Context: an optimization exercise on an open-source flow, tuned for small area and a short achievable clock period. The choices shown serve that exercise and are no tape-out recipe. RTL that was checked went through simulation tests only; none was proved equivalent to the original. Some runs may be left out. An edit can pass the tests and still lose a function that they never use. Only the layout flow was run in runs 10, 11, 13 and 14; the RTL was not checked for function there.

Figure 1. Routing congestion (run 1).
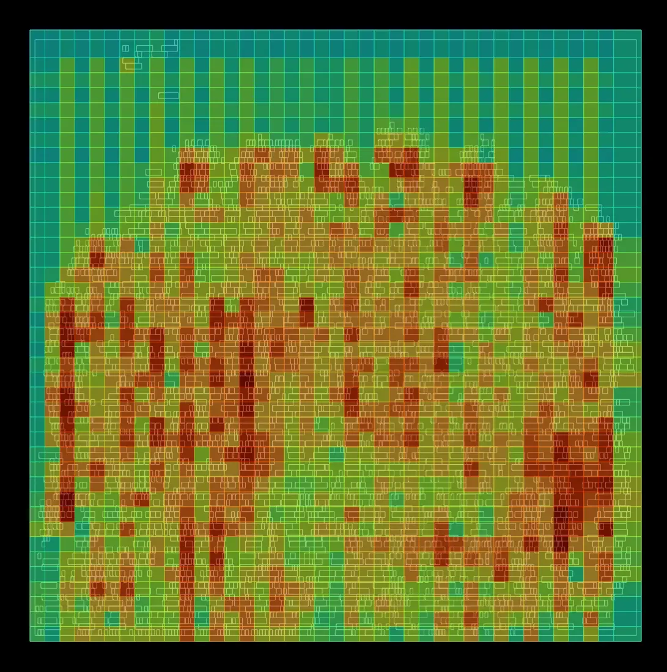
Figure 2. Nets reached from selected ports (run 1).
Drawn at 1.5 px/um.
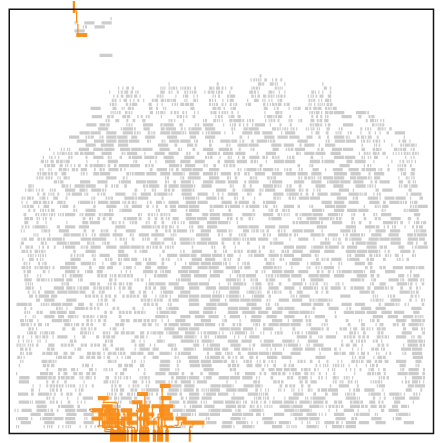
Figure 3. The clock tree on the layout (run 1).
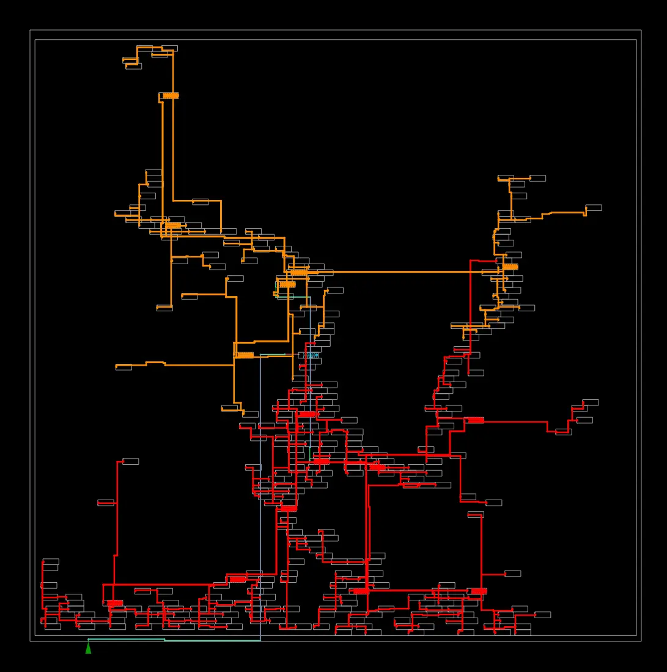
## flow/design.v in outline (module list and top-level ports)
// module fdiv_norm: 54 lines
// module fdiv_qsl4: 1038 lines
// module fdiv_r4: 23 lines
// module fdiv_r2: 19 lines
// module fdiv_rca: 16 lines
// module fdiv_post: 47 lines
// module fdiv_stream: 105 lines
module fdiv_stream (
    input wire clk,
    input wire rstn,
    input wire in_valid,
    input wire [31:0] in_x1,
    input wire [31:0] in_x2,
    output reg out_valid,
    output reg [31:0] out_y );
  // ...
==> flow/flow/run.sh <==
#!/bin/bash
# Layout: the standard flow (standard.sh) with these changes.
# 1. Synthesis: Yosys's synth runs with -noabc, which skips only its generic
#    pre-mapping ABC pass, so the adder extraction sees the full adders with
#    the polarity the RTL writes them in instead of wrapped in inverters.
#    The final ABC mapping to the library uses an area-oriented script
#    (abc_area_map.script below: AIG rewriting with dc2/dch and the amap
#    area mapper, then ORFS's usual buffering and sizing steps) instead of
#    ORFS's delay-oriented abc_speed.script; every stage still has slack at
#    the clock period. The registers and the rest of synthesis are standard.
# 2. Port buffers: buffer_ports still buffers every input and output, with
#    sky130_fd_sc_hd__buf_1 instead of the delay cell it picks by default.
# 3. Clock tree: clkbuf_16 buffers, larger sink clusters, no dummy loads.
set -euo pipefail
cat > abc_area_map.script <<'ABC'
strash
dch -f
amap -m -F 2 -A 8
strash
dc2
dch -f
amap -m -F 2 -A 8
strash
dc2
dch -f
amap -m -F 2 -A 8
strash
dc2
dch -f
amap -m -F 2 -A 8
buffer -c
topo
stime -c
upsize -c
dnsize -c
ABC
{
  echo 'proc synth {args} { yosys synth -nofsm -noshare -noabc {*}$args }'
  echo 'proc abc {args} {'
  echo '  set i [lsearch -exact $args -script]'
  echo "  if {\$i >= 0} { lset args [expr {\$i + 1}] $PWD/abc_area_map.script }"
  echo '  yosys abc {*}$args'
  echo '}'
  tail -n +2 synth_recipe.tcl
} > synth_recipe_custom.tcl
head -1 synth_recipe.tcl | grep -q 'proc synth'
bash standard.sh SYNTH_SCRIPT="$PWD/synth_recipe_custom.tcl" \
  "BUFFER_PORTS_ARGS=-buffer_cell sky130_fd_sc_hd__buf_1" \
  "CTS_ARGS=-sink_clustering_enable -repair_clock_nets -buf_list sky130_fd_sc_hd__clkbuf_16 -sink_clustering_size 30 -sink_clustering_max_diameter 120 -sink_clustering_levels 1 -dont_use_dummy_load" \
  finish > standard.log 2>&1
==> flow/standard.sh <==
#!/bin/bash
# synth_recipe.tcl (not shown) runs the flow's synth.tcl, then flattens the netlist and writes it again
# the make line also repeats each setting of config.mk as NAME=value (left out here)
make -C /OpenROAD-flow-scripts/flow DESIGN_CONFIG=/design/flow/config.mk WORK_HOME=/design/flow/orfs CLKGATE_MAP_FILE= SYNTH_SCRIPT=/design/flow/synth_recipe.tcl "${@:-finish}"
==> flow/config.mk <==
export PLATFORM = sky130hd
export DESIGN_NAME = fdiv_stream
export DESIGN_NICKNAME = fdiv_stream
export VERILOG_FILES = /design/flow/design.v
export SDC_FILE = /design/flow/constraint.sdc
export NUM_CORES = 4
export LEC_CHECK = 0
export CAP_MARGIN = 20
export CORE_MARGIN = 2
export CORE_UTILIZATION = 40
export SLEW_MARGIN = 20
==> flow/constraint.sdc <==
create_clock -name core_clock -period 170.0 [get_ports {clk}]
set_input_delay 34.0000 -clock core_clock [delete_from_list [all_inputs] [get_ports {clk}]]
set_output_delay 34.0000 -clock core_clock [all_outputs]
set_load 0.01 [all_outputs]
==> qor.yml, run 1 <==
timing:
  timing.hold.ws_ns: 0.326
  relSlewSlack_pct: 25.4
  fin_setup_tns_ns: 0
  setup_ws_ns: 134.95
  skew_ns: 0.0809
  max_freq_mhz: 28.5
  period_share_pct: 20.6
  hold_viol_final: 0
  tightest_slew_ns: 1.12
  slew_viol_final: 0
  setup_violations: 0
  rsz0062_at_grt: "no"
die:
  num_io_pins: 100
  fp.dieW_um: 282
  dieHeight_um: 282
  n_tap_cell: 1030
finish:
  final_common_cell: "nor2_1"
  stdcell_area_um2: 32700
  n_all_buffers: 143
  n_all_inverters: 372
  stdcell_count: 4757
  postLayoutCoreUtil_pct: 42.9
  buf_share_pct: 2.21
  sequential_cell_total: 319
  final.fill_count: 7640
  multi_input_area_share_pct: 68.8
  nMultiInputCombCells: 2877
  seq_share_pct: 19.6
  multi_input_area_um2: 22500
  diodes: 0
  syn2layout_area_growth_pct: 5.74
detailed_routing:
  first_pass_iters: 5
  wl_um: 92900
  top_layer: "met4"
  vias: 27100
  met2_length_um: 43500
  drt_iter0_markers: 2525
  wl_met3_um: 4490
yosys:
  synth-simple-area-share_pct: 13.7
  yosysWarnings: 4
  synthTopCellsByArea: "fa_1 27%, dfxtp_1 21%, o22ai_1 8.3%"
  synthXorXnorAreaFrac_pct: 0.227
  synth_top_family_by_area: "adder cells"
  synthFlopType: "dfxtp_1"
  synth_fp_nets: 4367
  async_flop_share_pct: 0
  syn_inst: 3769
  ys_seq_elements: 319
  synth_edf_count: 0
  synth_top_cell_by_area: "fa_1"
  syn-mean-instance-area_um2: 8.20
critical_path:
  crit_family: "flip-flops"
  cpPeakStageDelay_ns: 0.32
  cp_slowest_cell: "dfxtp_1"
  reg2reg_slack_ns: 135.46
  path_class: "reg -> out"
  crit_chain: "buf_1"
  worstSetupStartpointType: "register"
  cp-end-kind: "primary output"
run_status:
  outcome: "timing/DRC/antenna clean"
global_routing:
  first_global_vias: 26300
  antenna_found_initial: 0
  met3_usage_pct: 1.99
  overflow: 0
  grt_max_degree: 55
clock_network:
  clkTransAtPathRegs_ns: 0.11
  cts_resized: 0
  cts_buffer_depth: 3
  numCtsBuffers: 16
  hold_buffers: 0
placed_design:
  placedCellCount: 4740
  dpl_cell_area_um2: 32200
  portBuffers: 99
  pre_cts_slack_ns: 135.54
job:
  cap_viol_max_count: 0
-- Figure 1 (at the start) --
M2 GR Usage: 38.5%
Top Usage Layer GRT: met2
GRT Overall Usage: 23.3%

-- Figure 2 (at the start) --
orange -> in_x1  # bits 32, direction input, end cells 32, buffers 32, wire 604 um

-- Figure 3 (at the start) --
Max H-tree Level: 1
CTS Sinks: 319

Figure 4. Drive-strength map (run 1).
Drawn at 1.5 px/um.
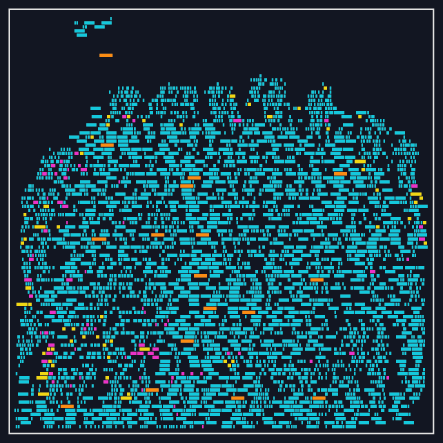

==> run 2, diff against run 1 <==
--- a/flow/flow/run.sh
+++ b/flow/flow/run.sh
@@ -46,5 +46,5 @@
 head -1 synth_recipe.tcl | grep -q 'proc synth'
 bash standard.sh SYNTH_SCRIPT="$PWD/synth_recipe_custom.tcl" \
   "BUFFER_PORTS_ARGS=-buffer_cell sky130_fd_sc_hd__buf_1" \
-  "CTS_ARGS=-sink_clustering_enable -repair_clock_nets -buf_list sky130_fd_sc_hd__clkbuf_16 -sink_clustering_size 30 -sink_clustering_max_diameter 120 -sink_clustering_levels 1 -dont_use_dummy_load" \
+  "CTS_ARGS=-sink_clustering_enable -repair_clock_nets -buf_list sky130_fd_sc_hd__clkbuf_16 -sink_clustering_size 36 -sink_clustering_max_diameter 150 -dont_use_dummy_load" \
   finish > standard.log 2>&1
Figure 5. Drive-strength map (run 2).
Drawn at 1.5 px/um.
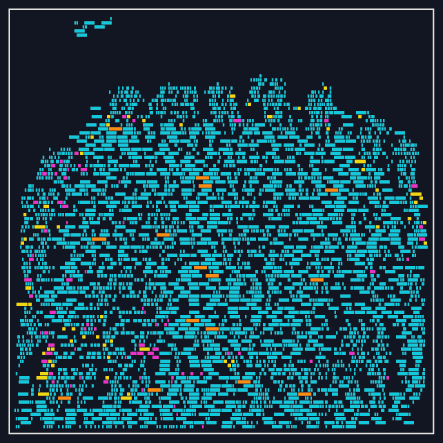
magenta -> x2  # cells 74
cyan -> x1 and smaller  # cells 3579
orange -> x6 and larger  # cells 15
yellow -> x3 and x4  # cells 57

Figure 6. A small window of the routed layout (run 2).
Window x 50 to 90, y 191 to 231 um. Cells in gray, sequential cells in the stronger gray; small squares are vias.
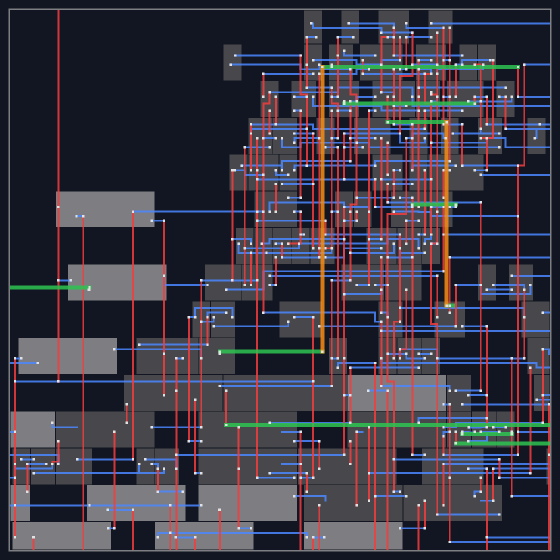
red -> M2
green -> M3
orange -> M4
blue -> M1
sequential cells in the window = 9
cells with their middle in the window = 91
most frequent = nor2_1 (16), o21ai_0 (12)

==> run 2 against run 1 <==
  * Non-clock buffer count unchanged
  * Core utilization down 0.066 points
  * Clock skew up 0.013 ns
  * Critical path depth unchanged
  * Sequential cell count unchanged
  * Global-route usage down 0.081 points
  * First-iteration DRC count down 2.4%
  * Final cell count about the same
  * Die area unchanged
  * Synthesized cell count unchanged
  * Maximum frequency about the same
  * Count of clock-buffer cells in the layout down 2
==> qor.yml, run 2 <==
yosys:
  syn-mean-instance-area_um2: 8.20
  synthXorXnorAreaFrac_pct: 0.227
  synth_top_family_by_area: "adder cells"
  synthTopCellsByArea: "fa_1 27%, dfxtp_1 21%, o22ai_1 8.3%"
  synth_edf_count: 0
  async_flop_share_pct: 0
  ys_seq_elements: 319
  synth-simple-area-share_pct: 13.7
detailed_routing:
  wl_met3_um: 4550
  met2_length_um: 43400
  top_layer: "met4"
  wl_um: 92600
  drt_iter0_markers: 2464
global_routing:
  grtUsageTotal_pct: 23.2
  grt_max_degree: 55
  antenna_found_initial: 1
  first_global_vias: 26200
  busiest_layer: "met2"
timing:
  hold_viol_final: 0
  tightest_slew_ns: 1.18
  max_freq_mhz: 28.5
  relSlewSlack_pct: 21.6
  setup_ws_ns: 134.95
  setup_violations: 0
job:
  cap_viol_max_count: 0
finish:
  buf_share_pct: 2.21
  diodes: 0
  final.fill_count: 7638
  multi_input_area_um2: 22500
  seq_share_pct: 19.6
  n_all_buffers: 143
  syn2layout_area_growth_pct: 5.58
critical_path:
  crit_chain: "buf_1"
  cpPeakStageDelay_ns: 0.33
  cp-end-kind: "primary output"
  cp_slowest_cell: "dfxtp_1"
  crit_family: "flip-flops"
run_status:
  outcome: "timing/DRC/antenna clean"
placed_design:
  placedCellCount: 4740
  dpl_cell_area_um2: 32200
  pre_cts_slack_ns: 135.54
clock_network:
  cts_sinks: 319
  cts_resized: 0
  hold_buffers: 0
  cts_buffer_depth: 3
die:
  n_tap_cell: 1030
  num_io_pins: 100
Figure 7. The clock tree on the layout (run 2).
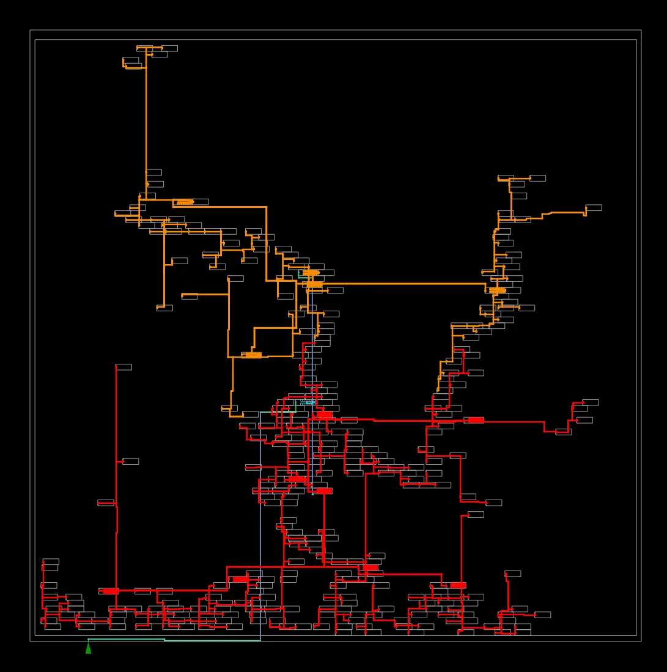
CTS root buf: clkbuf_16
CTS Buf Count: 14
Seq cells: 319

Figure 8. Routing congestion (run 2).
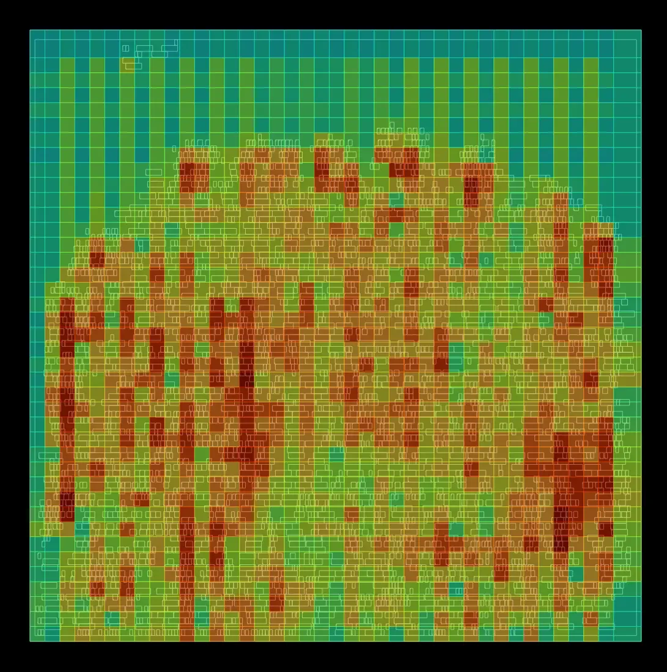
met1 GRT Util: 32.2%
GR Util met3: 1.94%

Figure 9. Selected gate families (run 2).
Drawn at 2 px/um.
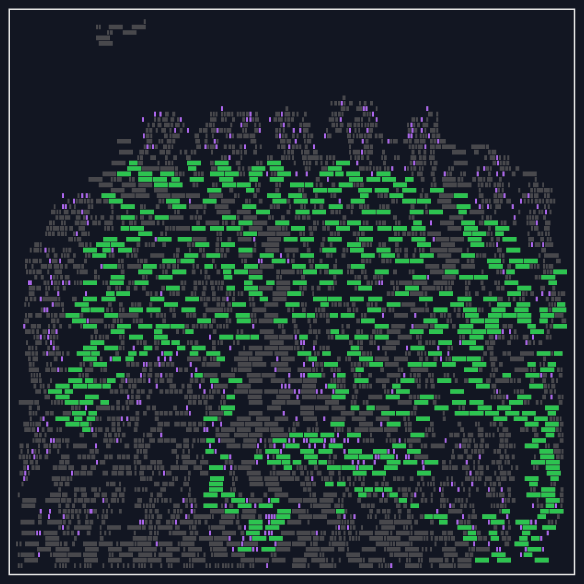

==> run 3, diff against run 2 <==
--- a/flow/flow/run.sh
+++ b/flow/flow/run.sh
@@ -46,5 +46,5 @@
 head -1 synth_recipe.tcl | grep -q 'proc synth'
 bash standard.sh SYNTH_SCRIPT="$PWD/synth_recipe_custom.tcl" \
   "BUFFER_PORTS_ARGS=-buffer_cell sky130_fd_sc_hd__buf_1" \
-  "CTS_ARGS=-sink_clustering_enable -repair_clock_nets -buf_list sky130_fd_sc_hd__clkbuf_16 -sink_clustering_size 36 -sink_clustering_max_diameter 150 -dont_use_dummy_load" \
+  "CTS_ARGS=-sink_clustering_enable -repair_clock_nets -buf_list sky130_fd_sc_hd__clkbuf_16 -sink_clustering_size 18 -sink_clustering_max_diameter 80 -dont_use_dummy_load" \
   finish > standard.log 2>&1
Figure 10. Selected gate families (run 3).
Drawn at 2 px/um.
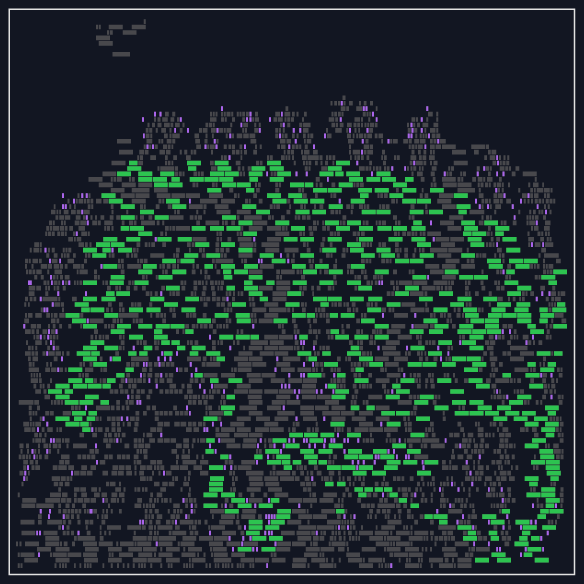
green -> fa/ha/maj cells  # cells 531, most used fa_1
purple -> inv cells  # cells 372, most used inv_1, where widely spread
fin cells: 4768
commonest non-fill, non-tap cell in the layout: nor2_1

Figure 11. Drive-strength map (run 3).
Drawn at 1.5 px/um.
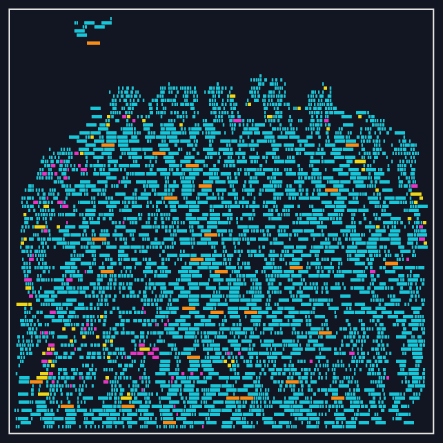
magenta -> x2  # cells 74
yellow -> x3 and x4  # cells 57
cyan -> x1 and smaller  # cells 3579
orange -> x6 and larger  # cells 28

Figure 12. The clock tree on the layout (run 3).
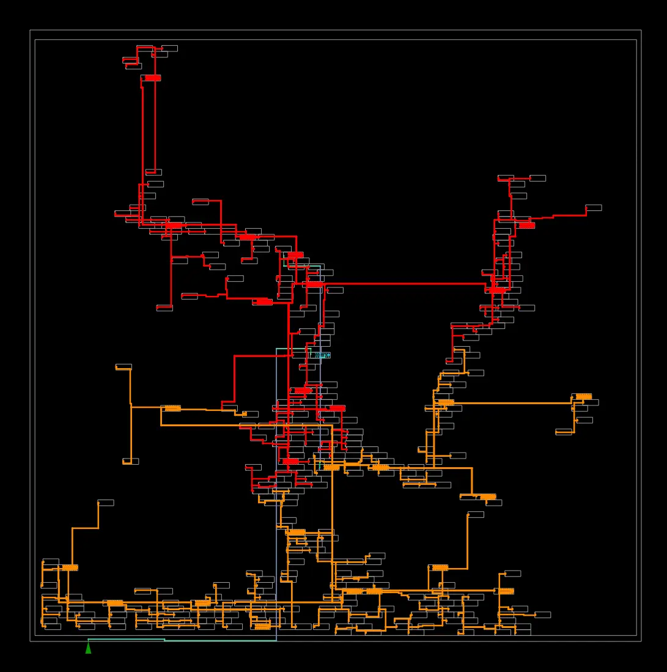
CTS Buf Count: 27

Figure 13. Nets reached from selected ports (run 3).
Drawn at 1.5 px/um.
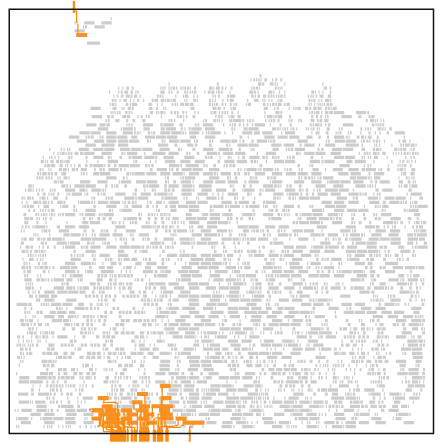
# IOs: 100
port bufs: 99

==> run 3 against run 2 <==
  * Still clean on timing, DRC and antenna
  * Sequential share of layout area fell by 0.19 points
  * Synthesized cell count stayed put
  * First-iteration DRC count rose by 1.5%
  * Core utilization grew 0.43 points
  * Critical path depth stayed put
  * Synthesized area is the same
  * Register-to-register slack better by 0.03 ns
  * Critical path type unchanged
==> qor.yml, run 3 <==
detailed_routing:
  vias: 27200
  top_layer: "met4"
timing:
  timing.hold.ws_ns: 0.268
  relSlewSlack_pct: 25.2
  tightest_slew_ns: 1.12
  setup_ws_ns: 134.92
  rsz0062_at_grt: "no"
  skew_ns: 0.0887
  period_share_pct: 20.6
global_routing:
  overflow: 0
  first_global_vias: 26400
  grtUsageTotal_pct: 23.3
  antenna_found_initial: 1
  busiest_layer: "met2"
  use_met1_pct: 32.2
clock_network:
  cts_sinks: 319
  cts_resized: 0
  clkTransAtPathRegs_ns: 0.07
  hold_buffers: 0
  cts_buffer_depth: 3
  h-tree-depth: 1
finish:
  n_all_inverters: 372
  postLayoutCoreUtil_pct: 43.2
  buf_share_pct: 2.19
  final.fill_count: 7615
  nMultiInputCombCells: 2877
die:
  dieHeight_um: 282
  fp.dieW_um: 282
placed_design:
  dpl_cell_area_um2: 32200
  placedCellCount: 4740
  pre_cts_slack_ns: 135.54
yosys:
  synth_fp_nets: 4367
  yosysWarnings: 4
  syn-mean-instance-area_um2: 8.20
  synth_top_cell_by_area: "fa_1"
  async_flop_share_pct: 0
  synth-simple-area-share_pct: 13.7
  synthXorXnorAreaFrac_pct: 0.227
run_status:
  outcome: "timing/DRC/antenna clean"
Figure 14. Routing congestion (run 3).
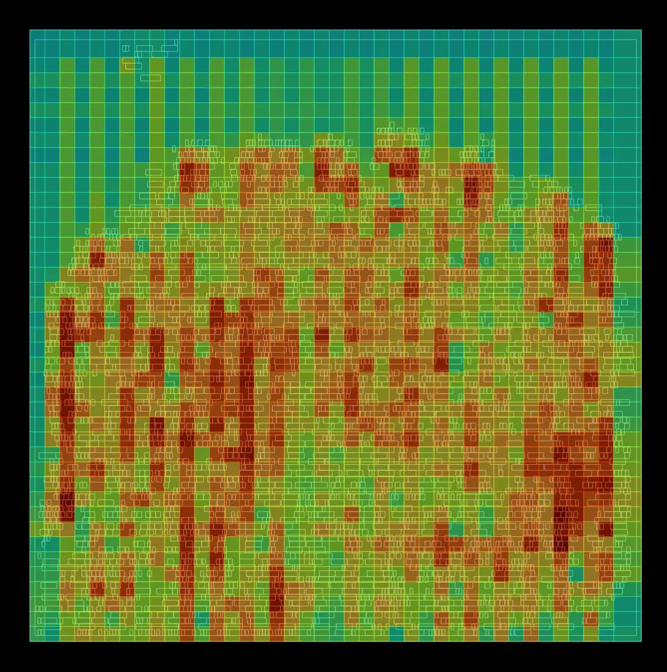

==> run 4, diff against run 3 <==
--- a/flow/flow/run.sh
+++ b/flow/flow/run.sh
@@ -15,19 +15,19 @@
 cat > abc_area_map.script <<'ABC'
 strash
 dch -f
-amap -m -F 2 -A 8
+amap -m -F 4 -A 16 -C 1000
 strash
 dc2
 dch -f
-amap -m -F 2 -A 8
+amap -m -F 4 -A 16 -C 1000
 strash
 dc2
 dch -f
-amap -m -F 2 -A 8
+amap -m -F 4 -A 16 -C 1000
 strash
 dc2
 dch -f
-amap -m -F 2 -A 8
+amap -m -F 4 -A 16 -C 1000
 buffer -c
 topo
 stime -c
@@ -46,5 +46,5 @@
 head -1 synth_recipe.tcl | grep -q 'proc synth'
 bash standard.sh SYNTH_SCRIPT="$PWD/synth_recipe_custom.tcl" \
   "BUFFER_PORTS_ARGS=-buffer_cell sky130_fd_sc_hd__buf_1" \
-  "CTS_ARGS=-sink_clustering_enable -repair_clock_nets -buf_list sky130_fd_sc_hd__clkbuf_16 -sink_clustering_size 18 -sink_clustering_max_diameter 80 -dont_use_dummy_load" \
+  "CTS_ARGS=-sink_clustering_enable -repair_clock_nets -buf_list sky130_fd_sc_hd__clkbuf_16 -sink_clustering_size 30 -sink_clustering_max_diameter 120 -dont_use_dummy_load" \
   finish > standard.log 2>&1
Figure 15. Routing congestion (run 4).
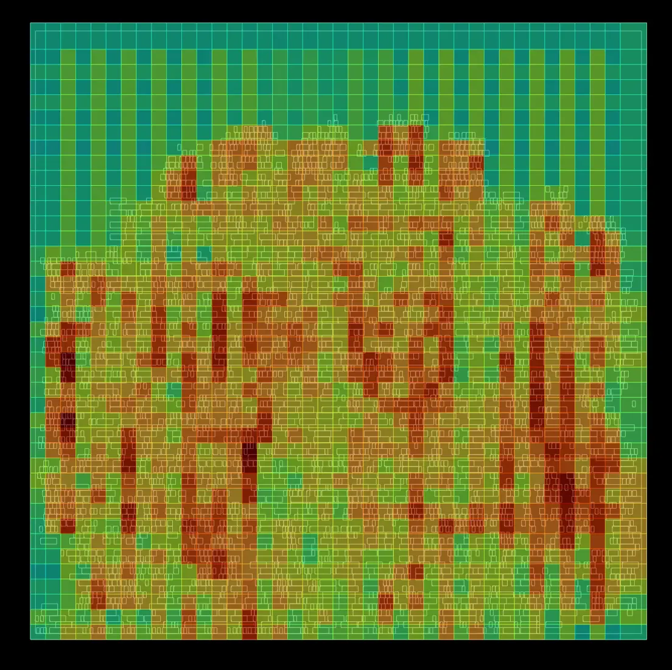
M2 GR Usage: 37.3%
met1 GRT Util: 30.9%

Figure 16. Nets reached from selected ports (run 4).
Drawn at 1.5 px/um.
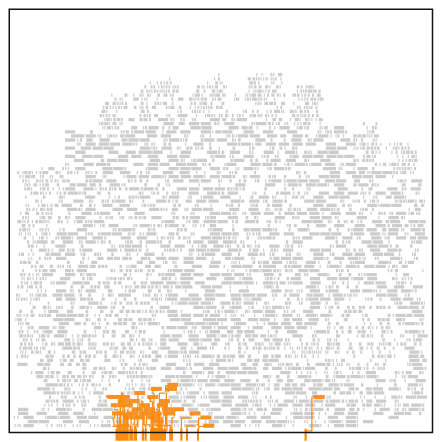

==> run 4 against run 3 <==
  * Synthesized cell count down 1.7%
  * Hold slack improved by 0.063 ns
  * Count of clock-buffer cells in the layout fell by 11
  * Non-clock buffer count is 5 higher
  * Critical path type unchanged
==> qor.yml, run 4 <==
run_status:
  outcome: "timing/DRC/antenna clean"
detailed_routing:
  routedWlPerCell_um: 19.0
  met2_length_um: 41500
  drtAntennaViolNets: 0
  wl_met3_um: 4660
  wl_um: 89400
  top_layer: "met4"
  wl_met1_um: 40300
  first_pass_iters: 7
  drt_iter0_markers: 2395
  vias: 26900
finish:
  area_dominant_class: "multi-input combinational cells"
  multi_input_area_um2: 22300
  seq_area_um2: 6390
  fin_nets: 4271
  drive_above_1_share_pct: 4.71
  syn2layout_area_growth_pct: 5.93
  final_cell_mix: "509 x nor2_1, 415 x fa_1, 396 x o22ai_1"
  nMultiInputCombCells: 2809
  seq_share_pct: 19.6
  n_all_inverters: 379
  diodes: 0
  final_common_cell: "nor2_1"
  final.fill_count: 7642
  clkCellAreaFrac_pct: 1.23
  buf_share_pct: 2.31
  multi_input_area_share_pct: 68.5
  sequential_cell_total: 319
  stdcell_count: 4701
  n_clock_buffer: 16
  postLayoutCoreUtil_pct: 42.9
global_routing:
  antenna_found_initial: 0
  busiest_layer: "met2"
  grt_max_degree: 55
  grtUsageTotal_pct: 22.5
  overflow: 0
  met3_usage_pct: 2.05
  first_global_vias: 26100
die:
  rows: 101
  num_io_pins: 100
  dieHeight_um: 281
  fp.dieW_um: 281
  die_area_um2: 79000
  n_tap_cell: 1030
yosys:
  syn_area_um2: 30700
  async_flop_share_pct: 0
  synthFlopType: "dfxtp_1"
  synth_fp_nets: 4302
  synth_compound_area_share_pct: 26.9
  synthTopCellsByArea: "fa_1 27%, dfxtp_1 21%, o22ai_1 8.1%"
  syn-mean-instance-area_um2: 8.29
  synth_edf_count: 0
  yosysSeqAreaShare_pct: 20.8
  synth_cell_types: 71
  synth_top_cell_by_area: "fa_1"
  syn_inst: 3704
  ys_seq_elements: 319
  synth-simple-area-share_pct: 13.2
  synth_mux_area_share_pct: 0
  yosysWarnings: 4
  synth_top_family_by_area: "adder cells"
  synthXorXnorAreaFrac_pct: 0.281
timing:
  max_freq_mhz: 28.5
  period_share_pct: 20.6
  skew_ns: 0.0636
  relSlewSlack_pct: 22.0
  timing.hold.ws_ns: 0.331
  hold_viol_final: 0
  min_period_ns: 35.03
  slew_viol_final: 0
  tightest_slew_ns: 1.17
  fin_setup_tns_ns: 0
  setup_violations: 0
  rsz0062_at_grt: "no"
clock_network:
  hold_buffers: 0
  h-tree-depth: 1
  cts_root_buffer: "clkbuf_16"
  numCtsBuffers: 16
  cts_buffer_depth: 3
  clkTransAtPathRegs_ns: 0.11
  cts_resized: 0
  cts_sinks: 319
  post-cts-setup-buffers: 0
critical_path:
  reg2reg_slack_ns: 135.09
  cp-end-kind: "primary output"
  cp_num_cells: 1
  cpPeakStageDelay_ns: 0.32
  worstSetupStartpointType: "register"
  cp_slowest_cell: "dfxtp_1"
  crit_family: "flip-flops"
  crit_chain: "buf_1"
  path_class: "reg -> out"
placed_design:
  dpl_cell_area_um2: 32100
  placedCellCount: 4683
  pre_cts_slack_ns: 135.54
  portBuffers: 99
worst_hold_path:
  hold_class: "reg -> reg"
job:
  cap_viol_max_count: 0
Figure 17. Selected gate families (run 4).
Drawn at 2 px/um.
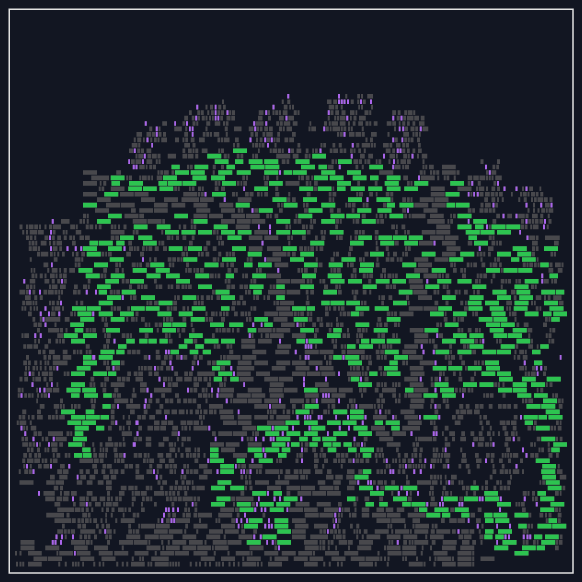
green -> fa/ha/maj cells  # cells 531, most used fa_1
purple -> inv cells  # cells 379, most used inv_1, where widely spread

Figure 18. Drive-strength map (run 4).
Drawn at 1.5 px/um.
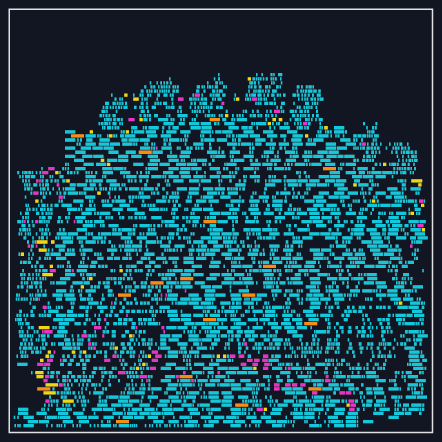
final worst slack: 134.97 ns
design area: 32500 um2
bufs w/o clock: 148

Figure 19. A small window of the routed layout (run 4).
Window x 50 to 90, y 191 to 231 um. Cells in gray, sequential cells in the stronger gray; small squares are vias.
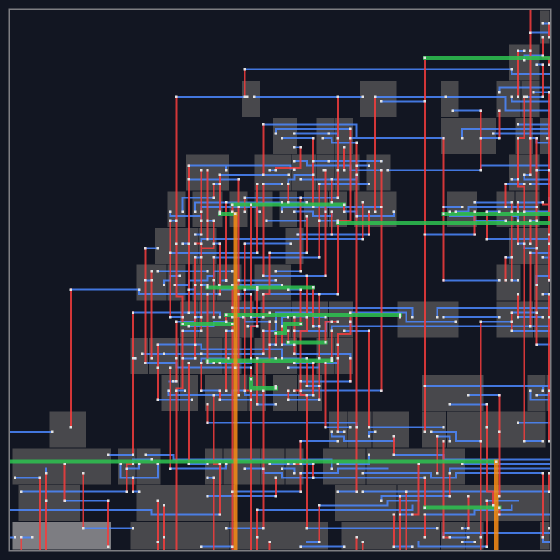

==> run 5, diff against run 4 <==
--- a/flow/flow/run.sh
+++ b/flow/flow/run.sh
@@ -15,19 +15,19 @@
 cat > abc_area_map.script <<'ABC'
 strash
 dch -f
-amap -m -F 4 -A 16 -C 1000
+amap -m -F 2 -A 8
 strash
 dc2
 dch -f
-amap -m -F 4 -A 16 -C 1000
+amap -m -F 2 -A 8
 strash
 dc2
 dch -f
-amap -m -F 4 -A 16 -C 1000
+amap -m -F 2 -A 8
 strash
 dc2
 dch -f
-amap -m -F 4 -A 16 -C 1000
+amap -m -F 2 -A 8
 buffer -c
 topo
 stime -c
Figure 20. A small window of the routed layout (run 5).
Window x 50 to 90, y 191 to 231 um. Cells in gray, sequential cells in the stronger gray; small squares are vias.
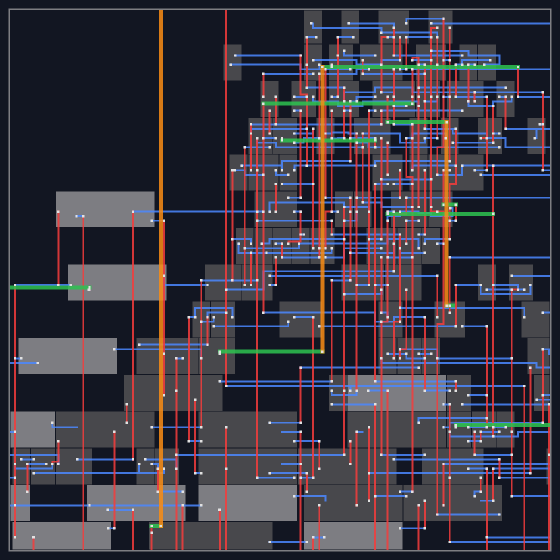
green -> M3
orange -> M4
blue -> M1
red -> M2
most frequent = nor2_1 (16), o21ai_0 (12), inv_1 (9)
cells with their middle in the window = 90
sequential cells in the window = 8

Figure 21. Selected gate families (run 5).
Drawn at 2 px/um.
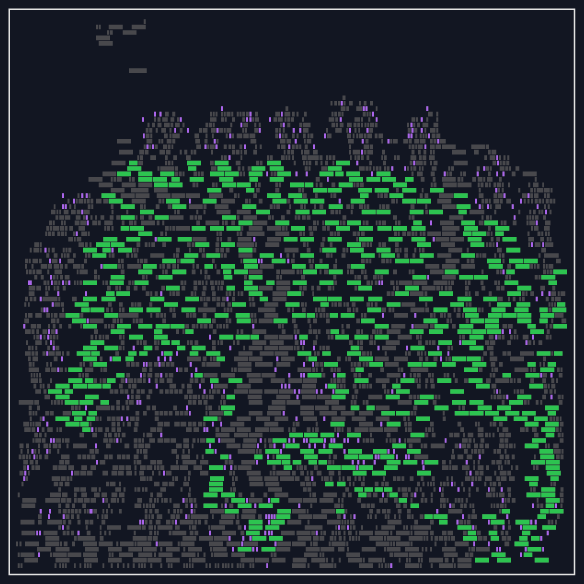
purple -> inv cells  # cells 372, most used inv_1, where widely spread
green -> fa/ha/maj cells  # cells 531, most used fa_1
fin cells: 4757
multi-input combinational area share: 68.8%

==> run 5 against run 4 <==
  * Global-route usage up 0.78 points
  * Final cell count increased by 1.2%
  * Sequential cell count unchanged
  * Via count up 0.84%
  * Count of clock-buffer cells in the layout did not move
  * Die area up 0.52%
  * Highest routed layer unchanged
==> qor.yml, run 5 <==
run_status:
  outcome: "timing/DRC/antenna clean"
yosys:
  synth-simple-area-share_pct: 13.7
  syn_inst: 3769
  synthXorXnorAreaFrac_pct: 0.227
  synth_compound_area_share_pct: 26.7
  syn-mean-instance-area_um2: 8.20
  synthTopCellsByArea: "fa_1 27%, dfxtp_1 21%, o22ai_1 8.3%"
  synth_fp_nets: 4367
  synth_cell_types: 75
  synthFlopType: "dfxtp_1"
  syn_area_um2: 30900
  synth_top_family_by_area: "adder cells"
placed_design:
  dpl_cell_area_um2: 32200
  placedCellCount: 4740
timing:
  hold_viol_final: 0
  tightest_slew_ns: 1.12
  period_share_pct: 20.6
  timing.hold.ws_ns: 0.326
  max_freq_mhz: 28.5
  setup_violations: 0
  skew_ns: 0.0809
  relSlewSlack_pct: 25.4
global_routing:
  first_global_vias: 26300
  use_met1_pct: 32.2
  overflow: 0
  met2_usage_pct: 38.5
  antenna_found_initial: 0
  met3_usage_pct: 1.99
clock_network:
  cts_buffer_depth: 3
  hold_buffers: 0
  clkTransAtPathRegs_ns: 0.11
  cts_sinks: 319
  cts_resized: 0
  h-tree-depth: 1
finish:
  drive_above_1_share_pct: 3.97
  diodes: 0
  n_all_inverters: 372
  n_all_buffers: 143
  fin_nets: 4327
  final.fill_count: 7640
  syn2layout_area_growth_pct: 5.74
  sequential_cell_total: 319
  final_common_cell: "nor2_1"
  area_dominant_class: "multi-input combinational cells"
  seq_area_um2: 6390
  nMultiInputCombCells: 2877
detailed_routing:
  wl_met3_um: 4490
  top_layer: "met4"
  drt_iter0_markers: 2525
  first_pass_iters: 5
  met2_length_um: 43500
  routedWlPerCell_um: 19.5
die:
  rows: 101
  num_io_pins: 100
critical_path:
  cp-end-kind: "primary output"
  cpPeakStageDelay_ns: 0.32
  worstSetupStartpointType: "register"
  cp_slowest_cell: "dfxtp_1"
  path_class: "reg -> out"
  reg2reg_slack_ns: 135.46
  cp_num_cells: 1
job:
  cap_viol_max_count: 0
==> run 6, diff against run 5 <==
--- a/flow/config.mk
+++ b/flow/config.mk
@@ -7,5 +7,5 @@
 export LEC_CHECK = 0
 export CAP_MARGIN = 20
 export CORE_MARGIN = 2
-export CORE_UTILIZATION = 40
+export CORE_UTILIZATION = 60
 export SLEW_MARGIN = 20
Figure 22. The clock tree on the layout (run 6).
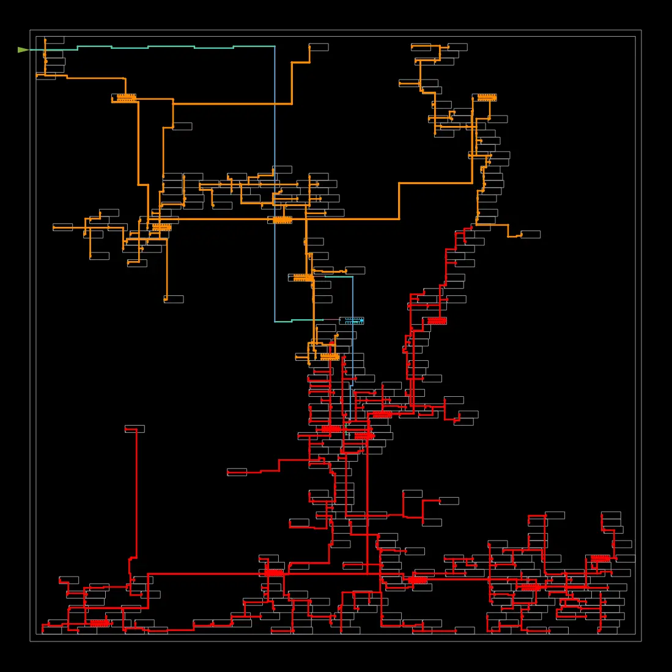
CTS Buf Count: 16

Figure 23. Selected gate families (run 6).
Drawn at 2 px/um.
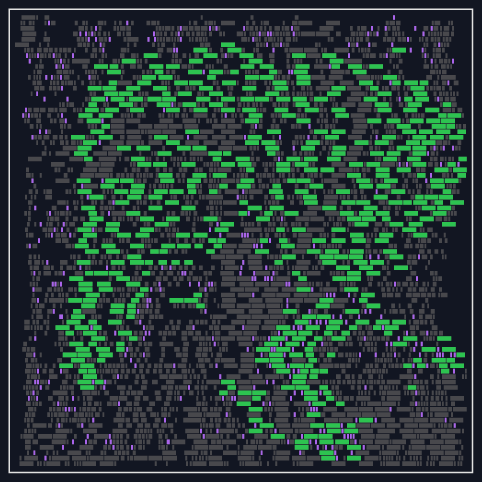
green -> fa/ha/maj cells  # cells 531, most used fa_1, where widely spread
purple -> inv cells  # cells 372, most used inv_1, where widely spread
fin cells: 4409
multi-input combinational area share: 69.7%

Figure 24. Nets reached from selected ports (run 6).
Drawn at 2 px/um.
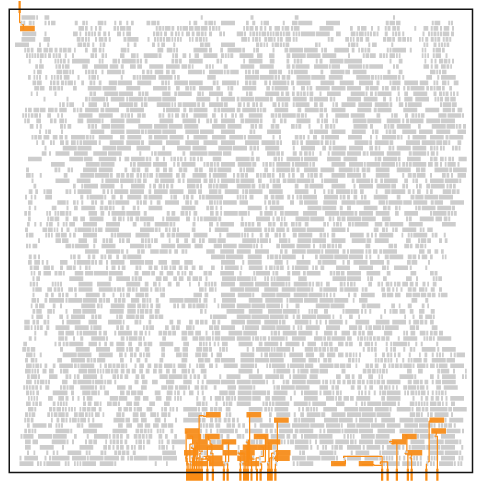
orange -> in_x1  # bits 32, direction input, end cells 32, buffers 32, wire 578 um

Figure 25. Drive-strength map (run 6).
Drawn at 1.5 px/um.
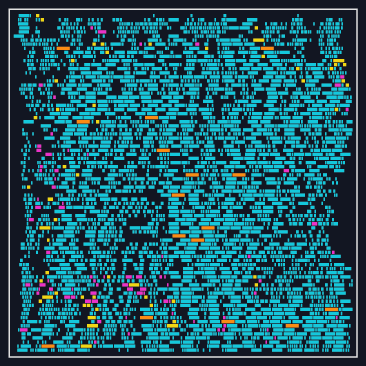
Layout area overhead: 4.19%
design area: 32200 um2
bufs w/o clock: 142

==> run 6 against run 5 <==
  * Worst setup slack better by 0.019 ns
  * Synthesized cell count stayed put
  * Core utilization is 20 points higher
  * Global-route usage is 11 points higher
  * Die area is 33% lower
  * Register-to-register slack better by 0.09 ns
  * First-iteration DRC count is 19% higher
  * Via count is 4.5% higher
  * Sequential cell count stayed put
  * Synthesized area stayed put
  * Sequential share of layout area is 0.29 points higher
  * Critical path type unchanged
  * Largest cell class unchanged
==> qor.yml, run 6 <==
die:
  fp.dieW_um: 231
  n_tap_cell: 680
  die_area_um2: 53300
  num_io_pins: 100
  dieHeight_um: 231
  rows: 83
clock_network:
  hold_buffers: 0
  h-tree-depth: 1
  cts_root_buffer: "clkbuf_16"
  cts_resized: 0
  cts_tree: "built"
  clkTransAtPathRegs_ns: 0.11
  cts_buffer_depth: 3
  cts_sinks: 319
yosys:
  async_flop_share_pct: 0
  syn_area_um2: 30900
  yosysSeqAreaShare_pct: 20.7
  synth_edf_count: 0
  ys_seq_elements: 319
  synth-simple-area-share_pct: 13.7
  syn-mean-instance-area_um2: 8.20
  synth_top_family_by_area: "adder cells"
  synth_compound_area_share_pct: 26.7
  synthTopCellsByArea: "fa_1 27%, dfxtp_1 21%, o22ai_1 8.3%"
  synth_fp_nets: 4367
  synthFlopType: "dfxtp_1"
  synthXorXnorAreaFrac_pct: 0.227
  yosysWarnings: 4
  synth_top_cell_by_area: "fa_1"
critical_path:
  cp-end-kind: "primary output"
  crit_chain: "buf_1"
  path_class: "reg -> out"
  cp_slowest_cell: "dfxtp_1"
  reg2reg_slack_ns: 135.55
  cp_num_cells: 1
finish:
  final_common_cell: "nor2_1"
  seq_share_pct: 19.8
  fin_nets: 4326
  seq_area_um2: 6390
  nMultiInputCombCells: 2877
  final.fill_count: 4519
  area_dominant_class: "multi-input combinational cells"
  diodes: 3
  postLayoutCoreUtil_pct: 63.0
  n_clock_buffer: 16
  final_cell_mix: "577 x nor2_1, 415 x fa_1, 406 x o22ai_1"
  sequential_cell_total: 319
  buf_share_pct: 2.16
  multi_input_area_um2: 22400
timing:
  setup_ws_ns: 134.97
  min_period_ns: 35.03
  setup_violations: 0
  slew_viol_final: 0
  rsz0062_at_grt: "no"
  timing.hold.ws_ns: 0.248
  relSlewSlack_pct: 21.6
  skew_ns: 0.0943
  period_share_pct: 20.6
  max_freq_mhz: 28.5
global_routing:
  use_met1_pct: 45.6
  met3_usage_pct: 4.25
  antenna_found_initial: 5
  first_global_vias: 27400
  overflow: 0
  grt_max_degree: 55
  met2_usage_pct: 56.3
  grtUsageTotal_pct: 34.3
  busiest_layer: "met2"
detailed_routing:
  wl_met1_um: 37700
  met2_length_um: 43200
  wl_met3_um: 6780
  drt_iter0_markers: 3007
  drtAntennaViolNets: 0
  first_pass_iters: 6
  vias: 28400
  routedWlPerCell_um: 20.9
  top_layer: "met5"
run_status:
  outcome: "timing/DRC/antenna clean"
worst_hold_path:
  hold_class: "reg -> reg"
placed_design:
  pre_cts_slack_ns: 135.54
  placedCellCount: 4390
  dpl_cell_area_um2: 31800
job:
  cap_viol_max_count: 0
Figure 26. Routing congestion (run 6).
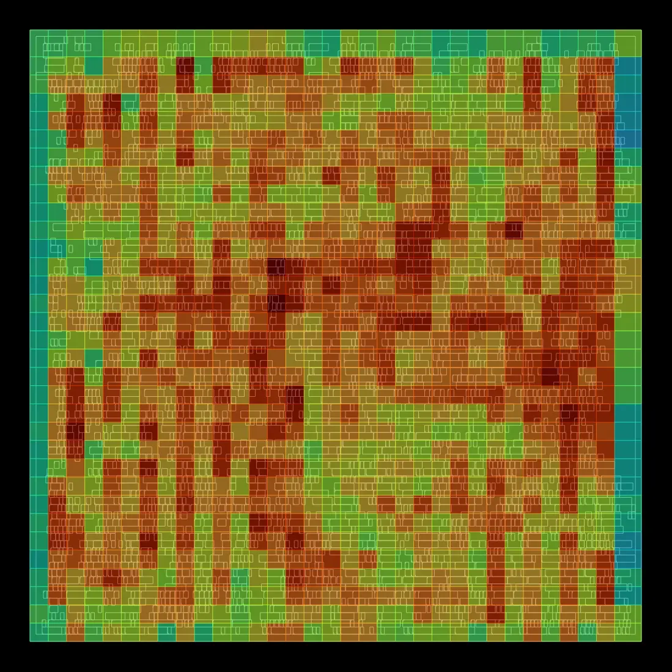

==> run 7, diff against run 6 <==
--- a/flow/config.mk
+++ b/flow/config.mk
@@ -8,4 +8,5 @@
 export CAP_MARGIN = 20
 export CORE_MARGIN = 2
 export CORE_UTILIZATION = 60
+export PLACE_DENSITY = 0.75
 export SLEW_MARGIN = 20
Figure 27. Routing congestion (run 7).
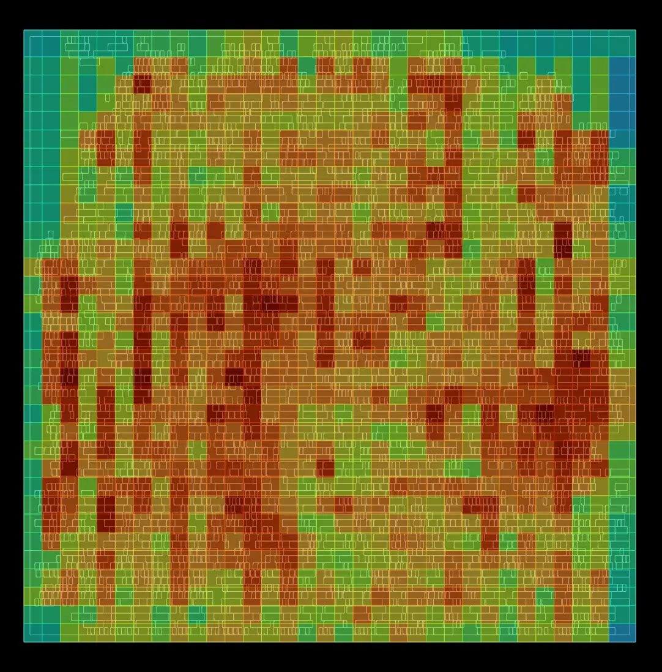
GRT Overall Usage: 32.9%
met1 GRT Util: 44.2%
GR Util met3: 3.59%
drt wl/cell: 19.9 um

Figure 28. The clock tree on the layout (run 7).
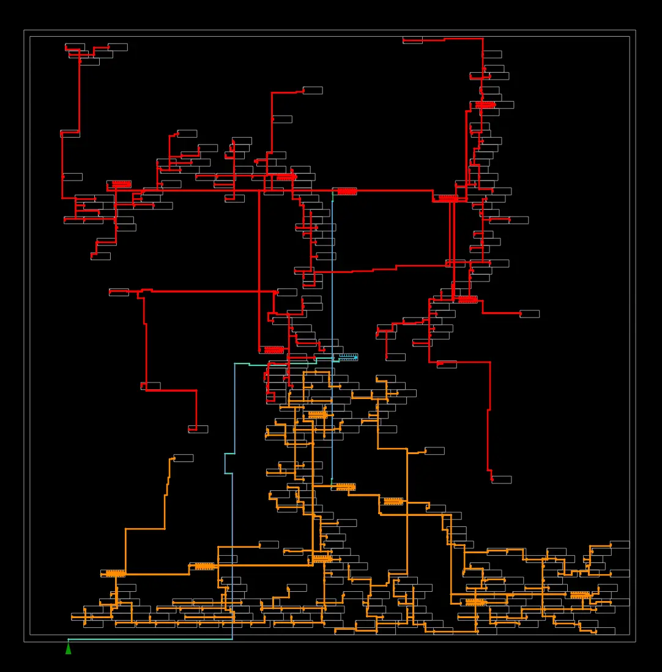

==> run 7 against run 6 <==
  * Still clean
  * Count of clock-buffer cells in the layout is the same
  * Worst setup slack worse by 0.0050 ns
  * Via count fell by 2.4%
  * Critical endpoint is now out_y[29]
  * Largest cell class unchanged
==> qor.yml, run 7 <==
run_status:
  outcome: "timing/DRC/antenna clean"
timing:
  period_share_pct: 20.6
  skew_ns: 0.0626
  fin_setup_tns_ns: 0
  setup_ws_ns: 134.97
  tightest_slew_ns: 1.07
  relSlewSlack_pct: 28.6
  slew_viol_final: 0
  hold_viol_final: 0
  max_freq_mhz: 28.5
  rsz0062_at_grt: "no"
  min_period_ns: 35.03
  timing.hold.ws_ns: 0.333
  setup_violations: 0
critical_path:
  cpPeakStageDelay_ns: 0.34
  cp_slowest_cell: "dfxtp_1"
  cp_num_cells: 1
  cp-end-kind: "primary output"
  crit_chain: "buf_1"
  crit_family: "flip-flops"
  path_class: "reg -> out"
  reg2reg_slack_ns: 135.35
finish:
  buf_share_pct: 2.16
  diodes: 0
  final_common_cell: "nor2_1"
  seq_area_um2: 6390
  syn2layout_area_growth_pct: 4.19
  area_dominant_class: "multi-input combinational cells"
  clkCellAreaFrac_pct: 1.24
  fin_nets: 4323
  multi_input_area_um2: 22500
  n_all_buffers: 139
  postLayoutCoreUtil_pct: 63.0
  final_cell_mix: "577 x nor2_1, 415 x fa_1, 406 x o22ai_1"
  final.fill_count: 4556
  stdcell_area_um2: 32200
  multi_input_area_share_pct: 69.8
  nMultiInputCombCells: 2877
  sequential_cell_total: 319
  seq_share_pct: 19.8
  stdcell_count: 4403
yosys:
  synth_mux_area_share_pct: 0
  synthFlopType: "dfxtp_1"
  yosysWarnings: 4
  async_flop_share_pct: 0
  syn-mean-instance-area_um2: 8.20
  synthXorXnorAreaFrac_pct: 0.227
  ys_seq_elements: 319
  synth_cell_types: 75
  synth_compound_area_share_pct: 26.7
  synth_top_family_by_area: "adder cells"
  synth_edf_count: 0
  synthTopCellsByArea: "fa_1 27%, dfxtp_1 21%, o22ai_1 8.3%"
  synth_fp_nets: 4367
  syn_inst: 3769
clock_network:
  clkTransAtPathRegs_ns: 0.10
  cts_resized: 0
  h-tree-depth: 1
  cts_buffer_depth: 3
  hold_buffers: 0
  cts_root_buffer: "clkbuf_16"
  cts_sinks: 319
  numCtsBuffers: 16
global_routing:
  first_global_vias: 26500
  antenna_found_initial: 1
  busiest_layer: "met2"
  overflow: 0
  met2_usage_pct: 54.5
  grt_max_degree: 55
detailed_routing:
  wl_met1_um: 36400
  drtAntennaViolNets: 0
  wl_um: 87600
  drt_iter0_markers: 2871
  met2_length_um: 41200
  wl_met3_um: 6220
  top_layer: "met5"
  vias: 27700
  first_pass_iters: 9
die:
  num_io_pins: 100
  die_area_um2: 53300
  n_tap_cell: 680
  dieHeight_um: 231
  rows: 83
placed_design:
  placedCellCount: 4384
  pre_cts_slack_ns: 135.54
  dpl_cell_area_um2: 31700
  portBuffers: 99
Figure 29. Nets reached from selected ports (run 7).
Drawn at 2 px/um.
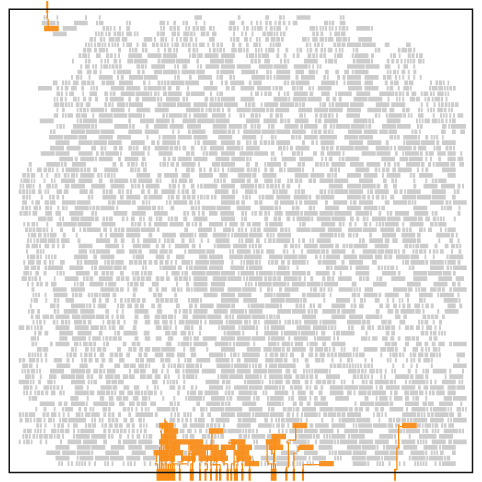
orange -> in_x1  # bits 32, direction input, end cells 32, buffers 32, wire 474 um

Figure 30. Selected gate families (run 7).
Drawn at 2 px/um.
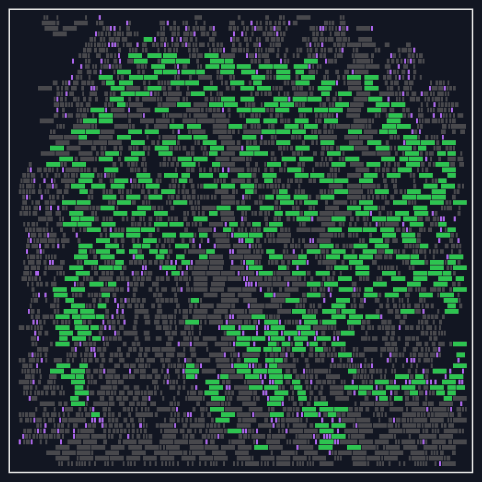
green -> fa/ha/maj cells  # cells 531, most used fa_1, where widely spread
purple -> inv cells  # cells 372, most used inv_1, where widely spread

Figure 31. A small window of the routed layout (run 7).
Window x 38 to 78, y 153 to 193 um. Cells in gray, sequential cells in the stronger gray; small squares are vias.
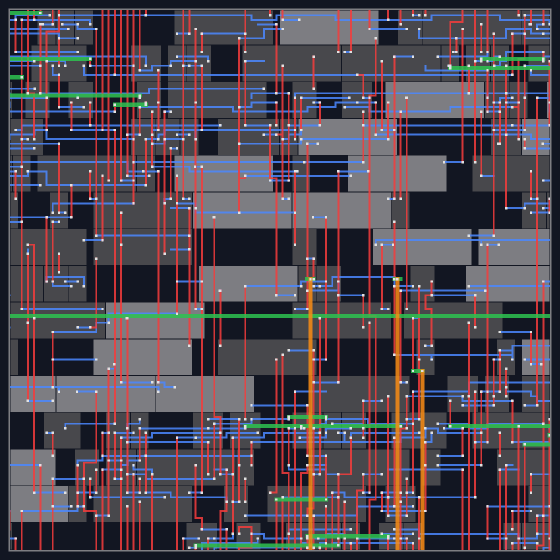

==> run 8, diff against run 7 <==
--- a/flow/flow/run.sh
+++ b/flow/flow/run.sh
@@ -5,7 +5,7 @@
 #    the polarity the RTL writes them in instead of wrapped in inverters.
 #    The final ABC mapping to the library uses an area-oriented script
 #    (abc_area_map.script below: AIG rewriting with dc2/dch and the amap
-#    area mapper, then ORFS's usual buffering and sizing steps) instead of
+#    area mapper, then ORFS's buffering and down-sizing steps) instead of
 #    ORFS's delay-oriented abc_speed.script; every stage still has slack at
 #    the clock period. The registers and the rest of synthesis are standard.
 # 2. Port buffers: buffer_ports still buffers every input and output, with
@@ -31,7 +31,6 @@
 buffer -c
 topo
 stime -c
-upsize -c
 dnsize -c
 ABC
 {
--- a/flow/config.mk
+++ b/flow/config.mk
@@ -7,6 +7,5 @@
 export LEC_CHECK = 0
 export CAP_MARGIN = 20
 export CORE_MARGIN = 2
-export CORE_UTILIZATION = 60
-export PLACE_DENSITY = 0.75
+export CORE_UTILIZATION = 40
 export SLEW_MARGIN = 20
Figure 32. A small window of the routed layout (run 8).
Window x 50 to 90, y 191 to 231 um. Cells in gray, sequential cells in the stronger gray; small squares are vias.
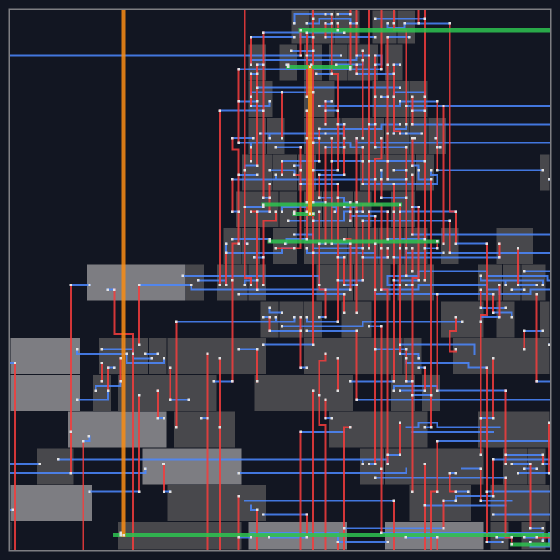
green -> M3
red -> M2
blue -> M1
orange -> M4
sequential cells in the window = 8
most frequent = nor2_1 (17), o21ai_0 (12)
cells with their middle in the window = 91

Figure 33. Nets reached from selected ports (run 8).
Drawn at 1.5 px/um.
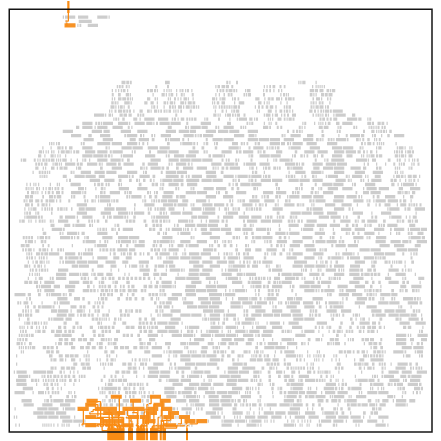
orange -> in_x1  # bits 32, direction input, end cells 32, buffers 32, wire 648 um

==> run 8 against run 7 <==
  * Still clean on timing, DRC and antenna
  * Die area rose by 48%
  * Critical path depth rose by 140
  * Core utilization fell by 20 points
  * Final area rose by 1.2%
  * Wire length rose by 6.2%
  * Final cell count rose by 8.3%
  * Clock skew fell by 0.015 ns
  * Sequential share of layout area fell by 0.23 points
  * Synthesized cell count did not move
==> qor.yml, run 8 <==
run_status:
  outcome: "timing/DRC/antenna clean"
yosys:
  async_flop_share_pct: 0
  synth_cell_types: 59
  synth_top_cell_by_area: "fa_1"
  synthTopCellsByArea: "fa_1 27%, dfxtp_1 21%, o22ai_1 8.6%"
  syn_inst: 3769
  yosysWarnings: 4
  synth_fp_nets: 4367
  synthXorXnorAreaFrac_pct: 0.228
  synth_top_family_by_area: "adder cells"
  yosysSeqAreaShare_pct: 20.8
  synth-simple-area-share_pct: 13.6
  synth_mux_area_share_pct: 0
  synthFlopType: "dfxtp_1"
  synth_edf_count: 0
finish:
  nMultiInputCombCells: 2877
  postLayoutCoreUtil_pct: 42.9
  buf_share_pct: 2.40
  stdcell_count: 4768
  drive_above_1_share_pct: 2.78
  diodes: 1
  n_all_inverters: 372
  final_common_cell: "nor2_1"
  syn2layout_area_growth_pct: 6.14
  final.fill_count: 7665
  area_dominant_class: "multi-input combinational cells"
  fin_nets: 4337
  multi_input_area_um2: 22300
  final_cell_mix: "585 x nor2_1, 418 x o22ai_1, 415 x fa_1"
clock_network:
  cts_root_buffer: "clkbuf_16"
  h-tree-depth: 1
  post-cts-setup-buffers: 0
  cts_buffer_depth: 3
  hold_buffers: 0
  cts_sinks: 319
  cts_resized: 0
  cts_tree: "built"
detailed_routing:
  first_pass_iters: 6
  routedWlPerCell_um: 19.5
  wl_met1_um: 41000
  top_layer: "met5"
  met2_length_um: 43200
  vias: 27300
  drt_iter0_markers: 2852
  wl_um: 93000
  wl_met3_um: 5720
global_routing:
  first_global_vias: 26500
  grtUsageTotal_pct: 23.4
  met3_usage_pct: 2.77
  met2_usage_pct: 38.6
  busiest_layer: "met2"
  overflow: 0
  grt_max_degree: 55
  antenna_found_initial: 1
critical_path:
  cp-end-kind: "register"
  crit_family: "compound AO/OA/AOI/OAI gates"
  worstSetupStartpointType: "register"
  cpPeakStageDelay_ns: 0.86
  path_class: "reg -> reg"
  cp_num_cells: 141
  reg2reg_slack_ns: 134.82
  cp_slowest_cell: "o22ai_1"
placed_design:
  pre_cts_slack_ns: 135.26
  portBuffers: 99
die:
  die_area_um2: 78900
  fp.dieW_um: 281
  rows: 101
  n_tap_cell: 1030
timing:
  relSlewSlack_pct: 20.6
  period_share_pct: 20.7
  hold_viol_final: 0
  setup_violations: 0
  skew_ns: 0.0473
  tightest_slew_ns: 1.19
  slew_viol_final: 0
  timing.hold.ws_ns: 0.317
  fin_setup_tns_ns: 0
job:
  cap_viol_max_count: 0
worst_hold_path:
  hold_class: "reg -> reg"
Figure 34. The clock tree on the layout (run 8).
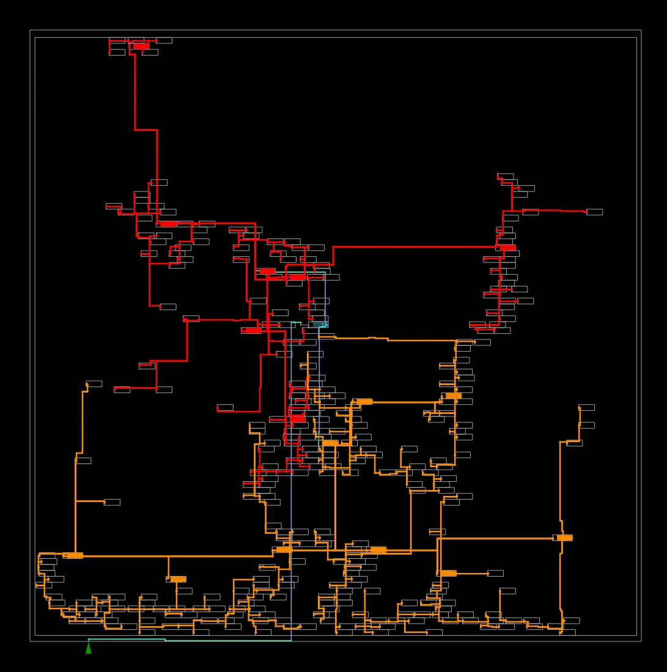
CTS Buf Count: 17

Figure 35. Drive-strength map (run 8).
Drawn at 1.5 px/um.
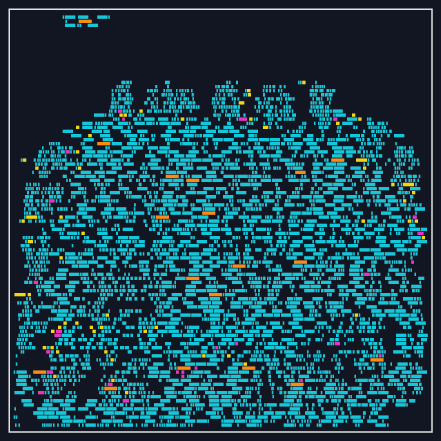
magenta -> x2  # cells 27
yellow -> x3 and x4  # cells 59
orange -> x6 and larger  # cells 18
cyan -> x1 and smaller  # cells 3633
bufs w/o clock: 152
design area: 32600 um2
final worst slack: 134.82 ns

Figure 36. Routing congestion (run 8).
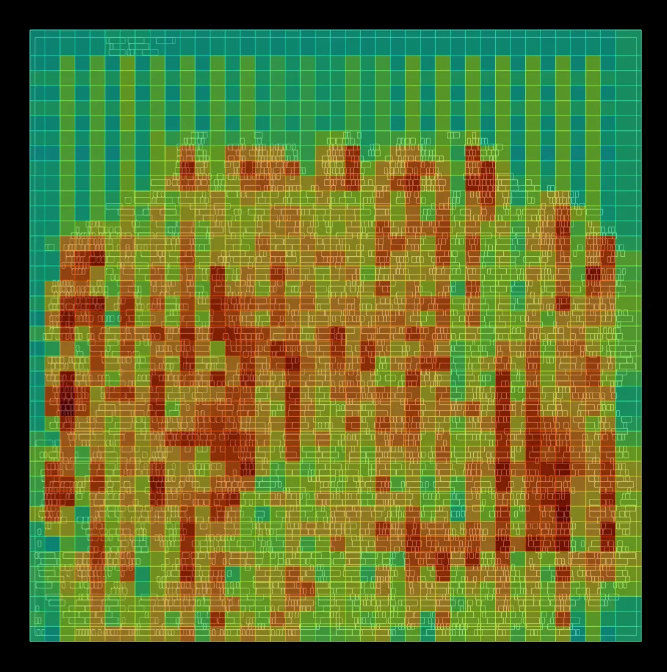

==> run 9, diff against run 8 <==
==> flow/flow/run.sh (replaced) <==
#!/bin/bash
# Layout: the standard flow (standard.sh) with these changes.
# 1. Synthesis: Yosys's synth runs with -noabc, which skips only its generic
#    pre-mapping ABC pass, so the adder extraction sees the full adders with
#    the polarity the RTL writes them in instead of wrapped in inverters.
#    The final ABC mapping runs ORFS's own abc_speed.script with its &nf
#    mapper allowed to relax delay for area (-R 1000 -p). The registers and
#    the rest of synthesis are standard.
# 2. Port buffers: buffer_ports still buffers every input and output, with
#    sky130_fd_sc_hd__buf_1 instead of the delay cell it picks by default.
# 3. Clock tree: clkbuf_16 buffers, larger sink clusters, no dummy loads.
set -euo pipefail
sed 's/^&nf$/\&nf -R 1000 -p/' "$FLOW_HOME/scripts/abc_speed.script" > abc_area_relaxed.script
grep -q -- '&nf -R 1000 -p' abc_area_relaxed.script
{
  echo 'proc synth {args} { yosys synth -nofsm -noshare -noabc {*}$args }'
  echo 'proc abc {args} {'
  echo '  set i [lsearch -exact $args -script]'
  echo "  if {\$i >= 0} { lset args [expr {\$i + 1}] $PWD/abc_area_relaxed.script }"
  echo '  yosys abc {*}$args'
  echo '}'
  tail -n +2 synth_recipe.tcl
} > synth_recipe_custom.tcl
head -1 synth_recipe.tcl | grep -q 'proc synth'
bash standard.sh SYNTH_SCRIPT="$PWD/synth_recipe_custom.tcl" \
  "BUFFER_PORTS_ARGS=-buffer_cell sky130_fd_sc_hd__buf_1" \
  "CTS_ARGS=-sink_clustering_enable -repair_clock_nets -buf_list sky130_fd_sc_hd__clkbuf_16 -sink_clustering_size 18 -sink_clustering_max_diameter 80 -dont_use_dummy_load" \
  finish > standard.log 2>&1
Figure 37. Routing congestion (run 9).
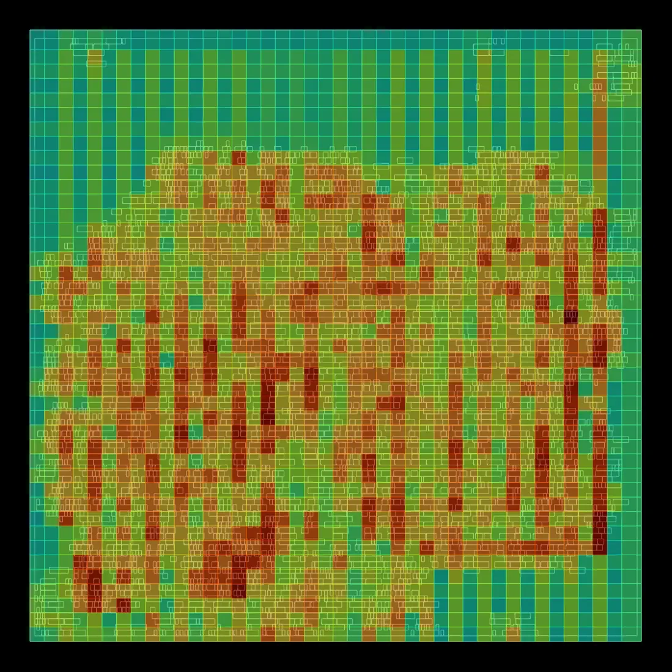
utilization after layout: 42.6%
GRT Overall Usage: 20.8%
met1 GRT Util: 28.6%
M2 GR Usage: 34.7%
GR Util met3: 2.75%

Figure 38. A small window of the routed layout (run 9).
Window x 53 to 93, y 199 to 239 um. Cells in gray, sequential cells in the stronger gray; small squares are vias.
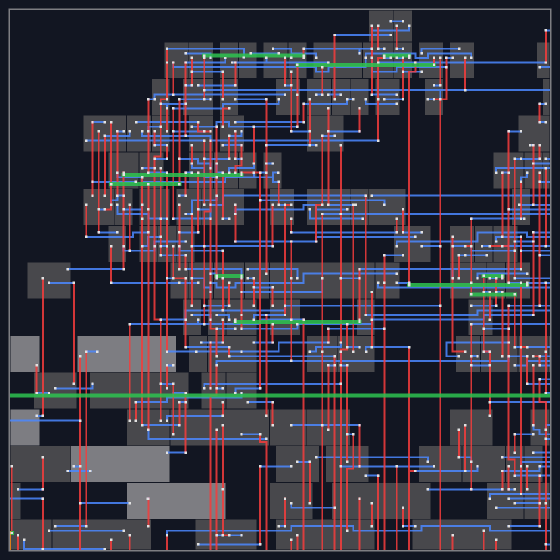
blue -> M1
green -> M3
orange -> M4
red -> M2
sequential cells in the window = 3
most frequent = nand2_1 (15), o21ai_0 (12), a21oi_1 (10)
cells with their middle in the window = 107

==> run 9 against run 8 <==
  * Core utilization down 0.26 points
  * Still clean
  * Worst setup slack better by 0.12 ns
  * Global-route usage fell by 2.6 points
  * Largest cell class unchanged
  * Final area increased by 7.6%
  * Synthesized cell count down 2.9%
==> qor.yml, run 9 <==
timing:
  setup_violations: 0
  min_period_ns: 35.06
  slew_viol_final: 0
  relSlewSlack_pct: 33.9
  fin_setup_tns_ns: 0
yosys:
  ys_seq_elements: 319
  async_flop_share_pct: 0
  yosysWarnings: 4
  synth_edf_count: 0
  synth_top_family_by_area: "adder cells"
  synthFlopType: "dfxtp_1"
  syn_area_um2: 33200
  synth-simple-area-share_pct: 12.3
clock_network:
  clkTransAtPathRegs_ns: 0.08
  cts_root_buffer: "clkbuf_16"
finish:
  n_all_inverters: 161
  nMultiInputCombCells: 2871
  diodes: 0
  final_cell_mix: "415 x fa_1, 317 x dfxtp_1, 305 x nand2_1"
  clkCellAreaFrac_pct: 2.00
  multi_input_area_um2: 25200
  fin_nets: 4141
  seq_share_pct: 18.2
placed_design:
  pre_cts_slack_ns: 135.54
  placedCellCount: 4583
  dpl_cell_area_um2: 34300
die:
  num_io_pins: 100
  rows: 105
  n_tap_cell: 1070
  dieHeight_um: 292
critical_path:
  crit_family: "flip-flops"
  crit_chain: "buf_1"
  cp-end-kind: "primary output"
detailed_routing:
  top_layer: "met4"
  drt_iter0_markers: 2100
  first_pass_iters: 6
  drtAntennaViolNets: 0
  wl_met1_um: 40500
global_routing:
  first_global_vias: 26900
job:
  cap_viol_max_count: 0
run_status:
  outcome: "timing/DRC/antenna clean"
Figure 39. The clock tree on the layout (run 9).
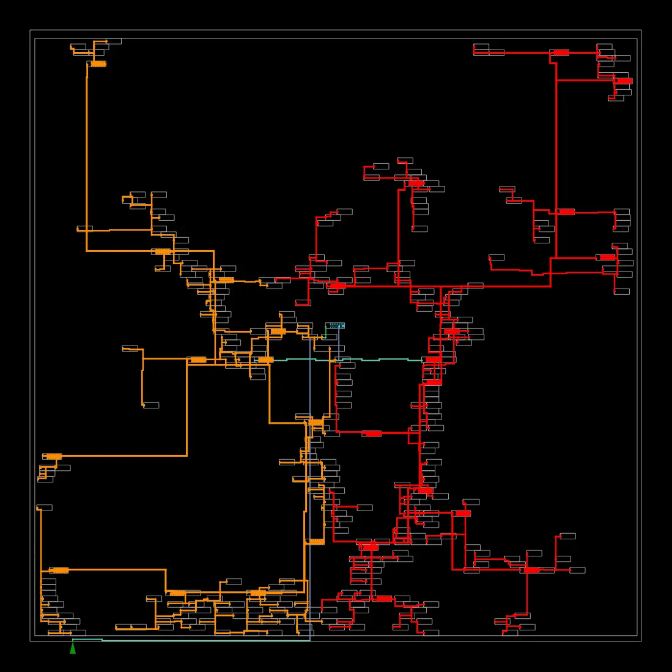
CTS Buf Count: 28

Figure 40. Nets reached from selected ports (run 9).
Drawn at 1.5 px/um.
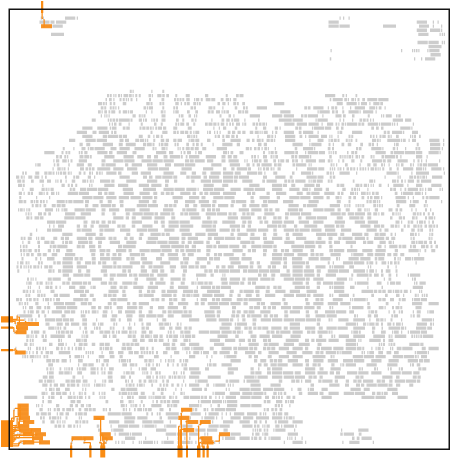
orange -> in_x1  # bits 32, direction input, end cells 32, buffers 32, wire 440 um

Figure 41. Selected gate families (run 9).
Drawn at 2 px/um.
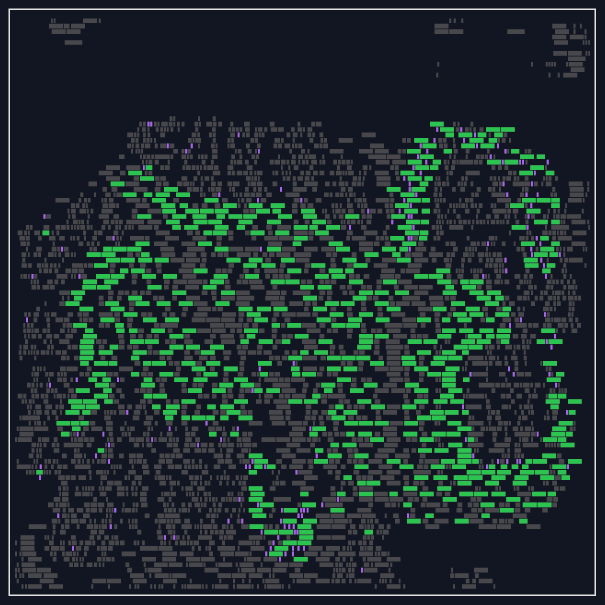

==> run 10, diff against run 9 <==
--- a/flow/design.v
+++ b/flow/design.v
@@ -1187,8 +1187,9 @@
   wire [24:0] x_c = {(qp[23:0] & xb[23:0]) | (qp[23:0] & xo[23:0]) | (xb[23:0] & xo[23:0]), 1'b0};
   wire [24:0] x0;
   fdiv_rca #(25) add_x (.x(x_s), .y(x_c), .ci(1'b0), .s(x0));
-  wire [24:0] v;
-  fdiv_rca #(25) add_v (.x(x0), .y({24'd0, c_hi}), .ci(c_lo), .s(v));
+  wire [24:0] x1 = x0 + 25'd1;
+  wire [24:0] x2 = x0 + 25'd2;
+  wire [24:0] v  = c_hi ? x2 : c_lo ? x1 : x0;
   wire [24:0] vm  = v & keep;
   wire [22:0] m   = v[24] ? vm[23:1] : vm[22:0];
   wire [8:0]  ec  = (z | ~v[24]) ? e : e + 9'd1;
Figure 42. Selected gate families (run 10).
Drawn at 2 px/um.
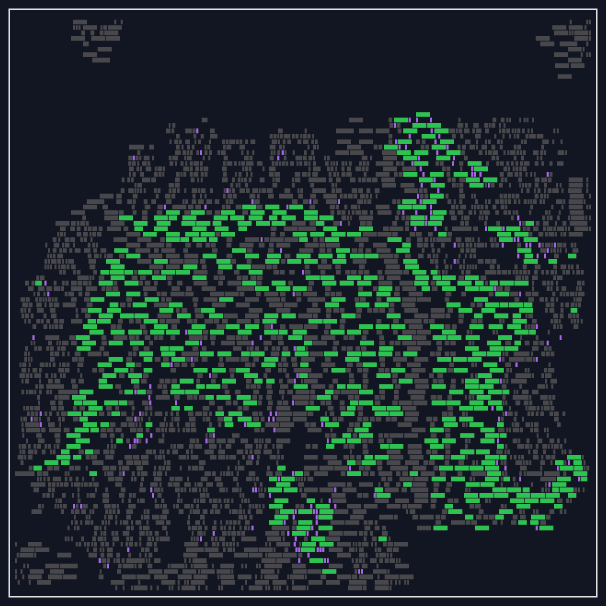
green -> fa/ha/maj cells  # cells 528, most used fa_1
purple -> inv cells  # cells 180, most used inv_1, where widely spread

Figure 43. Routing congestion (run 10).
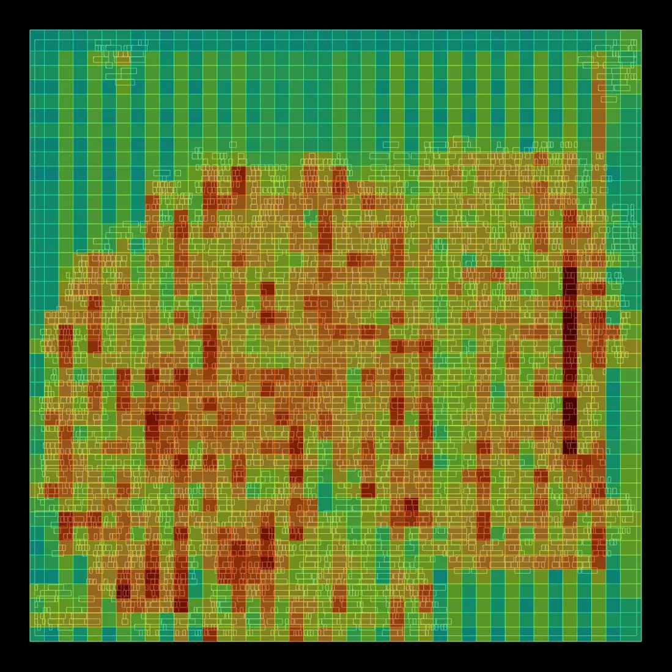
met1 GRT Util: 29.1%
M2 GR Usage: 34.3%

==> run 10 against run 9 <==
  * Final cell count increased by 1.4%
  * Clock skew increased by 0.020 ns
  * Core utilization about the same
  * Synthesized cell count increased by 1.8%
  * Still clean
  * Critical path type unchanged
  * Critical path depth unchanged
  * Largest cell class unchanged
==> qor.yml, run 10 <==
clock_network:
  post-cts-setup-buffers: 0
  cts_resized: 0
  hold_buffers: 0
  cts_sinks: 319
  cts_root_buffer: "clkbuf_16"
  cts_buffer_depth: 3
  h-tree-depth: 1
  clkTransAtPathRegs_ns: 0.07
finish:
  sequential_cell_total: 319
  seq_area_um2: 6390
  final_common_cell: "fa_1"
  n_all_inverters: 180
  syn2layout_area_growth_pct: 5.06
  drive_above_1_share_pct: 6.18
  stdcell_area_um2: 35100
  multi_input_area_um2: 25300
  seq_share_pct: 18.2
  postLayoutCoreUtil_pct: 42.6
  buf_share_pct: 2.11
  n_all_buffers: 148
  nMultiInputCombCells: 2932
  clkCellAreaFrac_pct: 1.93
  diodes: 0
  multi_input_area_share_pct: 72.0
  final_cell_mix: "414 x fa_1, 320 x nand2_1, 317 x dfxtp_1"
  stdcell_count: 4676
  area_dominant_class: "multi-input combinational cells"
  fin_nets: 4183
placed_design:
  portBuffers: 99
  pre_cts_slack_ns: 135.54
  placedCellCount: 4649
die:
  num_io_pins: 100
  n_tap_cell: 1070
  fp.dieW_um: 293
  die_area_um2: 85800
  rows: 105
yosys:
  yosysSeqAreaShare_pct: 19.1
  synthFlopType: "dfxtp_1"
  synthTopCellsByArea: "fa_1 25%, dfxtp_1 19%, xnor2_1 7.4%"
  synth_edf_count: 0
  syn_inst: 3725
  synth_cell_types: 105
  ys_seq_elements: 319
  syn_area_um2: 33400
  yosysWarnings: 4
  synth_fp_nets: 4300
  synth-simple-area-share_pct: 13.4
  synth_top_family_by_area: "adder cells"
  synth.most_common_cell: "fa_1"
  synthXorXnorAreaFrac_pct: 9.53
  synth_top_cell_by_area: "fa_1"
  syn-mean-instance-area_um2: 8.97
  async_flop_share_pct: 0
  synth_mux_area_share_pct: 3.72
critical_path:
  cp_num_cells: 1
  reg2reg_depth: 103
  worstSetupStartpointType: "register"
  cp_slowest_cell: "dfxtp_1"
  cp-end-kind: "primary output"
  cpPeakStageDelay_ns: 0.33
  crit_family: "flip-flops"
  crit_chain: "buf_1"
  path_class: "reg -> out"
  reg2reg_slack_ns: 140.04
timing:
  hold_viol_final: 0
  relSlewSlack_pct: 32.7
  timing.hold.ws_ns: 0.317
  setup_ws_ns: 134.92
  rsz0062_at_grt: "no"
  fin_setup_tns_ns: 0
  max_freq_mhz: 28.5
  setup_violations: 0
  tightest_slew_ns: 0.996
  min_period_ns: 35.08
  skew_ns: 0.0802
  slew_viol_final: 0
  period_share_pct: 20.6
global_routing:
  grt_max_degree: 56
  first_global_vias: 26600
  met3_usage_pct: 1.96
  antenna_found_initial: 1
  grtUsageTotal_pct: 20.7
  busiest_layer: "met2"
  overflow: 0
detailed_routing:
  first_pass_iters: 6
  routedWlPerCell_um: 19.0
  top_layer: "met4"
  drtAntennaViolNets: 0
  wl_um: 88800
  met2_length_um: 41400
  vias: 26900
  wl_met1_um: 40700
run_status:
  outcome: "timing/DRC/antenna clean"
job:
  cap_viol_max_count: 0
worst_hold_path:
  hold_class: "reg -> reg"
Figure 44. The clock tree on the layout (run 10).
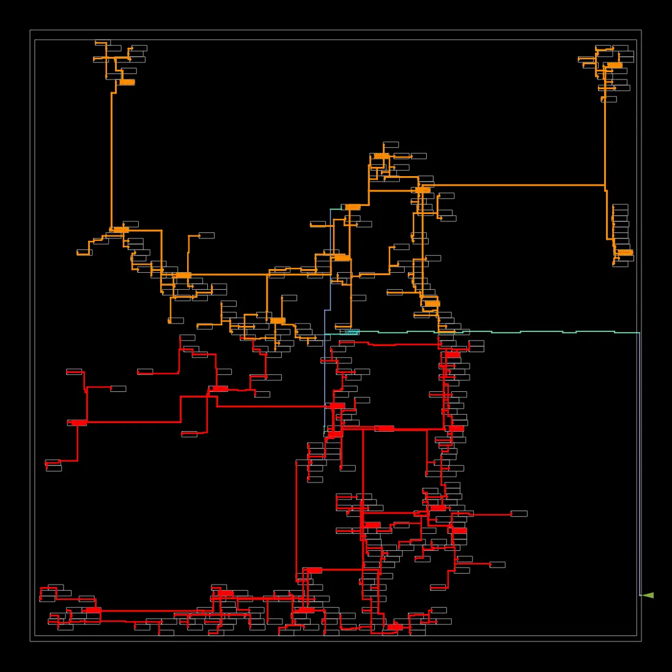
CTS Buf Count: 27

Figure 45. A small window of the routed layout (run 10).
Window x 53 to 93, y 200 to 240 um. Cells in gray, sequential cells in the stronger gray; small squares are vias.
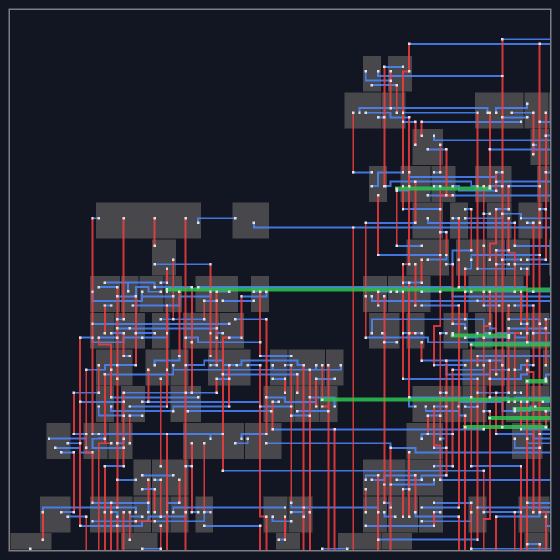
blue -> M1
green -> M3
red -> M2
most frequent = nand2_1 (14), a21oi_1 (12)
cells with their middle in the window = 88
sequential cells in the window = 0

Figure 46. Nets reached from selected ports (run 10).
Drawn at 1.5 px/um.
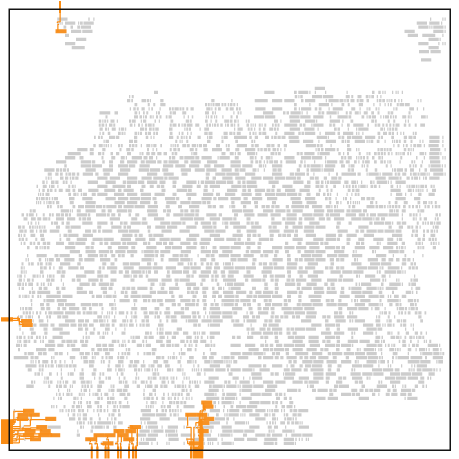

==> run 11, diff against run 10 <==
==> flow/flow/run.sh (replaced) <==
#!/bin/bash
# Layout: the standard flow (standard.sh) with three changes.
# 1. Synthesis: Yosys's synth runs with -noabc, which skips only its generic
#    pre-mapping ABC pass, so the adder extraction sees the full adders with
#    the polarity the RTL writes them in instead of wrapped in inverters. The
#    final ABC mapping, the registers and the rest of synthesis are standard.
# 2. Port buffers: buffer_ports still buffers every input and output, with
#    sky130_fd_sc_hd__buf_1 instead of the delay cell it picks by default.
# 3. Clock tree: smaller buffers and no dummy loads.
set -euo pipefail
sed 's/yosys synth -nofsm -noshare /yosys synth -nofsm -noshare -noabc /' synth_recipe.tcl > synth_recipe_noabc.tcl
grep -q -- '-noabc' synth_recipe_noabc.tcl
bash standard.sh SYNTH_SCRIPT="$PWD/synth_recipe_noabc.tcl" \
  "BUFFER_PORTS_ARGS=-buffer_cell sky130_fd_sc_hd__buf_1" \
  "CTS_ARGS=-sink_clustering_enable -repair_clock_nets -buf_list sky130_fd_sc_hd__clkbuf_16 -sink_clustering_size 18 -sink_clustering_max_diameter 80 -dont_use_dummy_load" \
  finish > standard.log 2>&1
Figure 47. Nets reached from selected ports (run 11).
Drawn at 1.5 px/um.
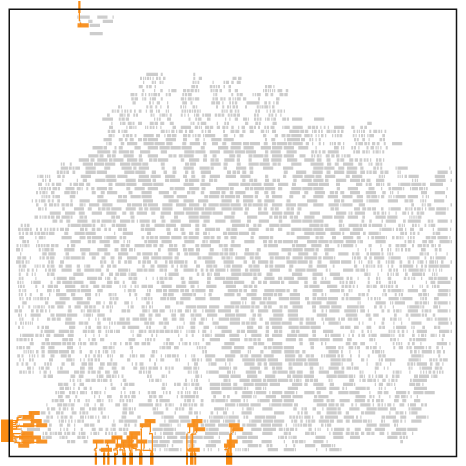
orange -> in_x1  # bits 32, direction input, end cells 32, buffers 32, wire 465 um

Figure 48. A small window of the routed layout (run 11).
Window x 54 to 94, y 203 to 243 um. Cells in gray, sequential cells in the stronger gray; small squares are vias.
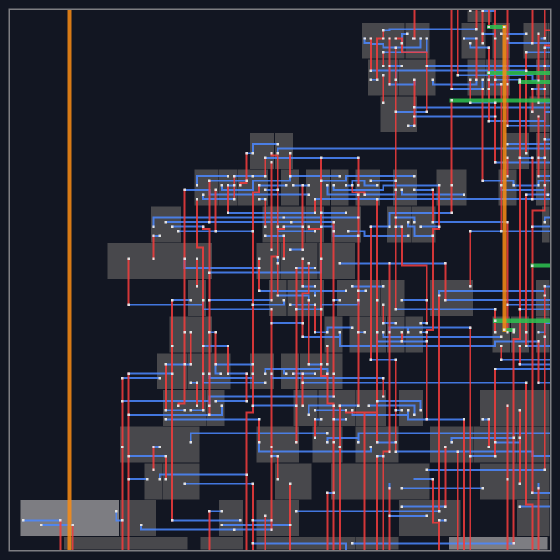
orange -> M4
green -> M3
red -> M2
blue -> M1
cells with their middle in the window = 77
sequential cells in the window = 1
most frequent = nand2_1 (9)

Figure 49. Routing congestion (run 11).
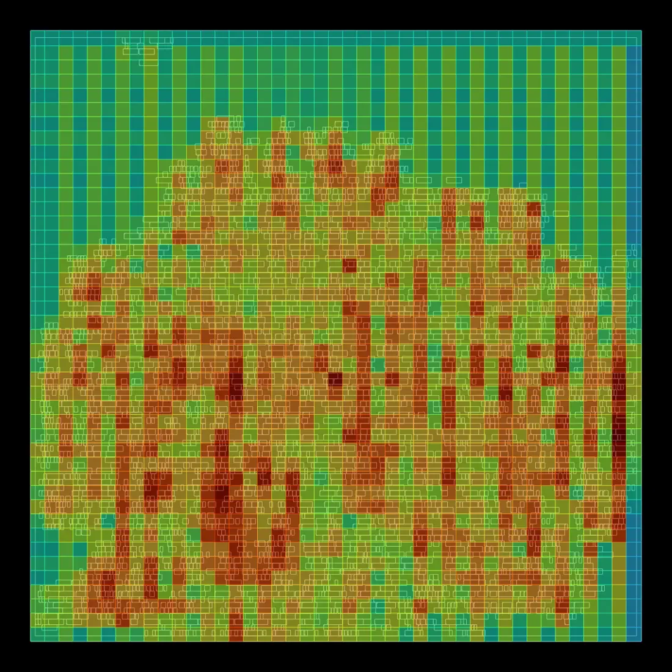
utilization after layout: 42.6%
GRT Overall Usage: 21.5%
met1 GRT Util: 29.2%
M2 GR Usage: 36.6%
drt wl/cell: 19.7 um

Figure 50. Selected gate families (run 11).
Drawn at 2 px/um.
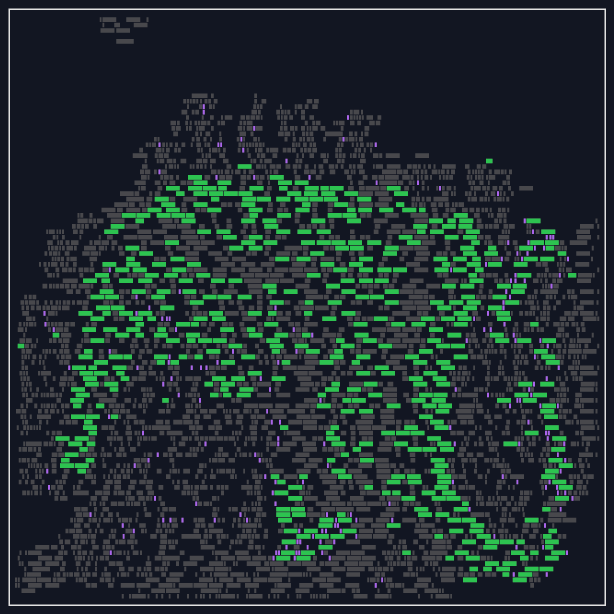
purple -> inv cells  # cells 197, most used inv_1
green -> fa/ha/maj cells  # cells 516, most used fa_1
multi-input combinational area share: 72.2%
fin cells: 4891
commonest non-fill, non-tap cell in the layout: fa_1

==> run 11 against run 10 <==
  * Still clean
  * Final area up 3.3%
  * Synthesized cell count increased by 3.8%
  * Hold slack improved by 0.0043 ns
  * Non-clock buffer count up 9
  * Wire length rose by 8.2%
  * Synthesized area is 2.9% higher
  * Critical endpoint is now out_valid
==> qor.yml, run 11 <==
run_status:
  outcome: "timing/DRC/antenna clean"
die:
  fp.dieW_um: 297
  rows: 107
  num_io_pins: 100
  n_tap_cell: 1144
  die_area_um2: 88300
  dieHeight_um: 297
finish:
  nMultiInputCombCells: 3046
  n_all_inverters: 197
  diodes: 0
  seq_share_pct: 17.6
  final_cell_mix: "414 x fa_1, 319 x dfxtp_1, 304 x nand2_1"
  n_clock_buffer: 28
  multi_input_area_um2: 26200
  syn2layout_area_growth_pct: 5.47
  buf_share_pct: 2.23
  sequential_cell_total: 319
  seq_area_um2: 6390
  drive_above_1_share_pct: 5.87
  fin_nets: 4324
  n_all_buffers: 157
  stdcell_area_um2: 36300
  clkCellAreaFrac_pct: 1.93
  area_dominant_class: "multi-input combinational cells"
  final.fill_count: 8466
critical_path:
  cp-end-kind: "primary output"
  reg2reg_slack_ns: 139.63
  cp_num_cells: 1
  reg2reg_depth: 95
  cp_slowest_cell: "dfxtp_1"
  worstSetupStartpointType: "register"
  path_class: "reg -> out"
  crit_chain: "buf_1"
  cpPeakStageDelay_ns: 0.32
yosys:
  syn_inst: 3866
  synth_edf_count: 0
  synth_mux_area_share_pct: 4.85
  syn_area_um2: 34400
  async_flop_share_pct: 0
  synth_top_family_by_area: "adder cells"
  synthXorXnorAreaFrac_pct: 9.01
  synth_fp_nets: 4441
  yosysWarnings: 4
  synth-simple-area-share_pct: 14.0
  synth_cell_types: 105
  synthFlopType: "dfxtp_1"
  synth_top_cell_by_area: "fa_1"
  ys_seq_elements: 319
  synth_compound_area_share_pct: 20.2
  yosysSeqAreaShare_pct: 18.6
  syn-mean-instance-area_um2: 8.89
  synthTopCellsByArea: "fa_1 24%, dfxtp_1 19%, xnor2_1 7.2%"
detailed_routing:
  wl_met1_um: 42300
  first_pass_iters: 7
  drt_iter0_markers: 2265
  wl_met3_um: 5220
  drtAntennaViolNets: 0
  met2_length_um: 46200
  top_layer: "met5"
  vias: 28500
  wl_um: 96100
timing:
  slew_viol_final: 0
  hold_viol_final: 0
  setup_ws_ns: 134.88
  rsz0062_at_grt: "no"
  skew_ns: 0.131
  tightest_slew_ns: 1.05
  setup_violations: 0
  max_freq_mhz: 28.5
  timing.hold.ws_ns: 0.321
  relSlewSlack_pct: 29.6
  fin_setup_tns_ns: 0
  min_period_ns: 35.12
worst_hold_path:
  holdPathStages: 0
  hold_class: "reg -> reg"
placed_design:
  pre_cts_slack_ns: 135.55
  placedCellCount: 4863
  portBuffers: 99
global_routing:
  grt_max_degree: 47
  busiest_layer: "met2"
  first_global_vias: 28400
  overflow: 0
  antenna_found_initial: 3
clock_network:
  post-cts-setup-buffers: 0
  clkTransAtPathRegs_ns: 0.08
  h-tree-depth: 1
  hold_buffers: 0
  cts_tree: "built"
  cts_root_buffer: "clkbuf_16"
  cts_resized: 0
  numCtsBuffers: 28
job:
  cap_viol_max_count: 0
Figure 51. The clock tree on the layout (run 11).
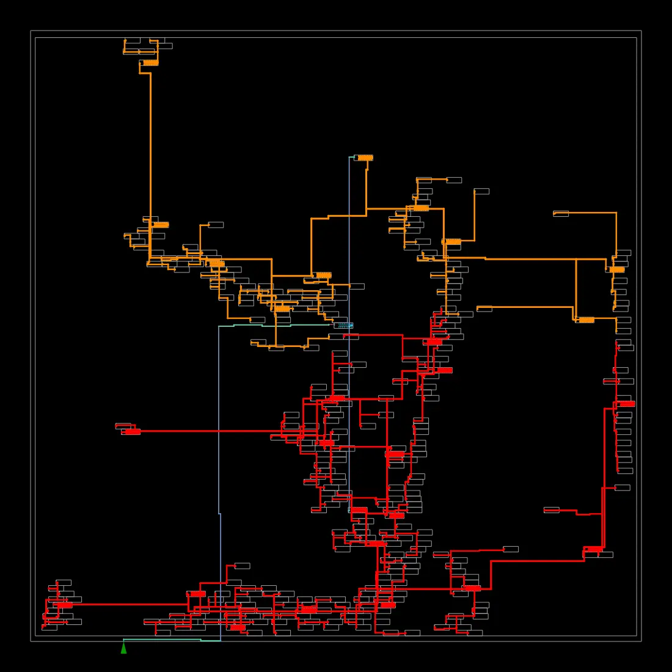

==> run 12, diff against run 11 <==
--- a/flow/design.v
+++ b/flow/design.v
@@ -1187,9 +1187,8 @@
   wire [24:0] x_c = {(qp[23:0] & xb[23:0]) | (qp[23:0] & xo[23:0]) | (xb[23:0] & xo[23:0]), 1'b0};
   wire [24:0] x0;
   fdiv_rca #(25) add_x (.x(x_s), .y(x_c), .ci(1'b0), .s(x0));
-  wire [24:0] x1 = x0 + 25'd1;
-  wire [24:0] x2 = x0 + 25'd2;
-  wire [24:0] v  = c_hi ? x2 : c_lo ? x1 : x0;
+  wire [24:0] v;
+  fdiv_rca #(25) add_v (.x(x0), .y({24'd0, c_hi}), .ci(c_lo), .s(v));
   wire [24:0] vm  = v & keep;
   wire [22:0] m   = v[24] ? vm[23:1] : vm[22:0];
   wire [8:0]  ec  = (z | ~v[24]) ? e : e + 9'd1;
Figure 52. The clock tree on the layout (run 12).
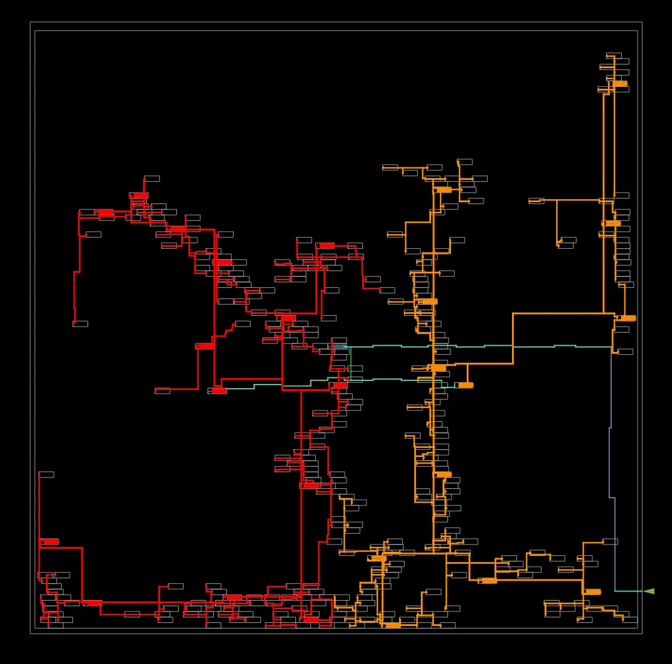

Figure 53. Routing congestion (run 12).
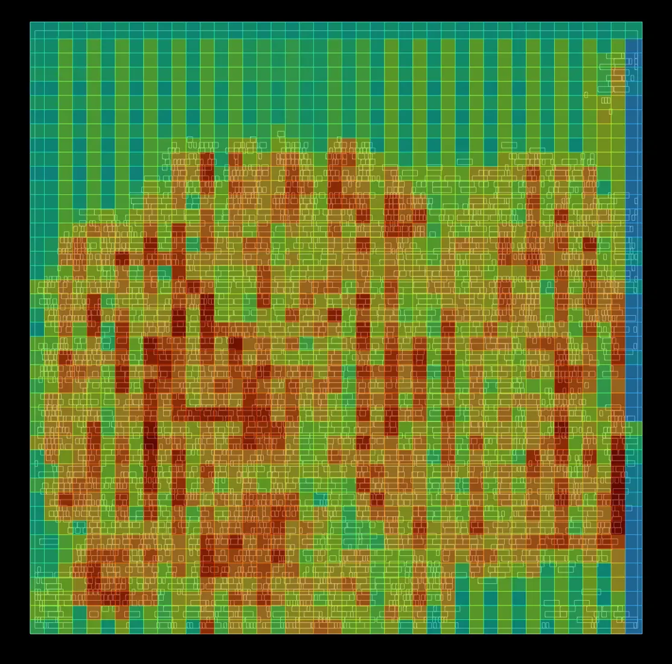
utilization after layout: 42.5%
GRT Overall Usage: 21.6%
M2 GR Usage: 35.4%
drt wl/cell: 20.1 um
met1 GRT Util: 30.6%

Figure 54. Selected gate families (run 12).
Drawn at 2 px/um.
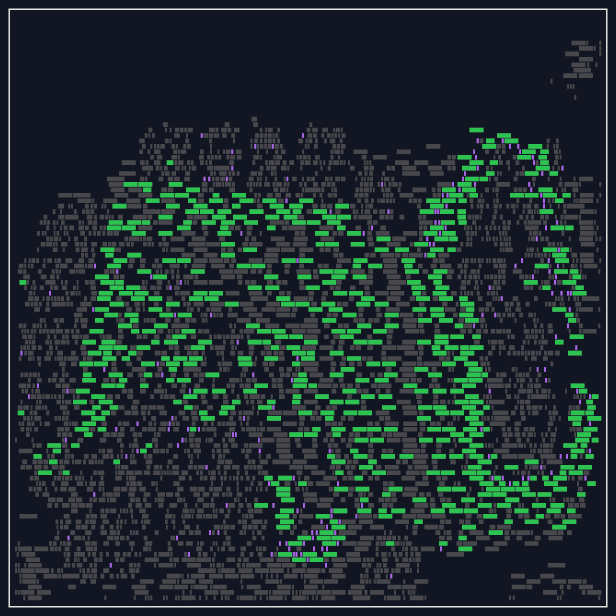
green -> fa/ha/maj cells  # cells 556, most used fa_1
purple -> inv cells  # cells 181, most used inv_1, where widely spread
multi-input combinational area share: 72.6%
fin cells: 4855

Figure 55. A small window of the routed layout (run 12).
Window x 55 to 95, y 204 to 244 um. Cells in gray, sequential cells in the stronger gray; small squares are vias.
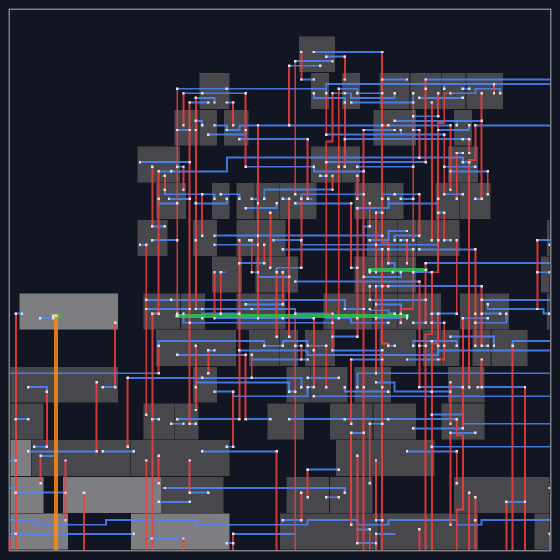

==> run 12 against run 11 <==
  * Highest routed layer unchanged
  * Critical path depth is the same
  * Final area about the same
  * Via count is 0.74% higher
  * Critical endpoint is now out_y[25]
  * Sequential share of layout area is essentially flat
==> qor.yml, run 12 <==
run_status:
  outcome: "timing/DRC/antenna clean"
yosys:
  synth.most_common_cell: "fa_1"
  synth_mux_area_share_pct: 4.65
  synth-simple-area-share_pct: 13.2
  syn-mean-instance-area_um2: 8.96
  synth_compound_area_share_pct: 21.5
  async_flop_share_pct: 0
  yosysSeqAreaShare_pct: 18.5
  syn_area_um2: 34600
  synth_top_cell_by_area: "fa_1"
  yosysWarnings: 4
  synthTopCellsByArea: "fa_1 24%, dfxtp_1 18%, xnor2_1 6.5%"
  synth_edf_count: 0
  syn_inst: 3860
  synth_top_family_by_area: "adder cells"
  synthXorXnorAreaFrac_pct: 7.61
  synth_fp_nets: 4458
detailed_routing:
  vias: 28700
  first_pass_iters: 6
  top_layer: "met5"
  wl_met3_um: 6000
  met2_length_um: 45300
  drtAntennaViolNets: 0
  drt_iter0_markers: 2474
  wl_met1_um: 43800
job:
  cap_viol_max_count: 0
placed_design:
  portBuffers: 99
  pre_cts_slack_ns: 135.55
  dpl_cell_area_um2: 35600
global_routing:
  met3_usage_pct: 2.46
  first_global_vias: 28300
  busiest_layer: "met2"
  grt_max_degree: 51
  overflow: 0
clock_network:
  hold_buffers: 0
  h-tree-depth: 1
  clkTransAtPathRegs_ns: 0.08
  cts_root_buffer: "clkbuf_16"
  post-cts-setup-buffers: 0
  cts_tree: "built"
  cts_resized: 0
finish:
  seq_share_pct: 17.6
  final_common_cell: "fa_1"
  sequential_cell_total: 319
  final.fill_count: 8583
  multi_input_area_um2: 26300
  area_dominant_class: "multi-input combinational cells"
  n_all_buffers: 154
  diodes: 0
  stdcell_area_um2: 36300
  drive_above_1_share_pct: 6.33
  buf_share_pct: 2.16
  n_all_inverters: 181
  clkCellAreaFrac_pct: 1.86
  seq_area_um2: 6390
timing:
  tightest_slew_ns: 1.15
  period_share_pct: 20.6
  skew_ns: 0.0688
  timing.hold.ws_ns: 0.327
  setup_violations: 0
  hold_viol_final: 0
  fin_setup_tns_ns: 0
  min_period_ns: 35.05
  max_freq_mhz: 28.5
  rsz0062_at_grt: "no"
  slew_viol_final: 0
critical_path:
  cp_max_fo: 1
  cp_num_cells: 1
  worstSetupStartpointType: "register"
  crit_family: "flip-flops"
  reg2reg_slack_ns: 138.39
  crit_chain: "buf_1"
  cpPeakStageDelay_ns: 0.32
  path_class: "reg -> out"
  cp_slowest_cell: "dfxtp_1"
die:
  rows: 107
  n_tap_cell: 1144
  fp.dieW_um: 298
  num_io_pins: 100
  dieHeight_um: 298
worst_hold_path:
  holdPathStages: 0
  hold_class: "reg -> reg"
Figure 56. Nets reached from selected ports (run 12).
Drawn at 1.5 px/um.
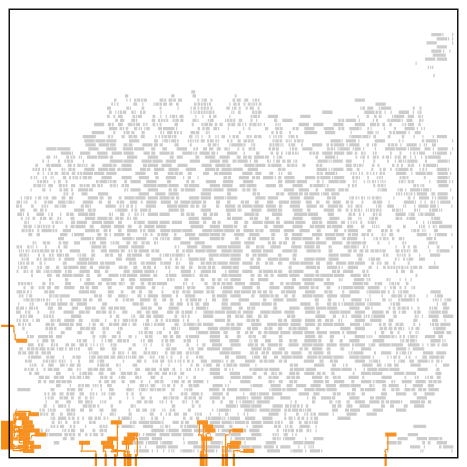

==> run 13, diff against run 12 <==
--- a/flow/design.v
+++ b/flow/design.v
@@ -1181,14 +1181,11 @@
     end
   endfunction
   wire        c_hi = t[25] ^ carry25(t[24:0], ~{1'd0, bf});
-  wire [24:0] xb = ~qn;
-  wire [24:0] xo = {1'b0, oh};
-  wire [24:0] x_s = qp ^ xb ^ xo;
-  wire [24:0] x_c = {(qp[23:0] & xb[23:0]) | (qp[23:0] & xo[23:0]) | (xb[23:0] & xo[23:0]), 1'b0};
-  wire [24:0] x0;
-  fdiv_rca #(25) add_x (.x(x_s), .y(x_c), .ci(1'b0), .s(x0));
+  wire [24:0] a;
+  fdiv_rca #(25) add_a (.x(qp), .y(~qn), .ci(1'b0), .s(a));
+  wire [24:0] inc = {1'b0, oh[23:1], oh[0] | c_hi};
   wire [24:0] v;
-  fdiv_rca #(25) add_v (.x(x0), .y({24'd0, c_hi}), .ci(c_lo), .s(v));
+  fdiv_rca #(25) add_v (.x(a), .y(inc), .ci(c_lo), .s(v));
   wire [24:0] vm  = v & keep;
   wire [22:0] m   = v[24] ? vm[23:1] : vm[22:0];
   wire [8:0]  ec  = (z | ~v[24]) ? e : e + 9'd1;
@@ -1258,6 +1255,8 @@
     fdiv_r4 d9 (.s(d8_s), .c(d8_c), .first(1'b0), .b(b_1), .s_o(d9_s), .c_o(d9_c), .qneg(d9_n), .q1(d9_1), .q2(d9_2));
     wire [26:0] d10_s, d10_c; wire d10_n, d10_1, d10_2;
     fdiv_r4 d10 (.s(d9_s), .c(d9_c), .first(1'b0), .b(b_1), .s_o(d10_s), .c_o(d10_c), .qneg(d10_n), .q1(d10_1), .q2(d10_2));
+    wire [26:0] d11_s, d11_c; wire d11_n, d11_1, d11_2;
+    fdiv_r4 d11 (.s(d10_s), .c(d10_c), .first(1'b0), .b(b_1), .s_o(d11_s), .c_o(d11_c), .qneg(d11_n), .q1(d11_1), .q2(d11_2));
     reg v_2;
     reg s_2;
     reg z_2;
@@ -1266,7 +1265,7 @@
     reg [8:0] e_2;
     reg [26:0] ws_2;
     reg [26:0] wc_2;
-    reg [29:0] qd_2;
+    reg [32:0] qd_2;
     always @(posedge clk) begin
         if (~rstn) v_2 <= 1'b0; else v_2 <= v_1;
         s_2 <= s_1;
@@ -1274,17 +1273,15 @@
         b_2 <= b_1;
         g_2 <= g_1;
         e_2 <= e_1;
-        ws_2 <= d10_s;
-        wc_2 <= d10_c;
-        qd_2 <= {{{{{qd_1, d6_n, d6_1, d6_2}, d7_n, d7_1, d7_2}, d8_n, d8_1, d8_2}, d9_n, d9_1, d9_2}, d10_n, d10_1, d10_2};
+        ws_2 <= d11_s;
+        wc_2 <= d11_c;
+        qd_2 <= {{{{{{qd_1, d6_n, d6_1, d6_2}, d7_n, d7_1, d7_2}, d8_n, d8_1, d8_2}, d9_n, d9_1, d9_2}, d10_n, d10_1, d10_2}, d11_n, d11_1, d11_2};
     end
-    wire [26:0] d11_s, d11_c; wire d11_n, d11_1, d11_2;
-    fdiv_r4 d11 (.s(ws_2), .c(wc_2), .first(1'b0), .b(b_2), .s_o(d11_s), .c_o(d11_c), .qneg(d11_n), .q1(d11_1), .q2(d11_2));
     wire [26:0] d12_s, d12_c; wire d12_n, d12_1, d12_2;
-    fdiv_r4 d12 (.s(d11_s), .c(d11_c), .first(1'b0), .b(b_2), .s_o(d12_s), .c_o(d12_c), .qneg(d12_n), .q1(d12_1), .q2(d12_2));
+    fdiv_r4 d12 (.s(ws_2), .c(wc_2), .first(1'b0), .b(b_2), .s_o(d12_s), .c_o(d12_c), .qneg(d12_n), .q1(d12_1), .q2(d12_2));
     wire [26:0] d13_s, d13_c; wire d13_p, d13_n;
     fdiv_r2 d13 (.s(d12_s), .c(d12_c), .b(b_2), .s_o(d13_s), .c_o(d13_c), .qp(d13_p), .qn(d13_n));
-    wire [35:0] qd = {{qd_2, d11_n, d11_1, d11_2}, d12_n, d12_1, d12_2};
+    wire [35:0] qd = {qd_2, d12_n, d12_1, d12_2};
     wire [24:0] qp, qn;
     genvar gj;
     generate for (gj = 0; gj < 12; gj = gj + 1) begin : dig
==> flow/flow/run.sh (replaced) <==
#!/bin/bash
# Layout: the standard flow (standard.sh) with these changes.
# 1. Synthesis: Yosys's synth runs with -noabc, which skips only its generic
#    pre-mapping ABC pass, so the adder extraction sees the full adders with
#    the polarity the RTL writes them in instead of wrapped in inverters.
#    The final ABC mapping to the library uses an area-oriented script
#    (abc_area_map.script below: AIG rewriting with dc2/dch and the amap
#    area mapper, then ORFS's usual buffering and sizing steps) instead of
#    ORFS's delay-oriented abc_speed.script; every stage still has slack at
#    the clock period. The registers and the rest of synthesis are standard.
# 2. Port buffers: buffer_ports still buffers every input and output, with
#    sky130_fd_sc_hd__buf_1 instead of the delay cell it picks by default.
# 3. Clock tree: clkbuf_16 buffers, larger sink clusters, no dummy loads.
set -euo pipefail
cat > abc_area_map.script <<'ABC'
strash
dch -f
amap -m -F 2 -A 8
strash
dc2
dch -f
amap -m -F 2 -A 8
strash
dc2
dch -f
amap -m -F 2 -A 8
strash
dc2
dch -f
amap -m -F 2 -A 8
buffer -c
topo
stime -c
upsize -c
dnsize -c
ABC
{
  echo 'proc synth {args} { yosys synth -nofsm -noshare -noabc {*}$args }'
  echo 'proc abc {args} {'
  echo '  set i [lsearch -exact $args -script]'
  echo "  if {\$i >= 0} { lset args [expr {\$i + 1}] $PWD/abc_area_map.script }"
  echo '  yosys abc {*}$args'
  echo '}'
  tail -n +2 synth_recipe.tcl
} > synth_recipe_custom.tcl
head -1 synth_recipe.tcl | grep -q 'proc synth'
bash standard.sh SYNTH_SCRIPT="$PWD/synth_recipe_custom.tcl" \
  "BUFFER_PORTS_ARGS=-buffer_cell sky130_fd_sc_hd__buf_1" \
  "CTS_ARGS=-sink_clustering_enable -repair_clock_nets -buf_list sky130_fd_sc_hd__clkbuf_16 -sink_clustering_size 30 -sink_clustering_max_diameter 120 -dont_use_dummy_load" \
  finish > standard.log 2>&1
Figure 57. Nets reached from selected ports (run 13).
Drawn at 1.5 px/um.
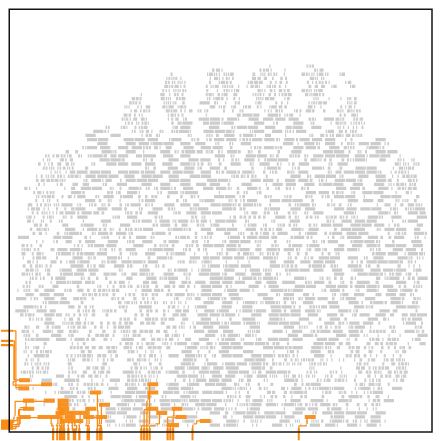

Figure 58. Drive-strength map (run 13).
Drawn at 1.5 px/um.
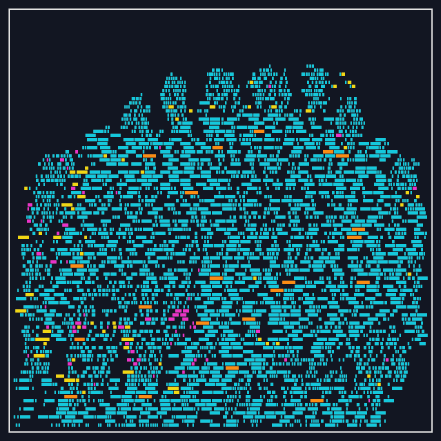
cyan -> x1 and smaller  # cells 3510
orange -> x6 and larger  # cells 21
yellow -> x3 and x4  # cells 62
magenta -> x2  # cells 61

Figure 59. The clock tree on the layout (run 13).
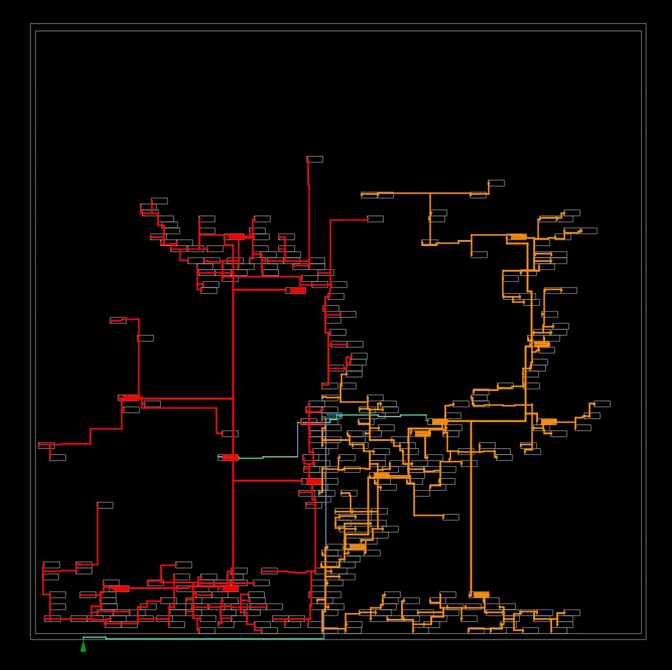
CTS Sinks: 322
CTS Buf Count: 16
Seq cells: 322

Figure 60. A small window of the routed layout (run 13).
Window x 50 to 90, y 191 to 231 um. Cells in gray, sequential cells in the stronger gray; small squares are vias.
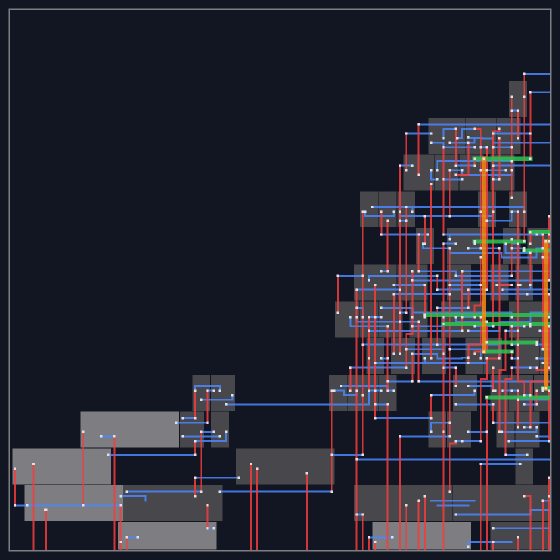

==> run 13 against run 12 <==
  * Die area decreased by 11%
  * Highest routed layer unchanged
  * Final area decreased by 11%
  * Sequential share of layout area increased by 2.3 points
  * Critical endpoint is now ws_1[10]
  * Maximum frequency decreased by 0.21%
  * Core utilization increased by 0.11 points
==> qor.yml, run 13 <==
finish:
  area_dominant_class: "multi-input combinational cells"
  n_clock_buffer: 16
  final_common_cell: "nor2_1"
  drive_above_1_share_pct: 3.94
  final_cell_mix: "573 x nor2_1, 432 x o22ai_1, 415 x fa_1"
  stdcell_count: 4686
  multi_input_area_share_pct: 68.4
  diodes: 2
  syn2layout_area_growth_pct: 5.51
  final.fill_count: 7632
  n_all_inverters: 356
critical_path:
  cp-end-kind: "register"
  reg2reg_depth: 148
  cp_num_cells: 148
timing:
  setup_ws_ns: 134.88
  timing.hold.ws_ns: 0.316
  setup_violations: 0
  max_freq_mhz: 28.5
  tightest_slew_ns: 1.08
  rsz0062_at_grt: "no"
  relSlewSlack_pct: 28.2
yosys:
  synth.most_common_cell: "nor2_1"
  syn_inst: 3719
  ys_seq_elements: 322
  synth_top_family_by_area: "adder cells"
  synth_edf_count: 0
  synth_mux_area_share_pct: 0
  synth_compound_area_share_pct: 26.5
  synth_cell_types: 80
  yosysSeqAreaShare_pct: 21.0
  synthFlopType: "dfxtp_1"
clock_network:
  h-tree-depth: 1
  cts_resized: 0
  cts_root_buffer: "clkbuf_16"
  hold_buffers: 0
  cts_tree: "built"
  cts_buffer_depth: 3
detailed_routing:
  routedWlPerCell_um: 19.2
  top_layer: "met5"
  drt_iter0_markers: 2267
  first_pass_iters: 6
worst_hold_path:
  holdPathStages: 0
die:
  num_io_pins: 100
  rows: 101
  dieHeight_um: 281
  die_area_um2: 78900
placed_design:
  dpl_cell_area_um2: 31900
global_routing:
  met3_usage_pct: 2.78
  antenna_found_initial: 4
  busiest_layer: "met2"
  overflow: 0
  met2_usage_pct: 37.7
run_status:
  outcome: "timing/DRC/antenna clean"
Figure 61. Selected gate families (run 13).
Drawn at 2 px/um.
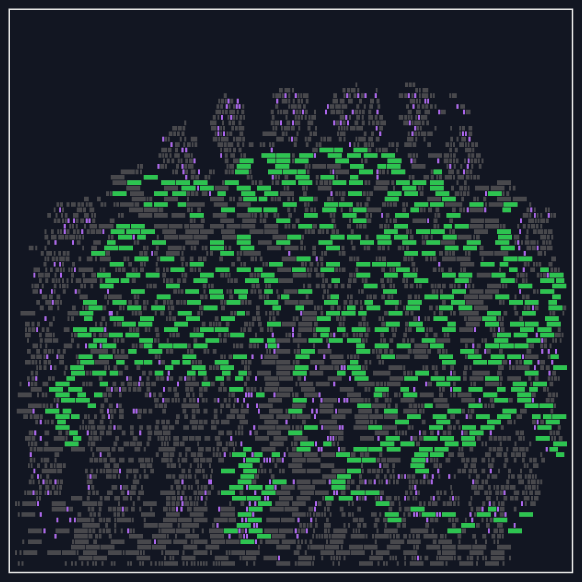

## Run 14: large edit since run 13, in outline
flow/design.v: 1301 -> 1311 lines; modules unchanged: 4
  fdiv_r4: edited, 23 -> 29 lines
  fdiv_post: edited, 44 -> 48 lines
  fdiv_stream: edited, 105 -> 105 lines
==> module fdiv_post as of run 14 <==
module fdiv_post (
  input  wire [25:0] s,
  input  wire [25:0] c,
  input  wire [24:0] qp,    
  input  wire [24:0] qn,
  input  wire [22:0] b,
  input  wire signed [5:0] g,
  input  wire [ 8:0] e,
  input  wire        z,
  input  wire        sg,
  output wire [31:0] y
);
  wire [23:0] bf  = {1'b1, b};
  wire        neg = g[5];
  wire [4:0]  gi  = ~g[4:0];              
  wire [23:0] bs  = neg ? 24'd0 : {1'b0, bf[23:1]} >> g[4:0];
  wire [24:0] keep = neg ? ~((25'd2 << gi) - 25'd1) : {25{1'b1}};
  wire [23:0] oh  = keep[24:1] & ~keep[23:0];    
  wire [25:0] k_s = s ^ c ^ {2'd0, bs};
  wire [25:0] k_c = {(s[24:0] & c[24:0]) | (s[24:0] & {1'd0, bs}) | (c[24:0] & {1'd0, bs}), 1'b0};
  wire [25:0] t;
  fdiv_rca #(26) add_t (.x(k_s), .y(k_c), .ci(1'b0), .s(t));
  wire        c_lo = ~t[25];
  function automatic carry25(input [24:0] x, input [24:0] y);
    integer i;
    begin
      carry25 = 1'b1;
      for (i = 0; i < 25; i = i + 1)
        carry25 = (x[i] & y[i]) | (x[i] & carry25) | (y[i] & carry25);
    end
  endfunction
  wire        c_hi = t[25] ^ carry25(t[24:0], ~{1'd0, bf});
  wire [24:0] xb = ~qn;
  wire [24:0] xo = {1'b0, oh};
  wire [24:0] x_s = qp ^ xb ^ xo;
  wire [24:0] x_c = {(qp[23:0] & xb[23:0]) | (qp[23:0] & xo[23:0]) | (xb[23:0] & xo[23:0]), 1'b0};
  wire [24:0] x0;
  fdiv_rca #(25) add_x (.x(x_s), .y(x_c), .ci(1'b0), .s(x0));
  wire [24:0] x1 = x0 + 25'd1;
  wire [24:0] x2 = x0 + 25'd2;
  wire [24:0] v  = c_hi ? x2 : c_lo ? x1 : x0;
  wire [24:0] vm  = v & keep;
  wire [22:0] m   = v[24] ? vm[23:1] : vm[22:0];
  wire [8:0]  ec  = (z | ~v[24]) ? e : e + 9'd1;
  wire        inf = (ec == 9'd255);
  wire        dnm = ec[8] | (ec == 9'd0);
  assign y = {sg, dnm ? 8'd0 : inf ? 8'd255 : ec[7:0], (inf | dnm | z) ? 23'd0 : m};
endmodule
==> flow/flow/run.sh (replaced) <==
#!/bin/bash
# Layout: the standard flow (standard.sh) with three changes.
# 1. Synthesis: Yosys's synth runs with -noabc, which skips only its generic
#    pre-mapping ABC pass, so the adder extraction sees the full adders with
#    the polarity the RTL writes them in instead of wrapped in inverters. The
#    final ABC mapping, the registers and the rest of synthesis are standard.
# 2. Port buffers: buffer_ports still buffers every input and output, with
#    sky130_fd_sc_hd__buf_1 instead of the delay cell it picks by default.
# 3. Clock tree: smaller buffers and no dummy loads.
set -euo pipefail
sed 's/yosys synth -nofsm -noshare /yosys synth -nofsm -noshare -noabc /' synth_recipe.tcl > synth_recipe_noabc.tcl
grep -q -- '-noabc' synth_recipe_noabc.tcl
bash standard.sh SYNTH_SCRIPT="$PWD/synth_recipe_noabc.tcl" \
  "BUFFER_PORTS_ARGS=-buffer_cell sky130_fd_sc_hd__buf_1" \
  "CTS_ARGS=-sink_clustering_enable -repair_clock_nets -buf_list sky130_fd_sc_hd__clkbuf_16 -sink_clustering_size 18 -sink_clustering_max_diameter 80 -dont_use_dummy_load" \
  finish > standard.log 2>&1
Figure 62. Selected gate families (run 14).
Drawn at 2 px/um.
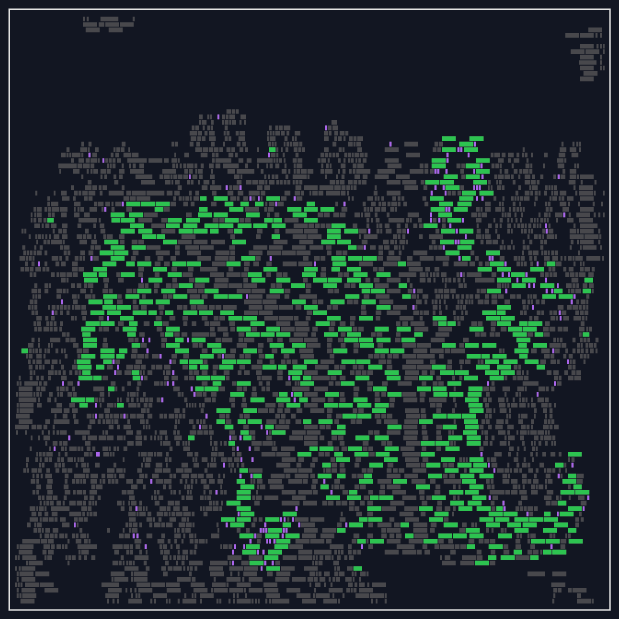
multi-input combinational area share: 72.8%
fin cells: 4981

Figure 63. Routing congestion (run 14).
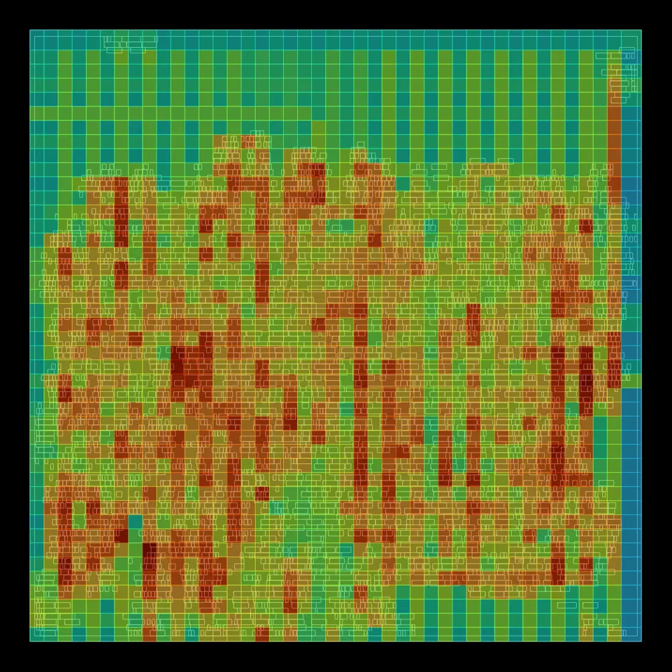
GRT Overall Usage: 21.5%
drt wl/cell: 19.5 um
utilization after layout: 42.4%
met1 GRT Util: 30.2%

==> run 14 against run 13 <==
  * Final cell count is 6.3% higher
  * Worst setup slack improved by 0.073 ns
  * Maximum frequency is 0.21% higher
  * Sequential cell count down 3
  * Sequential share of layout area shrank 2.6 points
  * Synthesized cell count up 6.2%
  * Non-clock buffer count grew 13
  * Largest cell class unchanged
==> qor.yml, run 14 <==
timing:
  fin_setup_tns_ns: 0
  period_share_pct: 20.6
  max_freq_mhz: 28.5
  tightest_slew_ns: 1.07
  timing.hold.ws_ns: 0.320
  skew_ns: 0.0657
  slew_viol_final: 0
  relSlewSlack_pct: 28.8
  hold_viol_final: 0
  setup_ws_ns: 134.95
critical_path:
  reg2reg_depth: 98
  cp_num_cells: 1
  path_class: "reg -> out"
  cp_max_fo: 1
  cp-end-kind: "primary output"
  crit_family: "flip-flops"
  worstSetupStartpointType: "register"
  crit_chain: "buf_1"
  cp_slowest_cell: "dfxtp_1"
worst_hold_path:
  holdPathStages: 0
  hold_class: "reg -> reg"
finish:
  fin_nets: 4403
  diodes: 0
  final_common_cell: "fa_1"
  n_all_inverters: 187
  multi_input_area_um2: 26800
  buf_share_pct: 2.10
  stdcell_area_um2: 36800
  nMultiInputCombCells: 3140
  n_all_buffers: 152
  clkCellAreaFrac_pct: 1.90
  final.fill_count: 8673
  final_cell_mix: "406 x fa_1, 318 x dfxtp_1, 315 x xnor2_1"
  syn2layout_area_growth_pct: 5.29
global_routing:
  overflow: 0
  met2_usage_pct: 35.9
  busiest_layer: "met2"
  met3_usage_pct: 1.98
  antenna_found_initial: 5
  first_global_vias: 28700
  grt_max_degree: 46
yosys:
  synth.most_common_cell: "fa_1"
  synthFlopType: "dfxtp_1"
  synth_top_family_by_area: "adder cells"
  syn-mean-instance-area_um2: 8.85
  yosysSeqAreaShare_pct: 18.3
  synth_compound_area_share_pct: 21.9
  synth_fp_nets: 4525
  syn_area_um2: 35000
  syn_inst: 3950
  synth_edf_count: 0
  synth_mux_area_share_pct: 4.03
  ys_seq_elements: 319
placed_design:
  placedCellCount: 4953
  dpl_cell_area_um2: 36100
  portBuffers: 99
  pre_cts_slack_ns: 135.56
clock_network:
  cts_buffer_depth: 3
  clkTransAtPathRegs_ns: 0.07
  cts_resized: 0
  h-tree-depth: 1
  cts_tree: "built"
  cts_root_buffer: "clkbuf_16"
detailed_routing:
  wl_um: 97300
  top_layer: "met5"
  wl_met3_um: 5410
  vias: 29300
  drt_iter0_markers: 2315
  met2_length_um: 45700
die:
  n_tap_cell: 1155
  dieHeight_um: 300
  fp.dieW_um: 300
  die_area_um2: 89800
  rows: 108
  num_io_pins: 100
run_status:
  outcome: "timing/DRC/antenna clean"
job:
  cap_viol_max_count: 0
Figure 64. A small window of the routed layout (run 14).
Window x 55 to 95, y 205 to 245 um. Cells in gray, sequential cells in the stronger gray; small squares are vias.
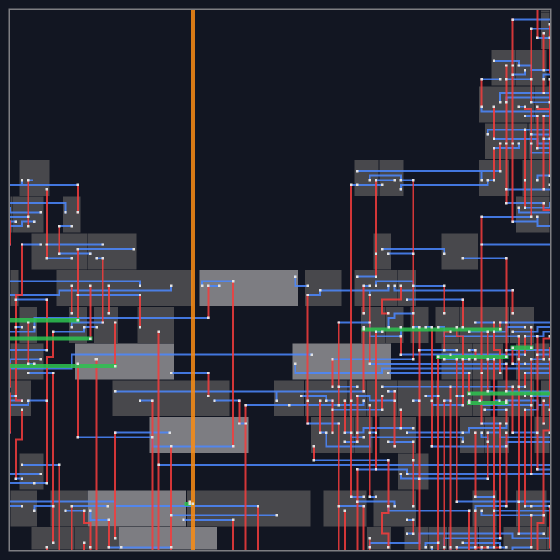

Figure 65. The clock tree on the layout (run 14).
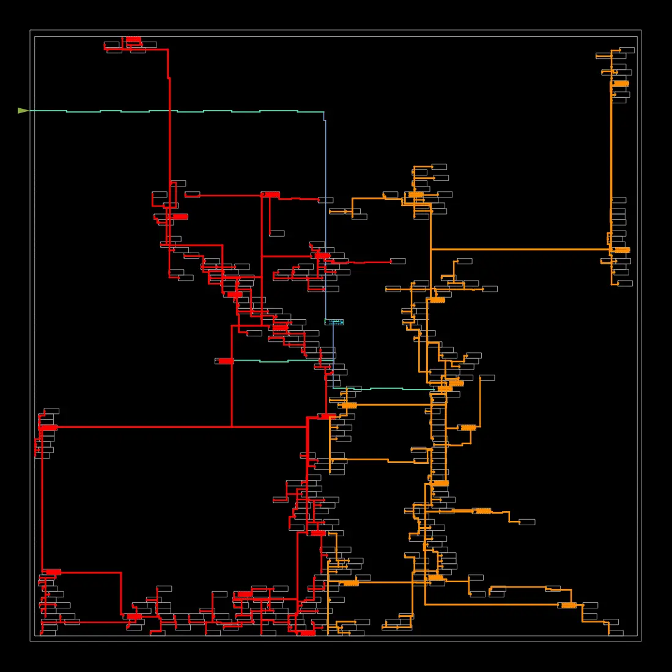
Seq cells: 319
CTS Buf Count: 28
CTS Sinks: 319

separate check: timing with driven ports:
Ports are ideal in the flow. The routed layouts listed here were re-timed in OpenROAD. Step 1: set_driving_cell puts a clkbuf_16 on clk and a buf_2 on each other input, an assumption about the parent block. Step 2 moves the port delays by t, midway between the first and last clock arrival at a register: inputs arrive t later, outputs are due t later. That takes back most of the time a late clock gives input paths. a / b / c = ideal ports / drivers / drivers and shift; a / b = the first two.
| run | shift t [ns] | setup slack, ns | worst register clock-pin slew, ns |
|---|---|---|---|
| run 1 | 0.564 | 134.952 / 134.894 / 135.457 | 0.11 / 0.11 |
| run 2 | 0.555 | 134.947 / 134.893 / 135.448 | 0.12 / 0.12 |
| run 3 | 0.621 | 134.917 / 134.857 / 135.478 | 0.08 / 0.08 |
| run 4 | 0.558 | 134.971 / 134.917 / 135.086 | 0.11 / 0.11 |
| run 5 | 0.564 | 134.952 / 134.894 / 135.457 | 0.11 / 0.11 |
| run 6 | 0.555 | 134.971 / 134.908 / 135.463 | 0.11 / 0.11 |
| run 7 | 0.559 | 134.966 / 134.908 / 135.346 | 0.11 / 0.11 |
| run 8 | 0.575 | 134.816 / 134.816 / 134.816 | 0.11 / 0.11 |
| run 9 | 0.631 | 134.938 / 134.878 / 135.509 | 0.08 / 0.08 |
| run 10 | 0.627 | 134.924 / 134.861 / 135.488 | 0.08 / 0.08 |
| run 11 | 0.653 | 134.884 / 134.818 / 135.471 | 0.08 / 0.08 |
| run 12 | 0.645 | 134.952 / 134.883 / 135.528 | 0.08 / 0.08 |
| run 13 | 0.562 | 134.879 / 134.879 / 134.879 | 0.12 / 0.12 |
| run 14 | 0.647 | 134.952 / 134.894 / 135.540 | 0.08 / 0.08 |
After both steps every run listed still meets setup and hold.
